Context: an optimization exercise on an open-source flow, tuned for small area, a short achievable clock period and few clock cycles. The choices shown serve that exercise and are no tape-out recipe. Where RTL was checked, it was by simulation tests only, not by an equivalence proof against the original. Not every run is shown, and edits may drop behaviour that the tests do not exercise. The RTL of run 9 was laid out without a check of its function.

[design.v]
`timescale 1ns/10ps
module LBP ( clk, reset, gray_addr, gray_req, gray_ready, gray_data, lbp_addr, lbp_valid, lbp_data, finish);
input clk;
input reset;
input gray_ready;
input [7:0] gray_data;
output [13:0] gray_addr;
output gray_req;
output [13:0] lbp_addr;
output lbp_valid;
output [7:0] lbp_data;
output finish;
localparam IDLE = 3'd0;
localparam READUR = 3'd1;
localparam READR = 3'd2;
localparam READDR = 3'd3;
localparam WRITE = 3'd4;
localparam FININSH = 3'd5;
reg finish;
reg gray_req;
reg lbp_valid;
reg [2:0] state, nxt_state;
reg [7:0] lbp_data;
reg [7:0] data [8:0];
reg [13:0] lbp_addr;
reg [13:0] gray_addr;
reg [13:0] pos;
wire [6:0] pos_row = pos[13:7];
wire [6:0] pos_col = pos[6:0];
wire [13:0] pos_r = pos + {7'd0,7'd1};
wire [13:0] pos_dr = pos + {7'd1,7'd1};
wire [13:0] pos_ur = pos - {7'd0, 7'd127};
wire [13:0] pos_urr = pos - {7'd0, 7'd126};
wire is_first_col = (pos_col == 7'd0);
wire is_last_col = (pos_col == 7'd127);
wire dont_output = (is_first_col || is_last_col);
always @(posedge clk or posedge reset) begin
    if (reset) state <= IDLE;
    else state <= nxt_state;
end 
always @(*) begin
    nxt_state <= state;
    case(state)
        IDLE: if (gray_ready) nxt_state <= READUR;
        READUR: nxt_state <= READR;
        READR:  nxt_state <= READDR;
        READDR: nxt_state <= WRITE;
        WRITE: begin
            if (pos_row == 7'd127) nxt_state <= FININSH;
            else nxt_state <= READUR; 
        end
    endcase
end
always @(posedge clk) begin
    gray_req <= 1;
    lbp_valid <= 0;
    lbp_addr <= 14'd0;
    lbp_data <= 8'd0;
    case (state)
        IDLE: begin
            gray_addr <= {7'd0, 7'd0};
            pos <= {7'd0, 7'd127};
            finish <= 0;
        end
        READUR: begin
            data[2] <= gray_data; 
            gray_addr <= pos_r;
        end
        READR: begin
            data[5] <= gray_data;
            gray_addr <= pos_dr;
        end
        READDR: begin
            data[8] <= gray_data;            
        end
        WRITE: begin
            lbp_valid <= !dont_output;
            lbp_addr <= pos;
            lbp_data[0] <= (data[0] >= data[4]);
            lbp_data[1] <= (data[1] >= data[4]);
            lbp_data[2] <= (data[2] >= data[4]);
            lbp_data[3] <= (data[3] >= data[4]);
            lbp_data[4] <= (data[5] >= data[4]);
            lbp_data[5] <= (data[6] >= data[4]);
            lbp_data[6] <= (data[7] >= data[4]);
            lbp_data[7] <= (data[8] >= data[4]);
            data[0] <= data[1];
            data[3] <= data[4];
            data[6] <= data[7];
            data[1] <= data[2];
            data[4] <= data[5];
            data[7] <= data[8];
            pos <= pos_r;
            gray_addr <= pos_urr;
        end
        FININSH: finish <= 1;
    endcase
end
endmodule
[run.sh]
#!/bin/bash
# synth_recipe.tcl (not shown) runs the flow's synth.tcl, then flattens the netlist and writes it again
# the make line also repeats each setting of config.mk as NAME=value (left out here)
make -C /OpenROAD-flow-scripts/flow DESIGN_CONFIG=/design/flow/config.mk WORK_HOME=/design/flow/orfs CLKGATE_MAP_FILE= SYNTH_SCRIPT=/design/flow/synth_recipe.tcl finish
[config.mk]
export PLATFORM = sky130hd
export DESIGN_NAME = LBP
export DESIGN_NICKNAME = LBP
export VERILOG_FILES = /design/flow/design.v
export SDC_FILE = /design/flow/constraint.sdc
export NUM_CORES = 4
export LEC_CHECK = 0
export CAP_MARGIN = 20
export CORE_MARGIN = 2
export CORE_UTILIZATION = 40
export PLACE_DENSITY = 0.6
export SLEW_MARGIN = 20
[constraint.sdc]
create_clock -name core_clock -period 3.5 [get_ports {clk}]
set_input_delay 0.7000 -clock core_clock [delete_from_list [all_inputs] [get_ports {clk}]]
set_output_delay 0.7000 -clock core_clock [all_outputs]
set_load 0.01 [all_outputs]
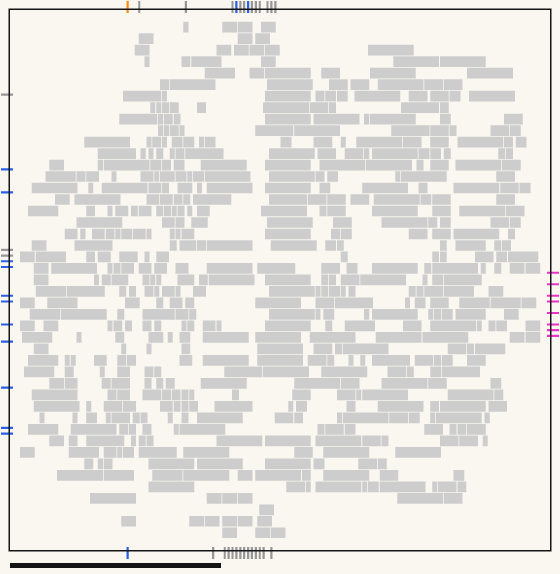
Figure 1: run 1, I/O pins on the die edge.
Scale bar: 50 um. Pins as bars across the die edge, other pins in gray.
blue -> lbp_addr  # pins 14, direction output, edge 11 left, 2 top, 1 bottom
orange -> gray_ready  # pins 1, direction input, edge top
magenta -> lbp_data  # pins 8, direction output, edge right
all pins by edge = 14 left, 14 top, 14 bottom, 8 right

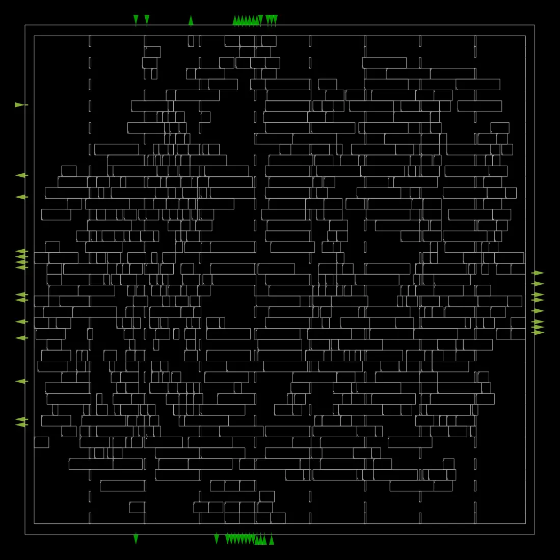
Figure 2: run 1, placed standard cells.
tapcell count: 188
Core Box Area: 0.0151 mm^2
FILL cells: 1321
Rows: 45
num sequential: 127

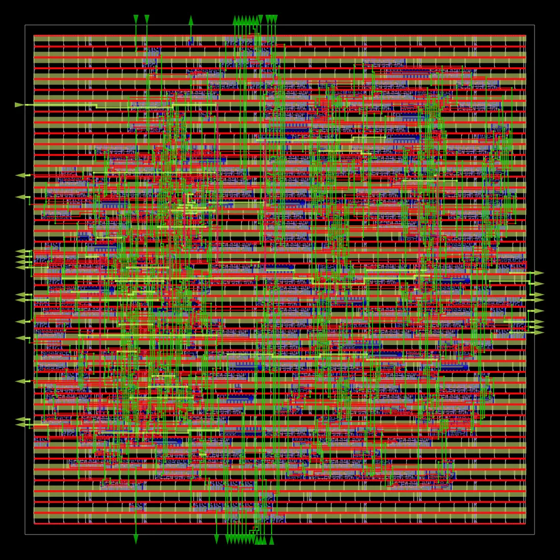
Figure 3: run 1, signal routing as the flow saved it.
Met1 Wirelength: 5.18 mm
Detail Route met3 WL: 605 um
Vias: 3874
top routing layer in use: met4

==> results by group, run 1 <==
Run status
  • Status: finished clean

STA
  • Max Clk Rate: 423 MHz
  • Actual slew at the worst max-slew pin: 791 ps
  • Final Critical Period: 2370 ps
  • Clock Skews: 12.3 ps
  • RSZ-0062 raised after global routing: no
  • Fin. Hold Viols: 0
  • Final setup vio count: 0
  • Slew margin rel.: 0.471
  • Final max-slew violation count: 0

Synth
  • Synth Cell Area: 0.00613 mm^2
  • Fraction of registers with async set/reset: 0.0236
  • Seq/Total Area, Yosys: 0.582
  • Synth top area cells: edfxtp_1, ha_1, dfxtp_1

Critical path
  • Worst EP arrival: ~2600 ps
  • Delay-heaviest family, CP: compound AO/OA/AOI/OAI gates
  • Crit. End Element: flip-flop
  • Worst setup SP type: flip-flop
  • Worst path slowest cell: edfxtp_1

Clocking
  • Worst-Skew Late Latency: 420 ps
  • Clock transition at path regs: around 50 ps
  • Root Buffer: clkbuf_16
  • Post-CTS setup buffers: 0
  • CTS hold repair buffers: 0
  • Total CTS buffers: 17
  • CTS HTree Levels: 4

Cells and area
  • # nets final: 618
  • Non-filler instance count after layout: 741
  • Ant diodes: 0

Route
  • Routed Antenna Nets: 0
  • Final wirelength: about 12 mm

GRT
  • Largest net degree at the start of global routing: 53
  • Total gr overflow: 0

Floorplanning
  • DIE HEIGHT: 128 um

Place
  • Placed cell count: roughly 700

Hold path
  • Hold WC Path Type: flip-flop to flip-flop
Testbench counts for the RTL of run 1, summed over its fixed seeds: cycles 1,032,352.
==> run 1: kinds of logic after synthesis <==
family | after synthesis | synth area share
other cells | 1 | 0.000612
buf+inv | 54 | 0.0371
simple gates | 106 | 0.0957
fa+ha+maj | 67 | 0.137
flops | 127 | 0.582
compound gates | 116 | 0.122
xor+xnor | 18 | 0.0257
==> run 1: worst paths after layout <==
| check | slack, ps | to | from | cells after the start |
|---|---|---|---|---|
| worst max register to register | 1130 | gray_addr[9]$_DFFE_PP_ | pos[2]$_SDFFCE_PP1P_ | 6 |
| worst min register to register | 440 | data[3][5]$_DFFE_PN_ | data[4][5]$_DFFE_PN_ | 0 |
| min in group asynchronous | 450 | state[2]$_DFFE_PP0P_ | reset | 2 |
| worst min-delay path | 440 | data[3][5]$_DFFE_PN_ | data[4][5]$_DFFE_PN_ | 0 |
| worst max-delay path | 1130 | gray_addr[9]$_DFFE_PP_ | pos[2]$_SDFFCE_PP1P_ | 6 |
| max in group asynchronous | 2910 | state[1]$_DFFE_PP0P_ | reset | 2 |
==> run 1: state kept, by name, indices dropped and copies added (netlist names) <==
name	flops
lbp_data	8
lbp_addr	14
lbp_valid	1
data	72
gray_addr	14
finish	1
state	3
pos	14
==> run 1: cell usage in the layout (no fill, tap or decap), types with 2 or more instances in the layout <==
cell	n
edfxtp_1	101
ha_1	67
clkdlybuf4s50_1	48
a21oi_1	37
inv_1	34
nor2_1	26
a21o_1	25
dfxtp_1	23
nand2_1	17
clkbuf_16	17
o21ai_0	16
xnor2_1	14
nand4_1	13
and2_1	11
nand2b_1	10
o21a_1	8
nor3_1	7
o22ai_1	7
a31oi_1	5
clkinvlp_4	5
bufinv_16	5
nand3_1	4
xor2_1	4
nor2b_1	3
and4_1	3
buf_4	3
dfrtp_1	3
nor4_1	2
and3_1	2
o221a_2	2
a221oi_1	2
clkinv_2	2
==> run 1: per-stage QoR <==
| stage | utilization | setup slack, ps | hold slack (ps) | area [um^2] |
|---|---|---|---|---|
| CTS | 0.492 | 927 | 441 | 7420 |
| floorplan | - | 1300 | 426 | 6130 |
| detailed placement | 0.449 | 929 | 434 | 6770 |
| global placement | 0.449 | 1020 | 429 | 6770 |
| global route | 0.492 | 982 | 452 | 7420 |
| finish | 0.492 | 1130 | 439 | 7420 |
==> run 1: routing by layer <==
metal  vias up  routed length, um
met5         -                  0
met4         0                197
met2        98               6290
met3        18                605
li1       1921                  -
met1      1837               5180
==> run 1: area by class of cell <==
cell class,count,area (um^2)
Multi-Input combinational cell,308,2340
Timing Repair Buffer,51,503
Sequential cell,127,3570
Clock inverter,14,215
Tap cell,188,235
Clock buffer,18,429
Inverter,35,131
Fill cell,1321,7670
==> run 1: worst reg2reg max path: cells and delay by family, from the launching register on <==
kind                     cells  cell delay (ps)
AO/OA/AOI/OAI                3              640
flip-flops                   1              560
AND/OR/NAND/NOR              2              560
adder cells (fa/ha/maj)      1              400
==> inputs of run 2 (changes only) <==
==> design.v (replaced) <==
`timescale 1ns/10ps
module LBP ( clk, reset, gray_addr, gray_req, gray_ready, gray_data, lbp_addr, lbp_valid, lbp_data, finish);
input clk;
input reset;
input gray_ready;
input [7:0] gray_data;
output [13:0] gray_addr;
output gray_req;
output [13:0] lbp_addr;
output lbp_valid;
output [7:0] lbp_data;
output finish;
localparam H = 6;             
localparam L = H + 2;         
localparam IW = (L > 8) ? 4 : 3;
localparam [6:0] LASTF = 7'd126 - H;    
reg [6:0] rd_row, rd_col;
reg [IW-1:0] rd_i;
reg rd_done;
reg v1;
reg finish;
wire rd_en = gray_ready & ~rd_done;
wire col_end = (rd_i == L-1);
wire strip_end = col_end & (rd_col == 7'd127);
wire [6:0] nxt_first = rd_row - 7'd1;
assign gray_addr = {rd_row, rd_col};
assign gray_req = 1'b1;
always @(posedge clk or posedge reset) begin
    if (reset) begin
        rd_row <= 7'd0;
        rd_col <= 7'd0;
        rd_i <= {IW{1'b0}};
        rd_done <= 1'b0;
        v1 <= 1'b0;
        finish <= 1'b0;
    end else begin
        v1 <= rd_en;
        finish <= rd_done & ~v1;
        if (rd_en) begin
            if (col_end) begin
                rd_i <= {IW{1'b0}};
                rd_col <= rd_col + 7'd1;
                if (strip_end) begin
                    if (rd_row == 7'd127) rd_done <= 1'b1;
                    rd_row <= (nxt_first > LASTF) ? LASTF : nxt_first;
                end else begin
                    rd_row <= rd_row - (L-1);
                end
            end else begin
                rd_i <= rd_i + 1'b1;
                rd_row <= rd_row + 7'd1;
            end
        end
    end
end
reg [7:0] sr [0:L+1];
integer k;
always @(posedge clk) begin
    sr[0] <= gray_data;
    for (k = 1; k <= L+1; k = k + 1) sr[k] <= sr[k-1];
end
wire [7:0] p = sr[0];
wire [7:0] pu = sr[1];
wire [7:0] pdl = sr[L-1];
wire [7:0] pl = sr[L];
wire [7:0] pul = sr[L+1];
wire geU = p >= pu,  leU = pu >= p;
wire geUL = p >= pul, leUL = pul >= p;
wire geL = p >= pl,  leL = pl >= p;
wire geDL = p >= pdl, leDL = pdl >= p;
reg [3:0] dle [0:L+1];    
reg [L:0] dgu;            
reg [1:0] dgl;            
reg [2:0] dgdl;           
reg b7;
always @(posedge clk) begin
    dle[0] <= {leDL, leL, leU, leUL};
    for (k = 1; k <= L+1; k = k + 1) dle[k] <= dle[k-1];
    dgu <= {dgu[L-1:0], geU};
    dgl <= {dgl[0], geL};
    dgdl <= {dgdl[1:0], geDL};
    b7 <= geUL;
end
wire [3:0] lo = dle[L+1];
assign lbp_data = {b7, dgu[L], lo[3], dgl[1], lo[2], dgdl[2], lo[1], lo[0]};
reg [6:0] lb_row, lb_col;
reg lbp_valid;
wire i0 = (rd_i == 0);
wire [6:0] lcn = rd_col - (i0 ? 7'd2 : 7'd1);
always @(posedge clk or posedge reset) begin
    if (reset) lbp_valid <= 1'b0;
    else lbp_valid <= v1 & (i0 | (rd_i >= 3)) & (lcn != 7'd0) & (lcn != 7'd127);
end
always @(posedge clk) begin
    lb_col <= lcn;
    lb_row <= i0 ? lb_row + 7'd1 : rd_row - 7'd2;
end
assign lbp_addr = {lb_row, lb_col};
endmodule
==> run 2 against run 1 <==
Net effect: utilization rose by 0.29 points; final cell count fell by 4.3%; critical endpoint is now lbp_valid$_DFF_PP0_; largest cell class unchanged.
==> results by group, run 2 <==
Critical path
  • Crit. End Element: flip-flop
  • Delay-heaviest family, CP: simple AND/OR/NAND/NOR gates
  • Worst EP arrival: 3190 ps (+620 ps)
  • Worst setup SP type: flip-flop

Cells and area
  • Ant diodes: 0 (unchanged)
  • Max FFs per register: 80 (+11%)
  • Largest Register: sr
  • # nets final: 574 (-7.1%)
  • FILL cells: 1249 (-5.5%)
  • Most frequent cells in the layout: dfxtp_1, clkdlybuf4s50_1, ha_1
  • Fin area: 0.00687 mm^2 (-7.5%)
  • FF+latch area: 0.00351 mm^2 (-1.7%)

STA
  • Final Critical Period: 2890 ps (+528 ps)
  • Slew margin rel.: 0.435 (-0.0355)
  • RSZ-0062 raised after global routing: no
  • Actual slew at the worst max-slew pin: 846 ps (+55.2 ps)
  • Max Clk Rate: 346 MHz (-18%)
  • Clock Skews: 4.37 ps (-7.92 ps)
  • Final max-slew violation count: 0 (unchanged)
  • Final setup vio count: 0 (unchanged)

Clocking
  • Post-CTS setup buffers: 0 (unchanged)
  • Clock transition at path regs: 70 ps (+20 ps)
  • CTS hold repair buffers: 0 (unchanged)
  • Total CTS buffers: 17 (unchanged)
  • Root Buffer: clkbuf_16
  • CTS HTree Levels: 4 (unchanged)

Synth
  • Fraction of registers with async set/reset: 0.124 (+0.0999)
  • Seq/Total Area, Yosys: 0.616 (+0.0341)

Place
  • Post-DP Area: 0.00627 mm^2 (-7.5%)

GRT
  • Largest net degree at the start of global routing: 22 (-58%)
  • Total gr overflow: 0 (unchanged)
  • Number of antenna violations at the first check in global routing: 0

Run status
  • Status: finished clean

Route
  • Routed Antenna Nets: 0 (unchanged)

Floorplanning
  • Core Box Area: 0.0139 mm^2 (-8.0%)
  • Rows: 43 (-4.4%)
  • DIE HEIGHT: 123 um (-3.5%)
Testbench counts for the RTL of run 2, summed over its fixed seeds: cycles 344,096.
## run 2: cell types whose count changed after synthesis, moves of 11 or more
cell	delta
xor2_1	+11
nand3_1	+13
ha_1	-21
a21o_1	-16
dfxtp_1	+126
nand4_1	-13
dfrtp_1	+18
a21oi_1	-25
edfxtp_1	-101
## run 2: logic make-up (layout without fill, tap and decap cells)
group                    Yosys count  in the layout  synth area share
flip-flops                       170            170             0.616
AND/OR/NAND/NOR                  103            103             0.103
AO/OA/AOI/OAI                     73             73            0.0877
adder cells (fa/ha/maj)           47             47             0.105
buffers and inverters             46            105            0.0402
XOR/XNOR                          27             27            0.0415
multiplexers                       3              3           0.00637
other                              1              1          0.000658
## run 2: worst paths after layout
kind	start	to	slack, ps	cells past startpoint
worst min-delay path	dle[0][0]$_DFF_P_	dle[1][0]$_DFF_P_	330	0
max in group asynchronous	reset	rd_row[2]$_DFFE_PP0P_	2220	2
worst max-delay path	rd_i[0]$_DFFE_PP0P_	lbp_valid$_DFF_PP0_	610	9
min in group asynchronous	reset	rd_col[3]$_DFFE_PP0P_	750	2
worst min register to register	dle[0][0]$_DFF_P_	dle[1][0]$_DFF_P_	330	0
worst max register to register	rd_i[0]$_DFFE_PP0P_	lbp_valid$_DFF_PP0_	610	9
## run 2: layer usage
layer,GRT usage,up-vias,wire length (um)
li1,-,1681,-
met1,0.148,1561,3920
met2,0.207,77,4170
met3,0.0420,18,409
met4,0.0753,0,214
met5,0,-,0
## run 2: layout make-up
| cell class | instances | area share |
|---|---|---|
| Tap cell | 180 | 0.0328 |
| Clock inverter | 14 | 0.0251 |
| Multi-Input combinational cell | 254 | 0.285 |
| Clock buffer | 18 | 0.0625 |
| Timing Repair Buffer | 48 | 0.0700 |
| Inverter | 25 | 0.0137 |
| Sequential cell | 170 | 0.511 |
## run 2: metrics by stage
stage                     std cells  worst slack (ps)  utilization  hold WS (ps)
after floorplan                 470               909            -           310
after global placement          677               762        0.451           310
after detailed placement        677               589        0.451           312
after CTS                       709               588        0.495           327
after global routing            709               386        0.495           332
final                           709               606        0.495           326
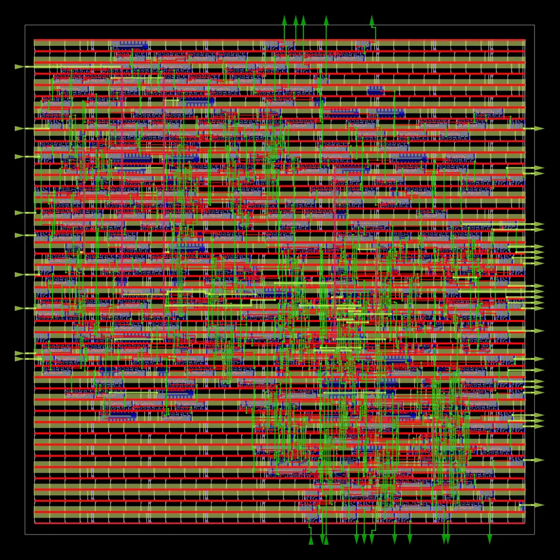
Figure 4: run 2, signal routing as the flow saved it.
final wirelength: 8.71 mm
Detail Route met3 WL: 409 um
Vias: 3337

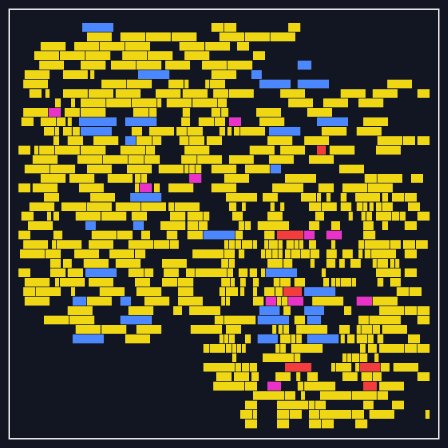
Figure 5: run 2, sizing map.
magenta -> drive 2  # cells 10, share 1.9%, most used a21bo_2
blue -> drive 6 and up  # cells 30, share 5.7%, most used clkbuf_16
red -> drive 3 to 4  # cells 6, share 1.1%
yellow -> drive 1 or less  # cells 483, share 91%, most used dfxtp_1

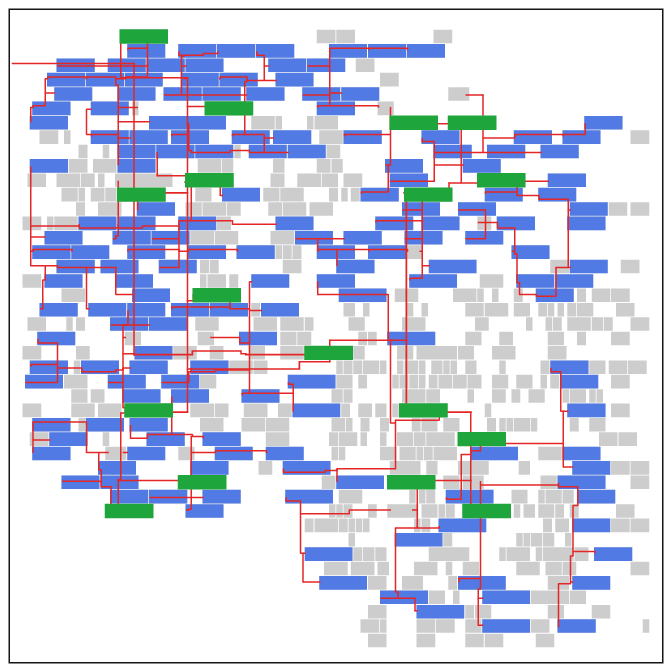
Figure 6: run 2, clock wires, drivers and flops.
blue -> flip-flops  # count 170
red -> clock wires  # length 1790 um
green -> cells driving clock nets  # count 17
routed clock nets = 18
flops lie = widely spread

==> inputs of run 3 (changes only) <==
==> design.v (replaced) <==
`timescale 1ns/10ps
module LBP ( clk, reset, gray_addr, gray_req, gray_ready, gray_data, lbp_addr, lbp_valid, lbp_data, finish);
input clk;
input reset;
input gray_ready;
input [7:0] gray_data;
output [13:0] gray_addr;
output gray_req;
output [13:0] lbp_addr;
output lbp_valid;
output [7:0] lbp_data;
output finish;
localparam H = 6;             
localparam L = H + 2;         
localparam IW = 3;            
reg [6:0] rd_row, rd_col;
reg [IW-1:0] rd_i;
reg rd_done;
reg finish;
reg lbp_valid;
wire rd_en = gray_ready & ~rd_done;
wire col_end = (rd_i == L-1);
wire strip_end = col_end & (rd_col == 7'd127);
assign gray_addr = {rd_row, rd_col};
assign gray_req = 1'b1;
always @(posedge clk or posedge reset) begin
    if (reset) begin
        rd_row <= 7'd0;
        rd_col <= 7'd0;
        rd_i <= {IW{1'b0}};
        rd_done <= 1'b0;
        finish <= 1'b0;
        lbp_valid <= 1'b0;
    end else begin
        finish <= rd_done;
        lbp_valid <= rd_en & (rd_i >= 2) & (rd_col >= 2);
        if (rd_en) begin
            if (col_end) begin
                rd_i <= {IW{1'b0}};
                rd_col <= rd_col + 7'd1;
                if (strip_end) begin
                    if (rd_row == 7'd127) rd_done <= 1'b1;
                    rd_row <= rd_row - 7'd1;
                end else begin
                    rd_row <= rd_row - (L-1);
                end
            end else begin
                rd_i <= rd_i + 1'b1;
                rd_row <= rd_row + 7'd1;
            end
        end
    end
end
reg [6:0] lb_row, lb_col;
always @(posedge clk) begin
    lb_row <= rd_row - 7'd1;
    lb_col <= rd_col - 7'd1;
end
assign lbp_addr = {lb_row, lb_col};
reg [7:0] sr [1:L+1];
integer k;
always @(posedge clk) begin
    sr[1] <= gray_data;
    for (k = 2; k <= L+1; k = k + 1) sr[k] <= sr[k-1];
end
wire [7:0] p = gray_data;
wire [7:0] pu = sr[1];
wire [7:0] pdl = sr[L-1];
wire [7:0] pl = sr[L];
wire [7:0] pul = sr[L+1];
wire geU = p >= pu,  leU = pu >= p;
wire geUL = p >= pul, leUL = pul >= p;
wire geL = p >= pl,  leL = pl >= p;
wire geDL = p >= pdl, leDL = pdl >= p;
reg [3:0] dle [0:L+1];    
reg [L:0] dgu;            
reg [1:0] dgl;            
reg [2:0] dgdl;           
reg b7;
always @(posedge clk) begin
    dle[0] <= {leDL, leL, leU, leUL};
    for (k = 1; k <= L+1; k = k + 1) dle[k] <= dle[k-1];
    dgu <= {dgu[L-1:0], geU};
    dgl <= {dgl[0], geL};
    dgdl <= {dgdl[1:0], geDL};
    b7 <= geUL;
end
wire [3:0] lo = dle[L+1];
assign lbp_data = {b7, dgu[L], lo[3], dgl[1], lo[2], dgdl[2], lo[1], lo[0]};
endmodule
==> run 3 against run 2 <==
Net effect: count of clock-buffer cells in the layout up 4; sequential share of layout area rose by 4.6 points; wire length decreased by 20%; global-route usage down 0.97 points; via count shrank 19%; non-clock buffer count stayed put; cell area shrank 13%; first-iteration DRC count decreased by 37%; fmax up 25%; utilization grew 0.60 points.
==> results by group, run 3 <==
Critical path
  • Delay-heaviest family, CP: buffers and inverters
  • Worst R2R Path Depth: 7 (-2)
  • Worst setup SP type: flip-flop

Route
  • Final wirelength: 6.94 mm (-20%)
  • Routed Antenna Nets: 0 (unchanged)
  • Top routing layer in use: met4

STA
  • Max Clk Rate: 433 MHz (+25%)
  • Hold_ws: 325 ps (-1.24 ps)
  • Final max-slew violation count: 0 (unchanged)
  • Clock Skews: 6.40 ps (+2.03 ps)
  • Actual slew at the worst max-slew pin: 804 ps (-41.9 ps)

Cells and area
  • Most frequent cells in the layout: dfxtp_1, clkdlybuf4s50_1, ha_1
  • Ant diodes: 0 (unchanged)
  • Largest Register: sr
  • # nets final: 483 (-16%)
  • Max FFs per register: 72 (-10%)

Clocking
  • Clock transition at path regs: 60 ps (about the same)
  • Post-CTS setup buffers: 0 (unchanged)
  • CTS hold repair buffers: 0 (unchanged)
  • CTS HTree Levels: 4 (unchanged)

Synth
  • Fraction of registers with async set/reset: 0.124 (+0.000694)

Floorplanning
  • Rows: 40 (-7.0%)
  • Core Box Area: 0.0119 mm^2 (-14%)

GRT
  • Total gr overflow: 0 (unchanged)
  • Number of antenna violations at the first check in global routing: 0 (unchanged)

Run status
  • Status: finished clean
Testbench counts for the RTL of run 3, summed over its fixed seeds: cycles 344,080.
## run 3: cell count changes in the layout (fill, tap and decap cells not counted), moves of 4 or more
cell / before / now
a21bo_2: 4 / 0
a21o_1: 9 / 5
and4_1: 8 / 0
dfxtp_1: 149 / 141
ha_1: 46 / 39
inv_6: 6 / 1
nand2_1: 27 / 20
nand3_1: 17 / 6
nand4_1: 0 / 9
o21a_1: 8 / 3
o21ai_0: 18 / 9
xor2_1: 15 / 9
## run 3: final timing paths
kind,from,end,slack (ps)
setup / recovery,rd_col[2]$_DFFE_PP0P_,gray_addr[2],1190
hold reg to reg,dle[2][2]$_DFF_P_,dle[3][2]$_DFF_P_,320
setup reg to reg,rd_i[0]$_DFFE_PP0P_,rd_row[2]$_DFFE_PP0P_,1710
min in group asynchronous,reset,rd_row[2]$_DFFE_PP0P_,750
hold / removal,dle[2][2]$_DFF_P_,dle[3][2]$_DFF_P_,320
max in group asynchronous,reset,rd_i[0]$_DFFE_PP0P_,2250
## run 3: cell families (layout without fill, tap and decap cells)
group,count (synthesis),count (layout),share of synthesized area
other,1,1,0.000772
AO/OA/AOI/OAI,41,41,0.0544
AND/OR/NAND/NOR,77,77,0.0837
buffers and inverters,36,102,0.0350
adder cells (fa/ha/maj),39,39,0.100
XOR/XNOR,23,23,0.0415
flip-flops,161,161,0.684
## run 3: routing by layer
layer,global-route usage,vias to the layer above
li1,-,1352
met5,0,-
met2,0.179,67
met4,0.0805,0
met3,0.0461,14
met1,0.139,1281
## run 3: area by class of cell
type | count | area [um^2]
clock buffer | 22 | 465
clock inverter | 8 | 57.6
fill | 1060 | 5950
inverter | 24 | 90.1
multi-input combinational | 181 | 1360
sequential | 161 | 3320
tap | 147 | 184
timing repair buffer | 48 | 480
## run 3: per-stage QoR
stage	cells	utilization
after floorplan	378	-
after global placement	561	0.457
after detailed placement	561	0.457
after CTS	591	0.501
after global routing	591	0.501
final	591	0.501
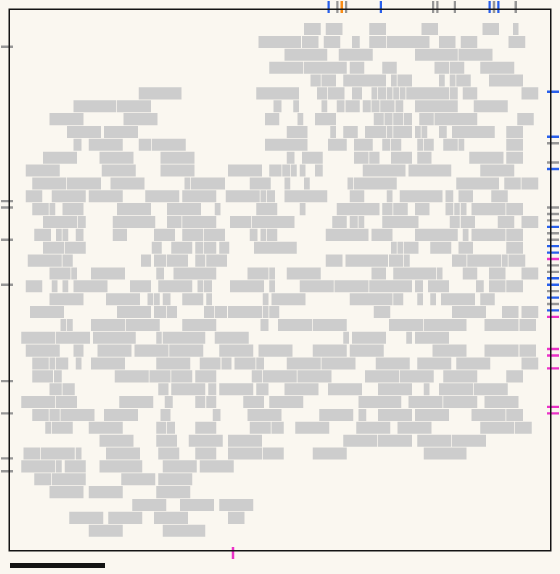
Figure 7: run 3, I/O pins on the die edge.
Scale bar: 20 um. Pins as bars across the die edge, other pins in gray.
orange -> gray_ready  # pins 1, direction input, edge top
magenta -> lbp_data  # pins 8, direction output, edge 7 right, 1 bottom
blue -> lbp_addr  # pins 14, direction output, edge 10 right, 4 top
all pins by edge = 28 right, 12 top, 9 left, 1 bottom

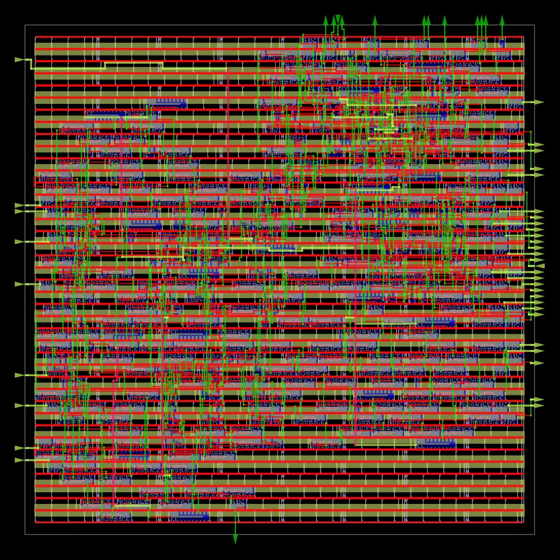
Figure 8: run 3, signal routing as the flow saved it.
Met1 Wirelength: 3.29 mm
met2 WL: 3.11 mm
GRT Total Usage: 0.118
Detail Route met3 WL: 343 um

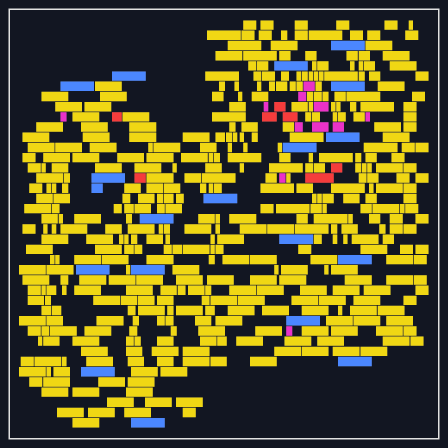
Figure 9: run 3, sizing map.
magenta -> drive 2  # cells 11, share 2.5%, most used clkinv_2
blue -> drive 6 and up  # cells 19, share 4.3%, most used clkbuf_16
yellow -> drive 1 or less  # cells 407, share 92%, most used dfxtp_1
red -> drive 3 to 4  # cells 7, share 1.6%, most used clkinv_4
area grow syn2layout: 22.8%
nonclk buf count: 48
Worst Setup Slack, final: 1190 ps
fin area: 0.00596 mm^2

==> inputs of run 4 (changes only) <==
--- a/config.mk
+++ b/config.mk
@@ -5,8 +5,10 @@
 export SDC_FILE = /design/flow/constraint.sdc
 export NUM_CORES = 4
 export LEC_CHECK = 0
+export ABC_CLOCK_PERIOD_IN_PS = 1600
 export CAP_MARGIN = 20
 export CORE_MARGIN = 2
 export CORE_UTILIZATION = 40
 export PLACE_DENSITY = 0.6
+export SETUP_SLACK_MARGIN = 1.9
 export SLEW_MARGIN = 20
==> run 4 against run 3 <==
Net effect: global-route usage grew 0.85 points; utilization grew 3.9 points; flip-flop and latch count is the same; fmax grew 39%; cell area grew 7.8%; largest cell class unchanged; critical path type unchanged.
==> results by group, run 4 <==
STA
  • Max Clk Rate: 603 MHz (+39%)
  • Actual slew at the worst max-slew pin: 801 ps (-2.85 ps)
  • Clock Skews: 6.12 ps (-0.277 ps)
  • Final max-slew violation count: 0 (unchanged)
  • Hold_ws: 323 ps (-1.82 ps)

Floorplanning
  • Core Box Area: 0.0119 mm^2 (unchanged)
  • Die X: 114 um

GRT
  • Total gr overflow: 0 (unchanged)
  • Number of antenna violations at the first check in global routing: 0 (unchanged)

Route
  • Routed Antenna Nets: 0 (unchanged)
  • Met2 WL: 3.42 mm (+10%)
  • Detail Route met3 WL: 406 um (+18%)
  • Top routing layer in use: met4

Critical path
  • Delay-heaviest family, CP: flip-flops
  • FF-to-FF Start: rd_row[1]$_DFFE_PP0P_
  • FF-to-FF End: rd_row[6]$_DFFE_PP0P_
  • Crit path from: rd_col[6]$_DFFE_PP0P_
  • Crit path to: gray_addr[6]
  • Worst R2R Path Depth: 7 (unchanged)
  • Worst setup SP type: flip-flop

Cells and area
  • FILL cells: 1022 (-3.6%)
  • Area grow syn2layout: 32.4%
  • Multi-input gate area: 0.00165 mm^2 (+21%)
  • Max FFs per register: 72 (unchanged)
  • Fin area: 0.00643 mm^2 (+7.8%)
  • Ant diodes: 0 (unchanged)
  • # nets final: 512 (+6.0%)
  • FF+latch area: 0.00334 mm^2 (+0.38%)
  • Final core occ: 0.540 (+0.0392)
  • Most frequent cells in the layout: dfxtp_1, buf_4, buf_2
  • Commonest non-fill, non-tap cell in the layout: dfxtp_1

Synth
  • Seq/Total Area, Yosys: 0.684
  • Fraction of registers with async set/reset: 0.124 (unchanged)
  • Synth Area per Inst: 12.8 um^2
  • Post-Syn Instances: 378

Clocking
  • Clock transition at path regs: 60 ps (about the same)
  • CTS HTree Levels: 4 (unchanged)

Run status
  • Status: finished clean

Hold path
  • Hold WC Path Type: flip-flop to flip-flop
## run 4: cell counts after synthesis
Identical to the previous run, type by type.
## run 4: final cells by class
class / count / share of cell area
clock inverter: 7 / 0.0119
multi-input combinational: 181 / 0.257
sequential: 161 / 0.519
tap: 147 / 0.0286
timing repair buffer: 77 / 0.0874
clock buffer: 24 / 0.0767
inverter: 24 / 0.0200
## run 4: cells by family (layout without fill, tap and decap cells)
group / count (synthesis) / after routing / share of synthesized area
AND/OR/NAND/NOR: 77 / 77 / 0.0837
buffers and inverters: 36 / 132 / 0.0350
adder cells (fa/ha/maj): 39 / 39 / 0.100
AO/OA/AOI/OAI: 41 / 41 / 0.0544
other: 1 / 1 / 0.000772
flip-flops: 161 / 161 / 0.684
XOR/XNOR: 23 / 23 / 0.0415
## run 4: through the flow
step | setup WS [ps] | instances
4_1_cts | 1820 | 616
3_3_place_gp | 982 | 561
2_1_floorplan | 1710 | 378
3_5_place_dp | 956 | 561
5_1_grt | 1810 | 621
6_report | 1840 | 621
## run 4: worst min-delay path by stage
stage / start / end / slack, ps / cells after the start
after floorplan: dgdl[0]$_DFF_P_ / dgdl[1]$_DFF_P_ / 310 / 0
final: sr[6][0]$_DFF_P_ / sr[7][0]$_DFF_P_ / 320 / 0
after global placement: dle[7][3]$_DFF_P_ / dle[8][3]$_DFF_P_ / 310 / 0
after detailed placement: dle[0][0]$_DFF_P_ / dle[1][0]$_DFF_P_ / 310 / 0
after global routing: dle[4][3]$_DFF_P_ / dle[5][3]$_DFF_P_ / 330 / 0
after CTS: dle[4][0]$_DFF_P_ / dle[5][0]$_DFF_P_ / 320 / 0
## run 4: what timing repair did
item	4_1_cts	5_1_grt
endpoints found under the setup margin	58	30
pin swaps	11	9
gates resized for setup	220	15
setup buffers	24	5
hold buffers	0	0
## run 4: layer usage
layer  global-route usage  vias to the layer above
met5                    0                        -
met4               0.0683                        0
met3               0.0524                       13
met2                0.200                       59
met1                0.148                     1301
li1                     -                     1416
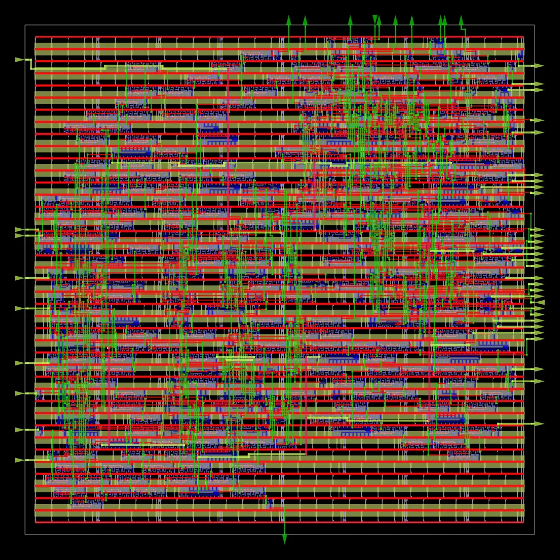
Figure 10: run 4, signal routing as the flow saved it.
Met1 Wirelength: 3.49 mm
Vias: 2789
DR WL/cell: 12.0 um
GRT Total Usage: 0.127
final wirelength: 7.47 mm

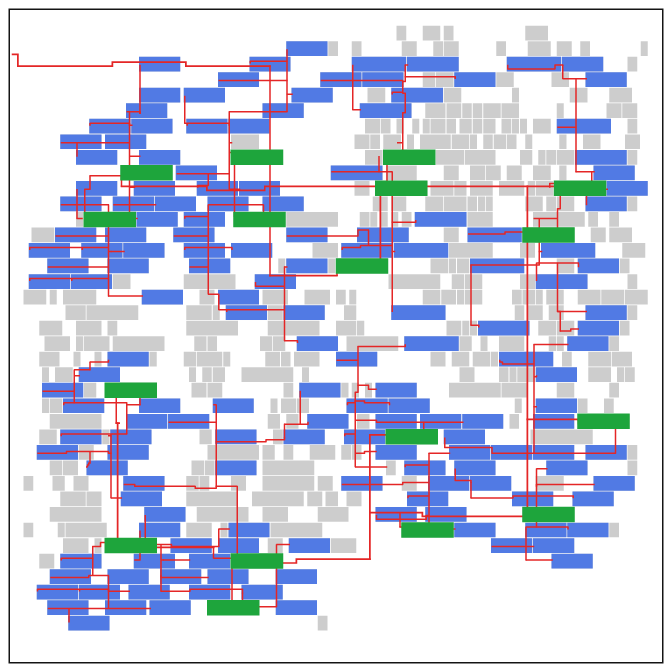
Figure 11: run 4, clock wires, drivers and flops.
green -> cells driving clock nets  # count 17
blue -> flip-flops  # count 161
red -> clock wires  # length 1670 um
flops lie = widely spread

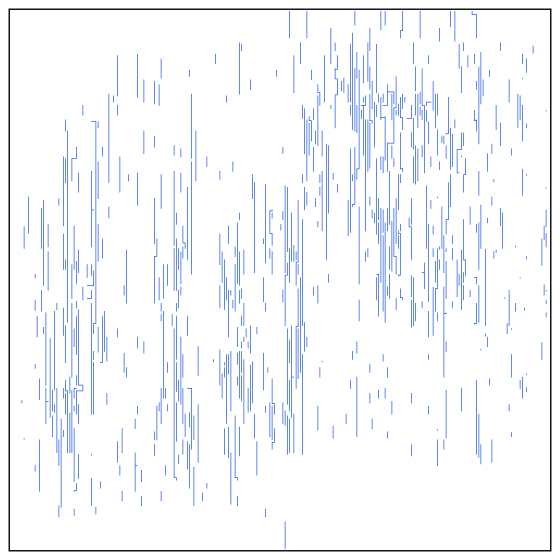
Figure 12: run 4, M2 wires.
wire length on this layer = 3420 um
share of all routed wire = 46%
nets with wire on the layer = 448
longest straight run = 42.7 um
GR met2 Demand/Resource: 0.200

==> inputs of run 5 (changes only) <==
--- a/config.mk
+++ b/config.mk
@@ -9,6 +9,8 @@
 export CAP_MARGIN = 20
 export CORE_MARGIN = 2
 export CORE_UTILIZATION = 40
+export CTS_CLUSTER_DIAMETER = 100
+export CTS_CLUSTER_SIZE = 40
 export PLACE_DENSITY = 0.6
 export SETUP_SLACK_MARGIN = 1.9
 export SLEW_MARGIN = 20
==> run 5 against run 4 <==
Net effect: still clean on timing, DRC and antenna; sequential share of layout area did not move; synthesized cell count unchanged; clock skew is the same; non-clock buffer count did not move; die area unchanged; worst hold slack unchanged; fmax stayed put; via count did not move; largest cell class unchanged.
==> results by group, run 5 <==
GRT
  • Number of antenna violations at the first check in global routing: 0 (unchanged)
  • GR met2 Demand/Resource: 0.200 (unchanged)
  • GR Layer Usage met1: 0.148 (unchanged)
  • GRT Total Usage: 0.127 (unchanged)
  • Total gr overflow: 0 (unchanged)
  • Global Route met3 Usage: 0.0524 (unchanged)
  • Busiest grt layer: met2

Route
  • Routed Antenna Nets: 0 (unchanged)
  • DR pass1 iterations: 4
  • Vias/cell: 4.49
  • Vias: 2789 (unchanged)
  • Final wirelength: 7.47 mm (unchanged)
  • DR WL/cell: 12.0 um (unchanged)
  • Number of remaining DRC errors: 0

Cells and area
  • Most frequent cells in the layout: dfxtp_1, buf_4, buf_2
  • Commonest non-fill, non-tap cell in the layout: dfxtp_1
  • Max FFs per register: 72 (unchanged)
  • # nets final: 512 (unchanged)
  • Final core occ: 0.540 (unchanged)
  • Ant diodes: 0 (unchanged)

STA
  • RSZ-0062 raised after global routing: yes
  • Clock Skews: 6.12 ps (unchanged)
  • Actual slew at the worst max-slew pin: 801 ps (unchanged)
  • Max Clk Rate: 603 MHz (unchanged)
  • Slew margin rel.: 0.465
  • Final max-slew violation count: 0 (unchanged)
  • TNS Setup: 0 ps
  • Fin. Hold Viols: 0
  • Final setup vio count: 0

Critical path
  • Delay-heaviest family, CP: flip-flops
  • WP data required: 2800 ps
  • CP Buf/Inv Count: 1
  • Worst setup SP type: flip-flop
  • Setup CP Type: flip-flop to output port
  • Worst path max stage delay: roughly 420 ps
  • Crit. End Element: output port

Synth
  • Seq/Total Area, Yosys: 0.684 (unchanged)
  • Post-Syn Instances: 378 (unchanged)
  • Fraction of registers with async set/reset: 0.124 (unchanged)
  • Synth cell count leaders: dfxtp_1, ha_1, inv_1
  • Main synth FF type: dfxtp_1
  • Synth Cell Area: slightly below 0.005 mm^2
  • Synth Area per Inst: 12.8 um^2 (unchanged)

Hold path
  • Hold WC Path Type: flip-flop to flip-flop

Floorplanning
  • Die area: about 0.013 mm^2
  • Rows: 40

Clocking
  • CTS HTree Levels: 4 (unchanged)
  • CTS hold repair buffers: 0 (unchanged)
  • Clock transition at path regs: 60 ps (about the same)

Run status
  • Status: finished clean
## run 5: cell counts after synthesis
Identical to the previous run, type by type.
## run 5: final timing paths
check | start | endpoint | slack (ps) | depth (start not counted)
worst max-delay path | rd_col[6]$_DFFE_PP0P_ | gray_addr[6] | 1840 | 1
worst min-delay path | sr[6][0]$_DFF_P_ | sr[7][0]$_DFF_P_ | 320 | 0
worst max register to register | rd_row[1]$_DFFE_PP0P_ | rd_row[6]$_DFFE_PP0P_ | 1910 | 7
worst min register to register | sr[6][0]$_DFF_P_ | sr[7][0]$_DFF_P_ | 320 | 0
max in group asynchronous | reset | rd_row[1]$_DFFE_PP0P_ | 2200 | 2
min in group asynchronous | reset | rd_col[0]$_DFFE_PP0P_ | 740 | 2
## run 5: layout make-up
class,instances,area (um^2),share of cell area
flip-flops and latches,161,3340,0.519
multi-input cells,181,1650,0.257
well taps,147,184,0.0286
repair buffers,77,562,0.0874
inverters,24,129,0.0200
clock buffers,24,493,0.0767
clock inverters,7,76.3,0.0119
## run 5: metrics by stage
stage | hold slack, ps | setup slack (ps) | cells | area [um^2]
6_report | 323 | 1840 | 621 | 6430
5_1_grt | 328 | 1810 | 621 | 6430
4_1_cts | 323 | 1820 | 616 | 6350
3_5_place_dp | 312 | 956 | 561 | 5570
3_3_place_gp | 310 | 982 | 561 | 5570
2_1_floorplan | 310 | 1710 | 378 | 4990
## run 5: logic make-up (layout without fill, tap and decap cells)
kind of cell,after synthesis,in the layout,synth area share
flip-flops,161,161,0.684
AND/OR/NAND/NOR,77,77,0.0837
adder cells (fa/ha/maj),39,39,0.100
buffers and inverters,36,132,0.0350
XOR/XNOR,23,23,0.0415
other,1,1,0.000772
AO/OA/AOI/OAI,41,41,0.0544
## run 5: metal layers
| layer | vias up | share of wire |
|---|---|---|
| li1 | 1416 | - |
| met1 | 1301 | 0.47 |
| met2 | 59 | 0.46 |
| met3 | 13 | 0.054 |
| met4 | 0 | 0.020 |
| met5 | - | 0 |
## run 5: repair_timing
item                       CTS  global route
setup endpoints to repair   58            30
buffers inserted            24             5
resized for setup          220            15
pin swaps                   11             9
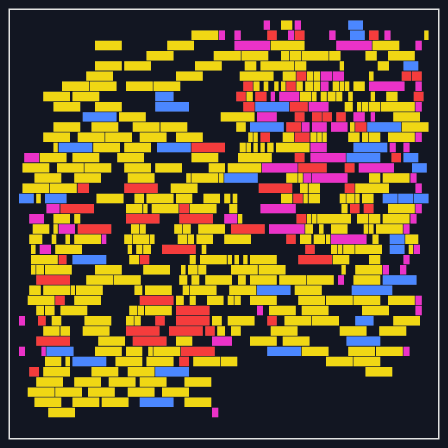
Figure 13: run 5, sizing map.
yellow -> drive 1 or less  # cells 315, share 66%, most used dfxtp_1
red -> drive 3 to 4  # cells 62, share 13%, most used buf_4
magenta -> drive 2  # cells 63, share 13%, most used buf_2
blue -> drive 6 and up  # cells 34, share 7.2%, most used clkbuf_16
nonclk buf count: 77
fin area: 0.00643 mm^2
area grow syn2layout: 32.4%
Worst Setup Slack, final: 1840 ps

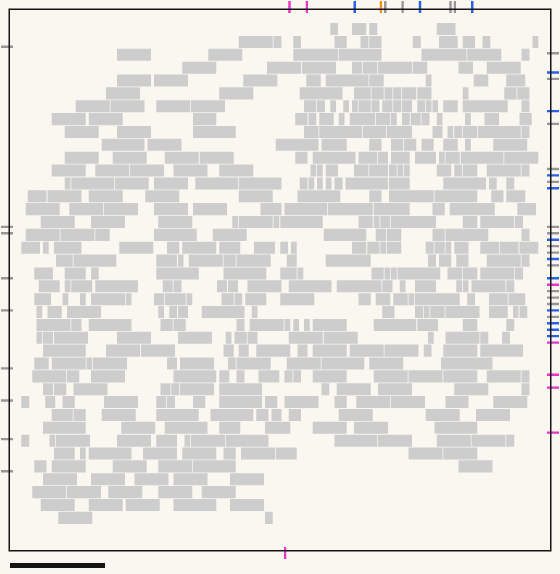
Figure 14: run 5, I/O pins on the die edge.
Scale bar: 20 um. Pins as bars across the die edge, other pins in gray.
magenta -> lbp_data  # pins 8, direction output, edge 5 right, 2 top, 1 bottom
blue -> lbp_addr  # pins 14, direction output, edge 11 right, 3 top
orange -> gray_ready  # pins 1, direction input, edge top
IO Port Bufs: 48
DIE HEIGHT: 114 um
Die X: 114 um

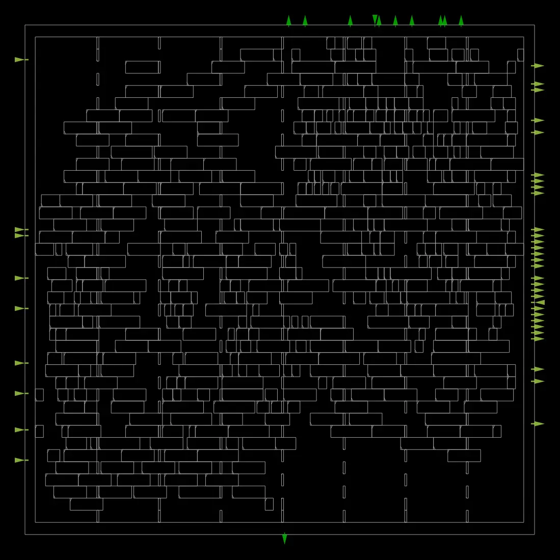
Figure 15: run 5, placed standard cells.
FILL cells: 1022
num sequential: 161
Core Box Area: 0.0119 mm^2
non-filler instance count after layout: 621

==> inputs of run 6 (changes only) <==
--- a/config.mk
+++ b/config.mk
@@ -9,8 +9,9 @@
 export CAP_MARGIN = 20
 export CORE_MARGIN = 2
 export CORE_UTILIZATION = 40
-export CTS_CLUSTER_DIAMETER = 100
-export CTS_CLUSTER_SIZE = 40
+export CTS_BUF_LIST = sky130_fd_sc_hd__clkbuf_16
+export CTS_CLUSTER_DIAMETER = 200
+export CTS_CLUSTER_SIZE = 80
 export PLACE_DENSITY = 0.6
 export SETUP_SLACK_MARGIN = 1.9
 export SLEW_MARGIN = 20
==> run 6 against run 5 <==
Net effect: still clean; area after synthesis is the same; flip-flop and latch count is the same; synthesized cell count is the same; count of clock-buffer cells in the layout shrank 6; utilization shrank 0.17 points; global-route usage is essentially flat; sequential share of layout area grew 0.16 points.
==> results by group, run 6 <==
Synth
  • Post-Syn Instances: 378 (unchanged)
  • Synth cell count leaders: dfxtp_1, ha_1, inv_1

STA
  • RSZ-0062 raised after global routing: yes
  • Fin. Hold Viols: 0 (unchanged)
  • Clock Skews: 6.12 ps (-0.000800 ps)
  • TNS Setup: 0 ps (unchanged)
  • Actual slew at the worst max-slew pin: 801 ps (unchanged)

Hold path
  • Hold depth: 0 (unchanged)

Critical path
  • FF-to-FF End: rd_row[6]$_DFFE_PP0P_
  • FF-to-FF Start: rd_row[1]$_DFFE_PP0P_
  • Crit. End Element: output port

Cells and area
  • Max FFs per register: 72 (unchanged)
  • FILL cells: 1025 (+0.29%)
  • Area grow syn2layout: 32.0%
  • Ant diodes: 0 (unchanged)
  • Most frequent cells in the layout: dfxtp_1, buf_4, buf_2
  • # nets final: 512 (unchanged)

Route
  • Vias/cell: 4.49 (about the same)
  • Final wirelength: 7.44 mm (-0.36%)
  • Number of remaining DRC errors: 0 (unchanged)

Run status
  • Status: finished clean

Place
  • IO Port Bufs: 48 (unchanged)

Clocking
  • CTS hold repair buffers: 0 (unchanged)

Floorplanning
  • Die area: 0.0130 mm^2 (unchanged)
## run 6: worst max-delay path by stage
stage                               start                end  slack [ps]
global placement             gray_data[1]  dle[0][3]$_DFF_P_         980
floorplan                    gray_data[1]  dle[0][2]$_DFF_P_        1710
finish              rd_col[6]$_DFFE_PP0P_       gray_addr[6]        1840
CTS                 rd_col[2]$_DFFE_PP0P_       gray_addr[2]        1820
detailed placement           gray_data[1]  dle[0][3]$_DFF_P_         960
global route        rd_col[2]$_DFFE_PP0P_       gray_addr[2]        1810
## run 6: through the flow
stage	utilization	setup slack [ps]	hold WS [ps]	instance area [um^2]
after floorplan	-	1710	310	4990
after global placement	0.468	982	310	5570
after detailed placement	0.468	956	312	5570
after CTS	0.531	1820	323	6330
after global routing	0.538	1810	328	6410
final	0.538	1840	323	6410
## run 6: area by class of cell
cell class / instances / area share
Sequential cell: 161 / 0.520
Multi-Input combinational cell: 181 / 0.258
Timing Repair Buffer: 77 / 0.0876
Clock buffer: 18 / 0.0703
Tap cell: 147 / 0.0287
Inverter: 24 / 0.0201
Clock inverter: 13 / 0.0154
## run 6: cells by family (layout without fill, tap and decap cells)
family          count (synthesis)  after routing  share of synthesized area
compound gates                 41             41                     0.0544
xor+xnor                       23             23                     0.0415
fa+ha+maj                      39             39                      0.100
buf+inv                        36            132                     0.0350
flops                         161            161                      0.684
other cells                     1              1                   0.000772
simple gates                   77             77                     0.0837
## run 6: timing repair
action | CTS | global route
setup endpoints to repair | 58 | 30
buffers inserted | 24 | 5
pin swaps | 11 | 9
gates resized for setup | 220 | 15
endpoints found under the hold margin | 0 | 0
## run 6: routing by layer
layer | GRT usage | routed length (um) | share of wire | vias up
li1 | - | - | - | 1416
met1 | 0.147 | 3480 | 0.47 | 1304
met2 | 0.199 | 3410 | 0.46 | 57
met3 | 0.0524 | 398 | 0.053 | 13
met4 | 0.0683 | 153 | 0.021 | 0
met5 | 0 | 0 | 0 | -
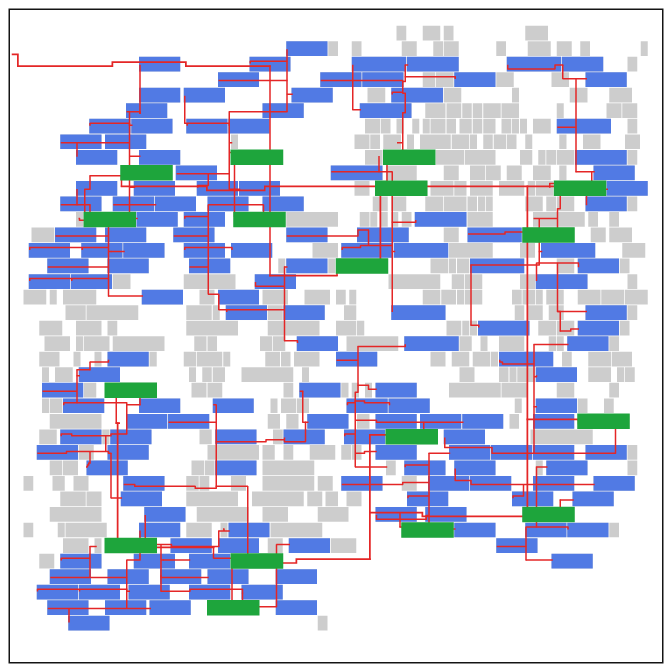
Figure 16: run 6, clock wires, drivers and flops.
blue -> flip-flops  # count 161
green -> cells driving clock nets  # count 17
red -> clock wires  # length 1670 um
routed clock nets = 18
flops lie = widely spread

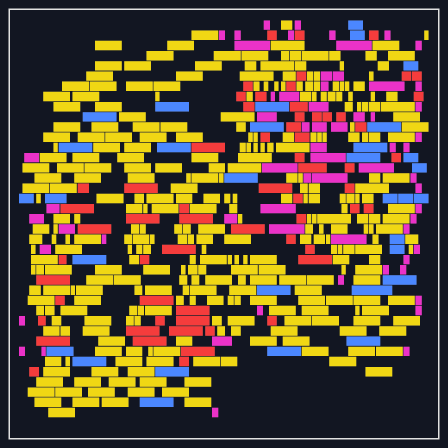
Figure 17: run 6, sizing map.
magenta -> drive 2  # cells 63, share 13%, most used buf_2
red -> drive 3 to 4  # cells 62, share 13%, most used buf_4
yellow -> drive 1 or less  # cells 317, share 67%, most used dfxtp_1
blue -> drive 6 and up  # cells 32, share 6.8%, most used clkbuf_16

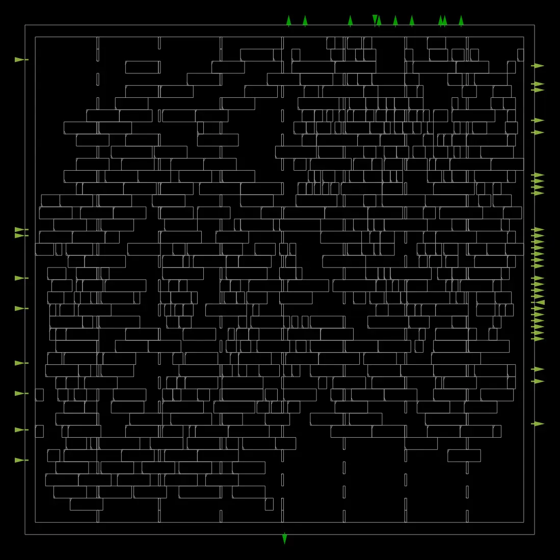
Figure 18: run 6, placed standard cells.
Seq/total area: 0.520
final core occ: 0.538

==> inputs of run 7 (changes only) <==
--- a/design.v
+++ b/design.v
@@ -63,28 +63,25 @@
     sr[1] <= gray_data;
     for (k = 2; k <= L+1; k = k + 1) sr[k] <= sr[k-1];
 end
-wire [7:0] p = gray_data;
-wire [7:0] pu = sr[1];
-wire [7:0] pdl = sr[L-1];
-wire [7:0] pl = sr[L];
-wire [7:0] pul = sr[L+1];
-wire geU = p >= pu,  leU = pu >= p;
-wire geUL = p >= pul, leUL = pul >= p;
-wire geL = p >= pl,  leL = pl >= p;
-wire geDL = p >= pdl, leDL = pdl >= p;
-reg [3:0] dle [0:L+1];    
-reg [L:0] dgu;            
-reg [1:0] dgl;            
-reg [2:0] dgdl;           
-reg b7;
+wire [7:0] ctr = sr[L+1];
+wire [7:0] n7 = gray_data;    
+wire [7:0] n4 = sr[1];        
+wire [7:0] n2 = sr[2];        
+wire [7:0] n6 = sr[L];        
+wire b7 = n7 >= ctr, o0 = ctr >= n7;    
+wire b4 = n4 >= ctr, o3 = ctr >= n4;    
+wire b2 = n2 >= ctr, o5 = ctr >= n2;    
+wire b6 = n6 >= ctr, o1 = ctr >= n6;    
+reg [L:0] d0;       
+reg [L-1:0] d3;     
+reg [L-2:0] d5;     
+reg d1;             
+reg [7:0] lbp_data;
 always @(posedge clk) begin
-    dle[0] <= {leDL, leL, leU, leUL};
-    for (k = 1; k <= L+1; k = k + 1) dle[k] <= dle[k-1];
-    dgu <= {dgu[L-1:0], geU};
-    dgl <= {dgl[0], geL};
-    dgdl <= {dgdl[1:0], geDL};
-    b7 <= geUL;
+    d0 <= {d0[L-1:0], o0};
+    d3 <= {d3[L-2:0], o3};
+    d5 <= {d5[L-3:0], o5};
+    d1 <= o1;
+    lbp_data <= {b7, b6, d5[L-2], b4, d3[L-1], b2, d1, d0[L]};
 end
-wire [3:0] lo = dle[L+1];
-assign lbp_data = {b7, dgu[L], lo[3], dgl[1], lo[2], dgdl[2], lo[1], lo[0]};
 endmodule
==> config.mk (replaced) <==
export PLATFORM = sky130hd
export DESIGN_NAME = LBP
export DESIGN_NICKNAME = LBP
export VERILOG_FILES = /design/flow/design.v
export SDC_FILE = /design/flow/constraint.sdc
export NUM_CORES = 4
export LEC_CHECK = 0
export ABC_CLOCK_PERIOD_IN_PS = 1800
export CAP_MARGIN = 20
export CORE_MARGIN = 2
export CORE_UTILIZATION = 40
export PLACE_DENSITY = 0.6
export SETUP_SLACK_MARGIN = 1.7
export SLEW_MARGIN = 20
==> run 7 against run 6 <==
Net effect: critical endpoint is now rd_row[5]$_DFFE_PP0P_; wire length shrank 1.1%; flip-flop and latch count down 22.
==> results by group, run 7 <==
Place
  • IO Port Bufs: 48 (unchanged)
  • Dpl ws: 1070 ps (+117 ps)

Synth
  • Synth top area cells: dfxtp_1, dfrtp_1, ha_1
  • YS warnings: 2
  • Synth cell count leaders: dfxtp_1, inv_1, ha_1
  • Top-count cell post-synth: dfxtp_1

STA
  • Fin. Hold Viols: 0 (unchanged)
  • TNS Setup: 0 ps (unchanged)
  • Actual slew at the worst max-slew pin: 793 ps (-8.21 ps)
  • Clock Skews: 4.37 ps (-1.75 ps)
  • RSZ-0062 raised after global routing: yes
  • Worst Setup Slack, final: 1720 ps (-123 ps)
  • Hold_ws: 321 ps (-1.58 ps)

Cells and area
  • Final core occ: 0.532 (-0.00652)
  • Most frequent cells in the layout: dfxtp_1, inv_1, ha_1
  • Area grow syn2layout: 29.0%
  • # nets final: 500 (-2.3%)
  • Ant diodes: 0 (unchanged)
  • FILL cells: 983 (-4.1%)
  • Largest Register: sr

Critical path
  • FF-to-FF End: rd_row[5]$_DFFE_PP0P_
  • FF-to-FF Start: rd_i[1]$_DFFE_PP0P_
  • Crit path from: gray_ready
  • Worst setup SP type: input pin
  • Crit path to: rd_row[5]$_DFFE_PP0P_
  • Crit. End Element: flip-flop

Route
  • Vias/cell: 4.49 (-0.15%)
  • Number of remaining DRC errors: 0 (unchanged)

Hold path
  • Hold WC Path Type: input pin to flip-flop

Floorplanning
  • Rows: 38
  • Die area: 0.0121 mm^2 (-7.3%)

Clocking
  • CTS HTree Levels: 4

GRT
  • GRT Total Usage: 0.136

Run status
  • Status: finished clean
Testbench counts for the RTL of run 7, summed over its fixed seeds: cycles 344,080.
## run 7: cell types whose count changed after synthesis, sizes merged, moves of 4 or more
cell,before,now
dfxtp,141,119
inv,24,40
nand2,21,15
a21oi,13,9
buf,12,8
## run 7: logic make-up (layout without fill, tap and decap cells)
group | after synthesis | count (layout) | synth area share
compound gates | 42 | 42 | 0.0621
xor+xnor | 24 | 24 | 0.0468
fa+ha+maj | 39 | 39 | 0.109
buf+inv | 50 | 140 | 0.0463
flops | 139 | 139 | 0.642
mux | 1 | 1 | 0.00223
other cells | 1 | 1 | 0.000835
simple gates | 77 | 77 | 0.0909
## run 7: stage by stage
| stage | cells | instance area (um^2) |
|---|---|---|
| 4_1_cts | 597 | 5760 |
| 6_report | 603 | 5790 |
| 5_1_grt | 603 | 5790 |
| 2_1_floorplan | 373 | 4520 |
| 3_3_place_gp | 551 | 5120 |
| 3_5_place_dp | 551 | 5120 |
## run 7: metal layers
metal	wire, um	up-vias	part of all wire	GRT usage
li1	-	1385	-	-
met1	3380	1247	0.46	0.164
met2	3460	62	0.47	0.210
met3	405	11	0.055	0.0557
met4	107	0	0.015	0.0687
met5	0	-	0	0
## run 7: worst max-delay path: stages
cell             delay [ps]
clkdlybuf4s50_1         540
nand3b_2                190
o32a_1                  410
o31ai_2                 210
xor2_1                  160
## run 7: how the worst min path moves through the flow
stage                                     end  slack (ps)  cells past startpoint
after floorplan                 d0[1]$_DFF_P_         310                      0
after global placement       sr[5][1]$_DFF_P_         310                      0
after detailed placement  lbp_data[1]$_DFF_P_         310                      0
after CTS                    sr[8][6]$_DFF_P_         330                      0
after global routing         sr[1][6]$_DFF_P_         310                      1
final                        sr[1][6]$_DFF_P_         320                      1
## run 7: cell type report
class                   count  area (um^2)  share of cell area
repair buffers             68          499              0.0862
clock buffers              17          414              0.0715
clock inverters            15          135              0.0233
inverters                  40          158              0.0272
multi-input cells         184         1510               0.260
flip-flops and latches    139         2900               0.501
well taps                 140          175              0.0303
## run 7: timing repair
item,4_1_cts,5_1_grt
resized for setup,126,45
pin swaps,0,8
hold buffers,0,0
setup buffers,14,6
setup endpoints to repair,44,36
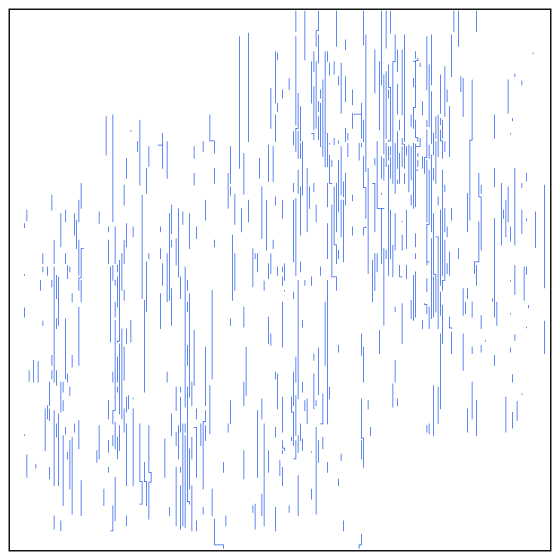
Figure 19: run 7, M2 wires.
longest straight run = 29.2 um
wire length on this layer = 3460 um
nets with wire on the layer = 423
main direction = vertical
share of all routed wire = 47%
Vias: 2705
final wirelength: 7.36 mm
GR met2 Demand/Resource: 0.210

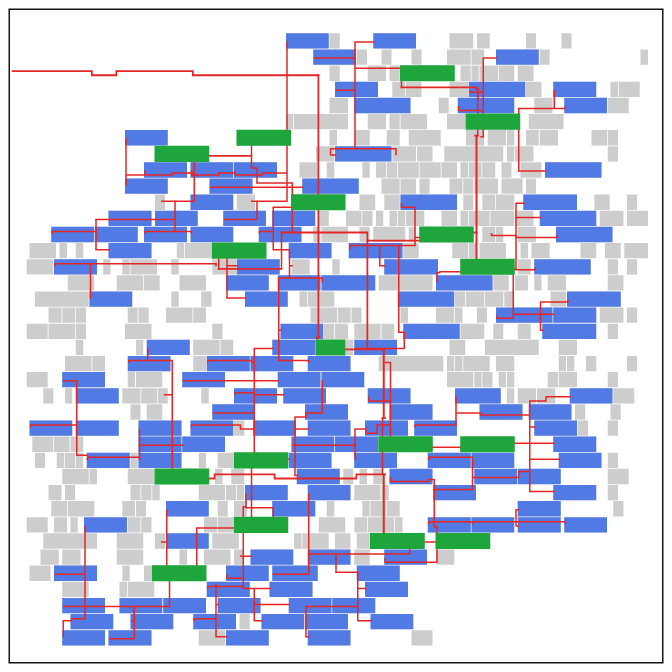
Figure 20: run 7, clock wires, drivers and flops.
green -> cells driving clock nets  # count 17
blue -> flip-flops  # count 139
red -> clock wires  # length 1530 um
flops lie = widely spread
routed clock nets = 18

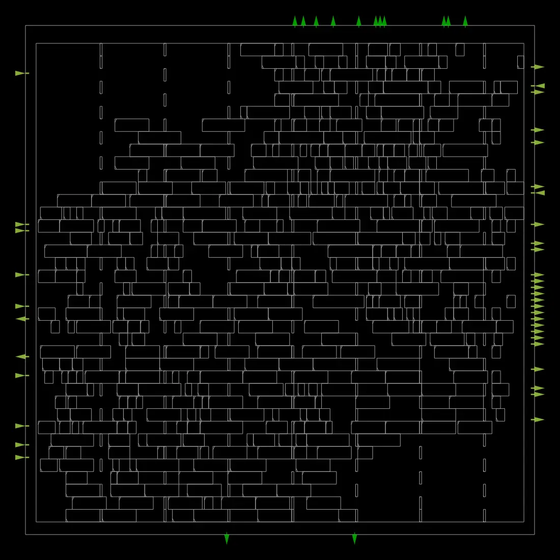
Figure 21: run 7, placed standard cells.
Core Box Area: 0.0109 mm^2
non-filler instance count after layout: 603

==> inputs of run 8 (changes only) <==
==> config.mk (replaced) <==
export PLATFORM = sky130hd
export DESIGN_NAME = LBP
export DESIGN_NICKNAME = LBP
export VERILOG_FILES = /design/flow/design.v
export SDC_FILE = /design/flow/constraint.sdc
export NUM_CORES = 4
export LEC_CHECK = 0
export ABC_CLOCK_PERIOD_IN_PS = 1600
export CAP_MARGIN = 20
export CORE_MARGIN = 2
export CORE_UTILIZATION = 40
export PLACE_DENSITY = 0.6
export SETUP_SLACK_MARGIN = 1.85
export SLEW_MARGIN = 20
==> run 8 against run 7 <==
Net effect: largest cell class unchanged; cell area up 5.5%; count of clock-buffer cells in the layout is 3 higher; die area unchanged.
==> results by group, run 8 <==
Route
  • Vias: 2741 (+1.3%)
  • Initial drt markers: 59
  • Vias/cell: 4.51 (+0.50%)
  • Number of remaining DRC errors: 0 (unchanged)
  • Final wirelength: 7.31 mm (-0.64%)

Critical path
  • Worst setup SP type: flip-flop
  • CP Buf/Inv Count: 1 (unchanged)
  • Worst path cell trace: buf_4 -> ha_4 -> nand4_4 -> nor3_2 -> o32a_1 -> o31ai_2 -> xor2_1
  • Delay-heaviest family, CP: compound AO/OA/AOI/OAI gates
  • Worst path max stage delay: 430 ps (-110 ps)
  • Worst path slowest cell: dfrtp_2
  • Crit. End Element: flip-flop

Floorplanning
  • Die area: 0.0121 mm^2 (unchanged)
  • Core Box Area: 0.0109 mm^2 (unchanged)
  • Starting Density: 0.412
  • Rows: 38 (unchanged)

Synth
  • Synth top area cells: dfxtp_1, dfrtp_1, ha_1
  • Main synth FF type: dfxtp_1
  • Top-count cell post-synth: dfxtp_1
  • FF+latch count, synth: 139
  • EDFF count, synth: 0
  • YS warnings: 2 (unchanged)
  • Synth Cell Area: 0.00449 mm^2
  • Fraction of registers with async set/reset: 0.144
  • Area share of the leading cell type in the synthesized netlist: 0.531
  • Syn Nets: about 420
  • Synth cell count leaders: dfxtp_1, inv_1, ha_1

Cells and area
  • Largest Register: sr
  • Ant diodes: 0 (unchanged)
  • FILL cells: 914 (-7.0%)
  • # nets final: 505 (+1.0%)
  • Most frequent cells in the layout: dfxtp_1, inv_1, ha_1
  • Max FFs per register: 72
  • Fin area: 0.00611 mm^2 (+5.5%)
  • Area grow syn2layout: 36.1%

GRT
  • GRT Total Usage: 0.135 (-0.00135)

Clocking
  • # clock sinks: roughly 140
  • CTS HTree Levels: 4 (unchanged)
  • CTS hold repair buffers: 0 (unchanged)
  • Worst-Skew Late Latency: about 510 ps

Run status
  • Status: finished clean

STA
  • RSZ-0062 raised after global routing: yes
  • Clock Skews: 5.61 ps (+1.23 ps)
  • TNS Setup: 0 ps (unchanged)
  • Fin. Hold Viols: 0 (unchanged)
  • Actual slew at the worst max-slew pin: 756 ps (-37.0 ps)
  • Max Clk Rate: ~560 MHz

Place
  • IO Port Bufs: 48 (unchanged)
  • Post-DP Area: 0.00514 mm^2 (+0.44%)

Hold path
  • Hold WC Path Type: flip-flop to flip-flop
run 8: area by class of cell:
cell class | count | area, um^2 | share of cell area
timing repair buffer | 73 | 606 | 0.0991
clock inverter | 12 | 161 | 0.0264
tap | 140 | 175 | 0.0287
inverter | 40 | 165 | 0.0270
clock buffer | 20 | 435 | 0.0713
sequential | 139 | 2920 | 0.477
multi-input combinational | 184 | 1650 | 0.270
run 8: final timing paths:
| check | endpoint | from | cells after the start |
|---|---|---|---|
| max | rd_row[5]$_DFFE_PP0P_ | rd_col[0]$_DFFE_PP0P_ | 7 |
| min | sr[7][7]$_DFF_P_ | sr[6][7]$_DFF_P_ | 0 |
| max reg2reg | rd_row[5]$_DFFE_PP0P_ | rd_col[0]$_DFFE_PP0P_ | 7 |
| min reg2reg | sr[7][7]$_DFF_P_ | sr[6][7]$_DFF_P_ | 0 |
| max in group asynchronous | rd_col[1]$_DFFE_PP0P_ | reset | 2 |
| min in group asynchronous | rd_row[0]$_DFFE_PP0P_ | reset | 2 |
run 8: per-layer routing:
metal | GRT usage | wire [um] | vias to the layer above
met5 | 0 | 0 | -
met4 | 0.0868 | 63 | 0
met3 | 0.0486 | 376 | 7
met2 | 0.207 | 3490 | 59
met1 | 0.159 | 3380 | 1269
li1 | - | - | 1406
run 8: cell families (layout without fill, tap and decap cells):
logic type,after synthesis,count (layout),synth area share
compound gates,42,42,0.0621
xor+xnor,24,24,0.0468
fa+ha+maj,39,39,0.109
buf+inv,50,145,0.0463
flops,139,139,0.642
mux,1,1,0.00223
other cells,1,1,0.000835
simple gates,77,77,0.0909
run 8: stage by stage:
step           std cells  hold WS [ps]   util  setup slack [ps]
2_1_floorplan        373           310      -              1700
3_3_place_gp         551           310  0.472              1050
3_5_place_dp         551           312  0.472              1010
4_1_cts              599           326  0.543              1710
5_1_grt              608           310  0.561              1680
6_report             608           324  0.561              1730
run 8: what timing repair did:
action	in CTS	in global routing
buffers inserted	16	9
endpoints found under the hold margin	0	0
gates resized for setup	215	40
endpoints found under the setup margin	48	48
pin swaps	12	16
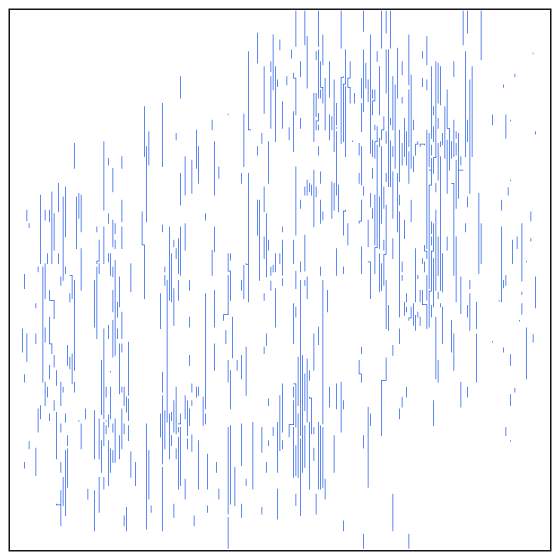
Figure 22: run 8, M2 wires.
share of all routed wire = 48%
longest straight run = 31.6 um

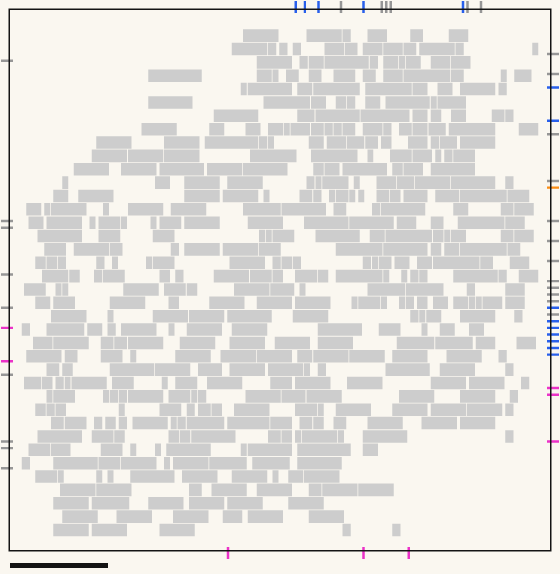
Figure 23: run 8, I/O pins on the die edge.
Scale bar: 20 um. Pins as bars across the die edge, other pins in gray.
orange -> gray_ready  # pins 1, direction input, edge right
magenta -> lbp_data  # pins 8, direction output, edge 3 right, 3 bottom, 2 left
blue -> lbp_addr  # pins 14, direction output, edge 9 right, 5 top

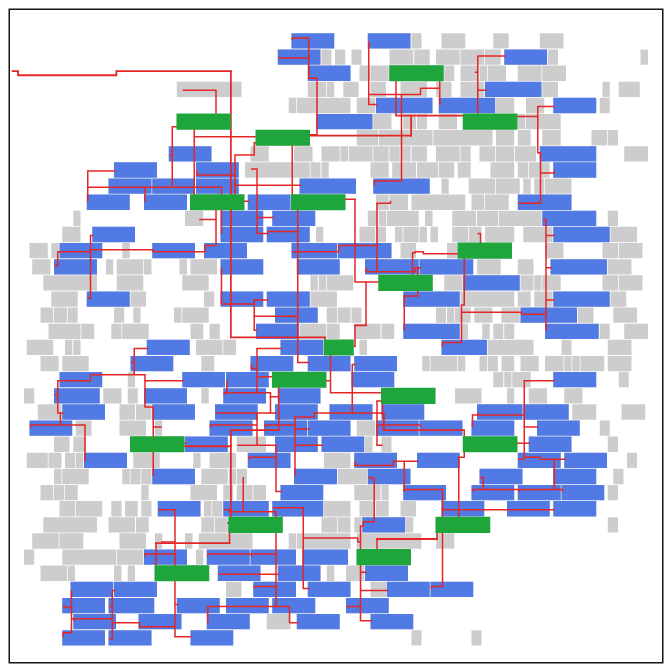
Figure 24: run 8, clock wires, drivers and flops.
blue -> flip-flops  # count 139
green -> cells driving clock nets  # count 17
red -> clock wires  # length 1500 um
flops lie = widely spread

==> inputs of run 9 (changes only) <==
--- a/design.v
+++ b/design.v
@@ -15,45 +15,48 @@
 localparam IW = 3;            
 reg [6:0] rd_row, rd_col;
 reg [IW-1:0] rd_i;
-reg rd_done;
+reg go;           
+reg rd_done;      
 reg finish;
 reg lbp_valid;
-wire rd_en = gray_ready & ~rd_done;
-wire col_end = (rd_i == L-1);
-wire strip_end = col_end & (rd_col == 7'd127);
+wire col_end = &rd_i;             
+wire last_col = &rd_col;
+wire [6:0] row_inc = rd_row + 7'd1;
+wire [6:0] row_dec = rd_row - 7'd1;
+wire [6:0] row_back = rd_row - (L-1);
 assign gray_addr = {rd_row, rd_col};
 assign gray_req = 1'b1;
 always @(posedge clk or posedge reset) begin
     if (reset) begin
-        rd_row <= 7'd0;
-        rd_col <= 7'd0;
-        rd_i <= {IW{1'b0}};
+        go <= 1'b0;
         rd_done <= 1'b0;
         finish <= 1'b0;
         lbp_valid <= 1'b0;
     end else begin
+        go <= gray_ready;
+        if (go & col_end & last_col & (&rd_row)) rd_done <= 1'b1;
         finish <= rd_done;
-        lbp_valid <= rd_en & (rd_i >= 2) & (rd_col >= 2);
-        if (rd_en) begin
-            if (col_end) begin
-                rd_i <= {IW{1'b0}};
-                rd_col <= rd_col + 7'd1;
-                if (strip_end) begin
-                    if (rd_row == 7'd127) rd_done <= 1'b1;
-                    rd_row <= rd_row - 7'd1;
-                end else begin
-                    rd_row <= rd_row - (L-1);
-                end
-            end else begin
-                rd_i <= rd_i + 1'b1;
-                rd_row <= rd_row + 7'd1;
-            end
+        lbp_valid <= go & ~rd_done & (rd_i >= 2) & (rd_col >= 2);
+    end
+end
+always @(posedge clk) begin
+    if (!go) begin
+        rd_row <= 7'd0;
+        rd_col <= 7'd0;
+        rd_i <= {IW{1'b0}};
+    end else begin
+        rd_i <= rd_i + 1'b1;
+        if (col_end) begin
+            rd_col <= rd_col + 7'd1;
+            rd_row <= last_col ? row_dec : row_back;
+        end else begin
+            rd_row <= row_inc;
         end
     end
 end
 reg [6:0] lb_row, lb_col;
 always @(posedge clk) begin
-    lb_row <= rd_row - 7'd1;
+    lb_row <= row_dec;
     lb_col <= rd_col - 7'd1;
 end
 assign lbp_addr = {lb_row, lb_col};
==> config.mk (replaced) <==
export PLATFORM = sky130hd
export DESIGN_NAME = LBP
export DESIGN_NICKNAME = LBP
export VERILOG_FILES = /design/flow/design.v
export SDC_FILE = /design/flow/constraint.sdc
export NUM_CORES = 4
export LEC_CHECK = 0
export CAP_MARGIN = 20
export CORE_MARGIN = 2
export CORE_UTILIZATION = 40
export PLACE_DENSITY = 0.6
export SETUP_SLACK_MARGIN = 1.7
export SLEW_MARGIN = 20
==> run 9 against run 8 <==
Net effect: still clean on timing, DRC and antenna; area after synthesis increased by 0.17%; synthesized cell count decreased by 0.54%; first-iteration DRC count decreased by 10%; critical path depth increased by 1; critical path type is now input pin to flip-flop; largest cell class unchanged.
==> results by group, run 9 <==
Critical path
  • CP Buf/Inv Count: 2 (+1)
  • Worst path cell trace: clkdlybuf4s50_1 -> inv_1 -> ha_1 -> and2_1 -> o21ai_0 -> a21boi_1 -> o21ai_0 -> a22o_1
  • Crit. End Element: flip-flop
  • Worst path slowest cell: clkdlybuf4s50_1
  • Delay-heaviest family, CP: compound AO/OA/AOI/OAI gates

Route
  • Vias: 2725 (-0.58%)
  • Met2 WL: 3.35 mm (-4.0%)
  • Met1 Wirelength: 3.36 mm (-0.56%)
  • Number of remaining DRC errors: 0 (unchanged)
  • Top routing layer in use: met4
  • Detail Route met3 WL: 405 um (+7.7%)
  • Vias/cell: 4.60 (+1.9%)
  • Initial drt markers: 53 (-10%)

Floorplanning
  • Core Box Area: 0.0109 mm^2 (unchanged)
  • Die area: 0.0121 mm^2 (+0.16%)
  • Starting Density: 0.413 (+0.000689)
  • Rows: 38 (unchanged)

Synth
  • Synth cell count leaders: dfxtp_1, ha_1, inv_1
  • Syn Nets: 422 (-0.24%)
  • Fraction of registers with async set/reset: 0.0286 (-0.115)
  • Area share of the leading cell type in the synthesized netlist: 0.605 (+0.0748)
  • Synth top area cells: dfxtp_1, ha_1, inv_1
  • Synth Cell Area: 0.00450 mm^2 (+0.17%)
  • FF+latch count, synth: 140 (+0.72%)

GRT
  • GRT Total Usage: 0.134 (-0.00135)

Place
  • Dpl ws: 1140 ps (+127 ps)
  • IO Port Bufs: 48 (unchanged)

Clocking
  • CTS HTree Levels: 4 (unchanged)

Cells and area
  • Ant diodes: 0 (unchanged)
  • Most frequent cells in the layout: dfxtp_1, ha_1, inv_1
  • Multi-input gate area: 0.00147 mm^2 (-11%)
  • Area grow syn2layout: 25.9%
  • Largest Register: sr
  • FF+latch area: 0.00287 mm^2 (-1.5%)
  • # nets final: 492 (-2.6%)
  • Max FFs per register: 72 (unchanged)
  • FILL cells: 993 (+8.6%)

STA
  • Max Clk Rate: 571 MHz (+1.2%)
  • Worst Setup Slack, final: 1750 ps (+20.6 ps)
  • Fin. Hold Viols: 0 (unchanged)

Run status
  • Status: finished clean
==> run 9: changes by cell type in the layout (fill, tap and decap cells not counted), sizes merged, moves of 5 or more <==
cell	change
and2	+11
clkbuf	+17
inv	-8
buf	-32
dfrtp	-16
dfxtp	+17
clkdlybuf4s50	+8
o21ai	-6
or3	-5
nor2	-6
==> run 9: logic make-up after synthesis <==
kind of cell,synth area share
other,0.000834
and+or+nand+nor,0.104
DFF,0.628
adders and majority gates,0.111
xor gates and xnor gates,0.0351
muxes,0.0120
AOI/OAI and AO/OA,0.0598
buffers and inverters,0.0498
==> run 9: final timing paths <==
kind / cells after the start / to / slack, ps / from
worst max-delay path: 8 / lbp_data[7]$_DFF_P_ / 1750 / gray_data[3]
worst min-delay path: 0 / d5[5]$_DFF_P_ / 320 / d5[4]$_DFF_P_
worst max register to register: 7 / rd_row[5]$_SDFF_PN0_ / 1810 / rd_col[0]$_SDFFE_PN0P_
worst min register to register: 0 / d5[5]$_DFF_P_ / 320 / d5[4]$_DFF_P_
max in group asynchronous: 2 / rd_done$_DFFE_PP0P_ / 2990 / reset
min in group asynchronous: 2 / go$_DFF_PP0_ / 370 / reset
==> run 9: area by class of cell <==
type,count,share of cell area
Sequential cell,140,0.507
Multi-Input combinational cell,183,0.260
Clock buffer,21,0.0829
Timing Repair Buffer,62,0.0736
Tap cell,140,0.0309
Inverter,37,0.0245
Clock inverter,10,0.0203
==> run 9: per-stage QoR <==
stage                     cells  area, um^2   util  hold slack, ps
after global placement      548        5070  0.465             310
final                       593        5660  0.520             324
after detailed placement    548        5070  0.465             312
after CTS                   593        5780  0.531             324
after global routing        593        5660  0.520             326
after floorplan             371        4500      -             310
==> run 9: repair_timing <==
item                       4_1_cts  5_1_grt
gates cloned                     0        0
pin swaps                        0        0
hold buffers                     0        0
buffers inserted                14        0
setup endpoints to repair       43       32
resized for setup              129       31
==> run 9: routing by layer <==
layer | up-vias | global-route usage
met4 | 0 | 0.0651
met3 | 13 | 0.0600
li1 | 1371 | -
met2 | 59 | 0.206
met1 | 1282 | 0.159
met5 | - | 0
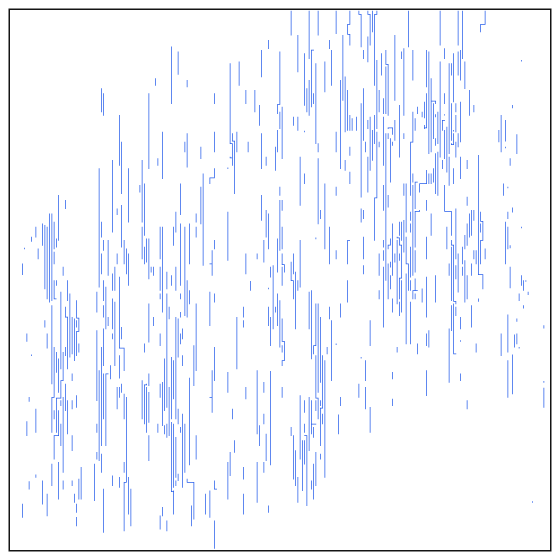
Figure 25: run 9, M2 wires.
main direction = vertical
wire length on this layer = 3350 um
longest straight run = 29.9 um
share of all routed wire = 46%

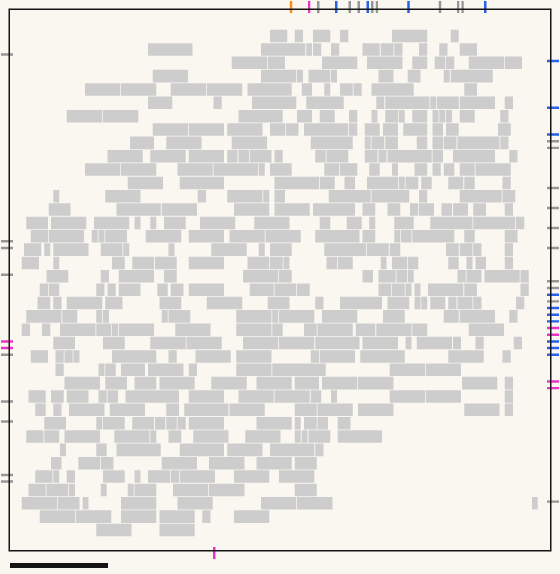
Figure 26: run 9, I/O pins on the die edge.
Scale bar: 20 um. Pins as bars across the die edge, other pins in gray.
orange -> gray_ready  # pins 1, direction input, edge top
magenta -> lbp_data  # pins 8, direction output, edge 4 right, 2 left, 1 bottom, 1 top
blue -> lbp_addr  # pins 14, direction output, edge 10 right, 4 top
all pins by edge = 24 right, 14 top, 11 left, 1 bottom
DIE HEIGHT: 110 um
Die X: 110 um

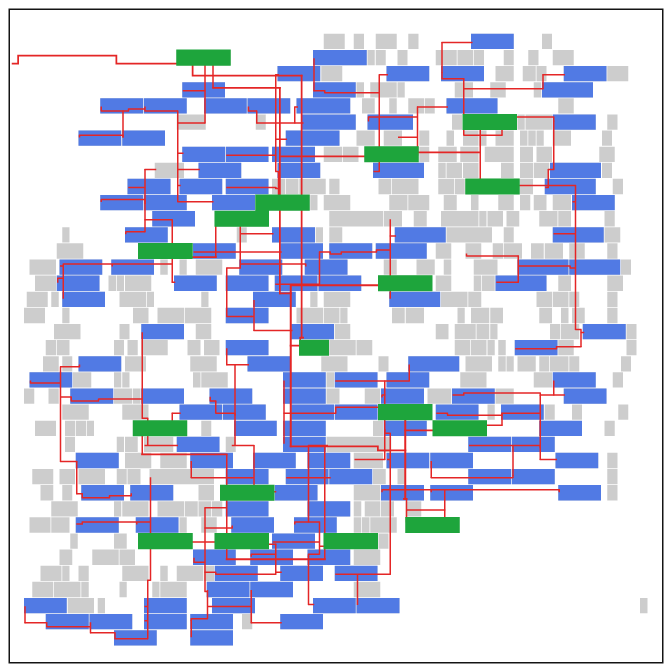
Figure 27: run 9, clock wires, drivers and flops.
green -> cells driving clock nets  # count 17
blue -> flip-flops  # count 140
red -> clock wires  # length 1560 um
flops lie = widely spread
routed clock nets = 18
Worst-Skew Late Latency: 520 ps
Clock Skews: 8.82 ps


==> notes/layouts.md <==
Pictures saved along the way, in no particular order.

Placed standard cells.
panel A
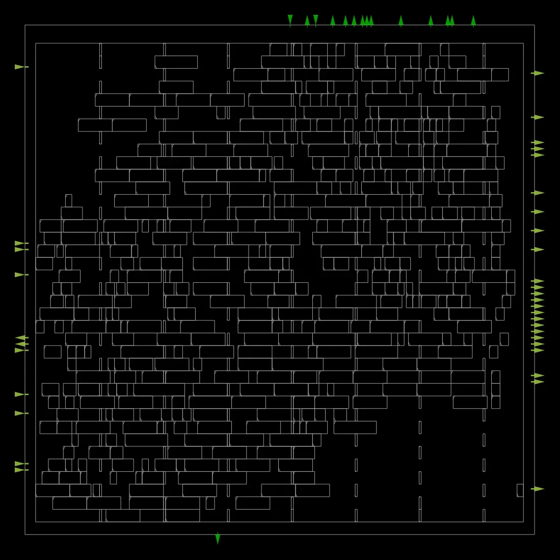
panel B
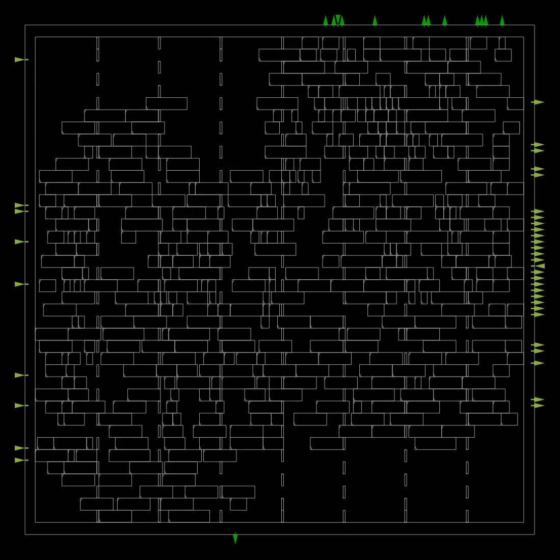
panel C
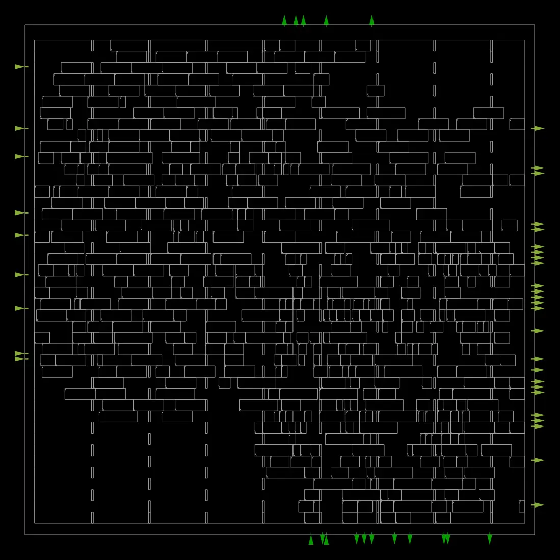
For run 3, see panel B.
For run 9, see panel A.
For run 2, see panel C.

## port drivers added, routing unchanged
Ports are ideal in the flow. The routed layouts listed here were re-timed in OpenROAD.
Step 1: set_driving_cell puts a clkbuf_16 on clk and a buf_2 on each other input, an assumption about the parent block.
Step 2 also shifts input and output timing later by t, the mid clock arrival at the registers, as if the neighbouring blocks saw the same clock.
a / b / c = ideal ports / drivers / drivers and shift; a / b = the first two.
| run | t, ns | setup slack, ns | worst setup path after step 2 | clock arrival spread, ns |
|---|---|---|---|---|
| run 1 | 0.448 | 1.133 / 1.133 / 1.133 | register to register | 0.013 / 0.014 |
| run 2 | 0.455 | 0.606 / 0.606 / 0.606 | register to register | 0.006 / 0.006 |
| run 3 | 0.445 | 1.188 / 1.153 / 0.826 | input to register | 0.007 / 0.007 |
| run 4 | 0.446 | 1.842 / 1.806 / 1.486 | input to register | 0.008 / 0.007 |
| run 5 | 0.446 | 1.842 / 1.806 / 1.486 | input to register | 0.008 / 0.007 |
| run 6 | 0.446 | 1.842 / 1.806 / 1.485 | input to register | 0.008 / 0.007 |
| run 7 | 0.545 | 1.719 / 1.695 / 1.180 | input to register | 0.005 / 0.004 |
| run 8 | 0.539 | 1.729 / 1.705 / 1.385 | input to register | 0.006 / 0.006 |
| run 9 | 0.542 | 1.750 / 1.722 / 1.216 | input to register | 0.010 / 0.009 |
After both steps setup and hold are still met in every run listed. For run 7, which loses most, drivers alone change the setup slack by -0.024 ns; drivers and shift together by -0.539 ns.
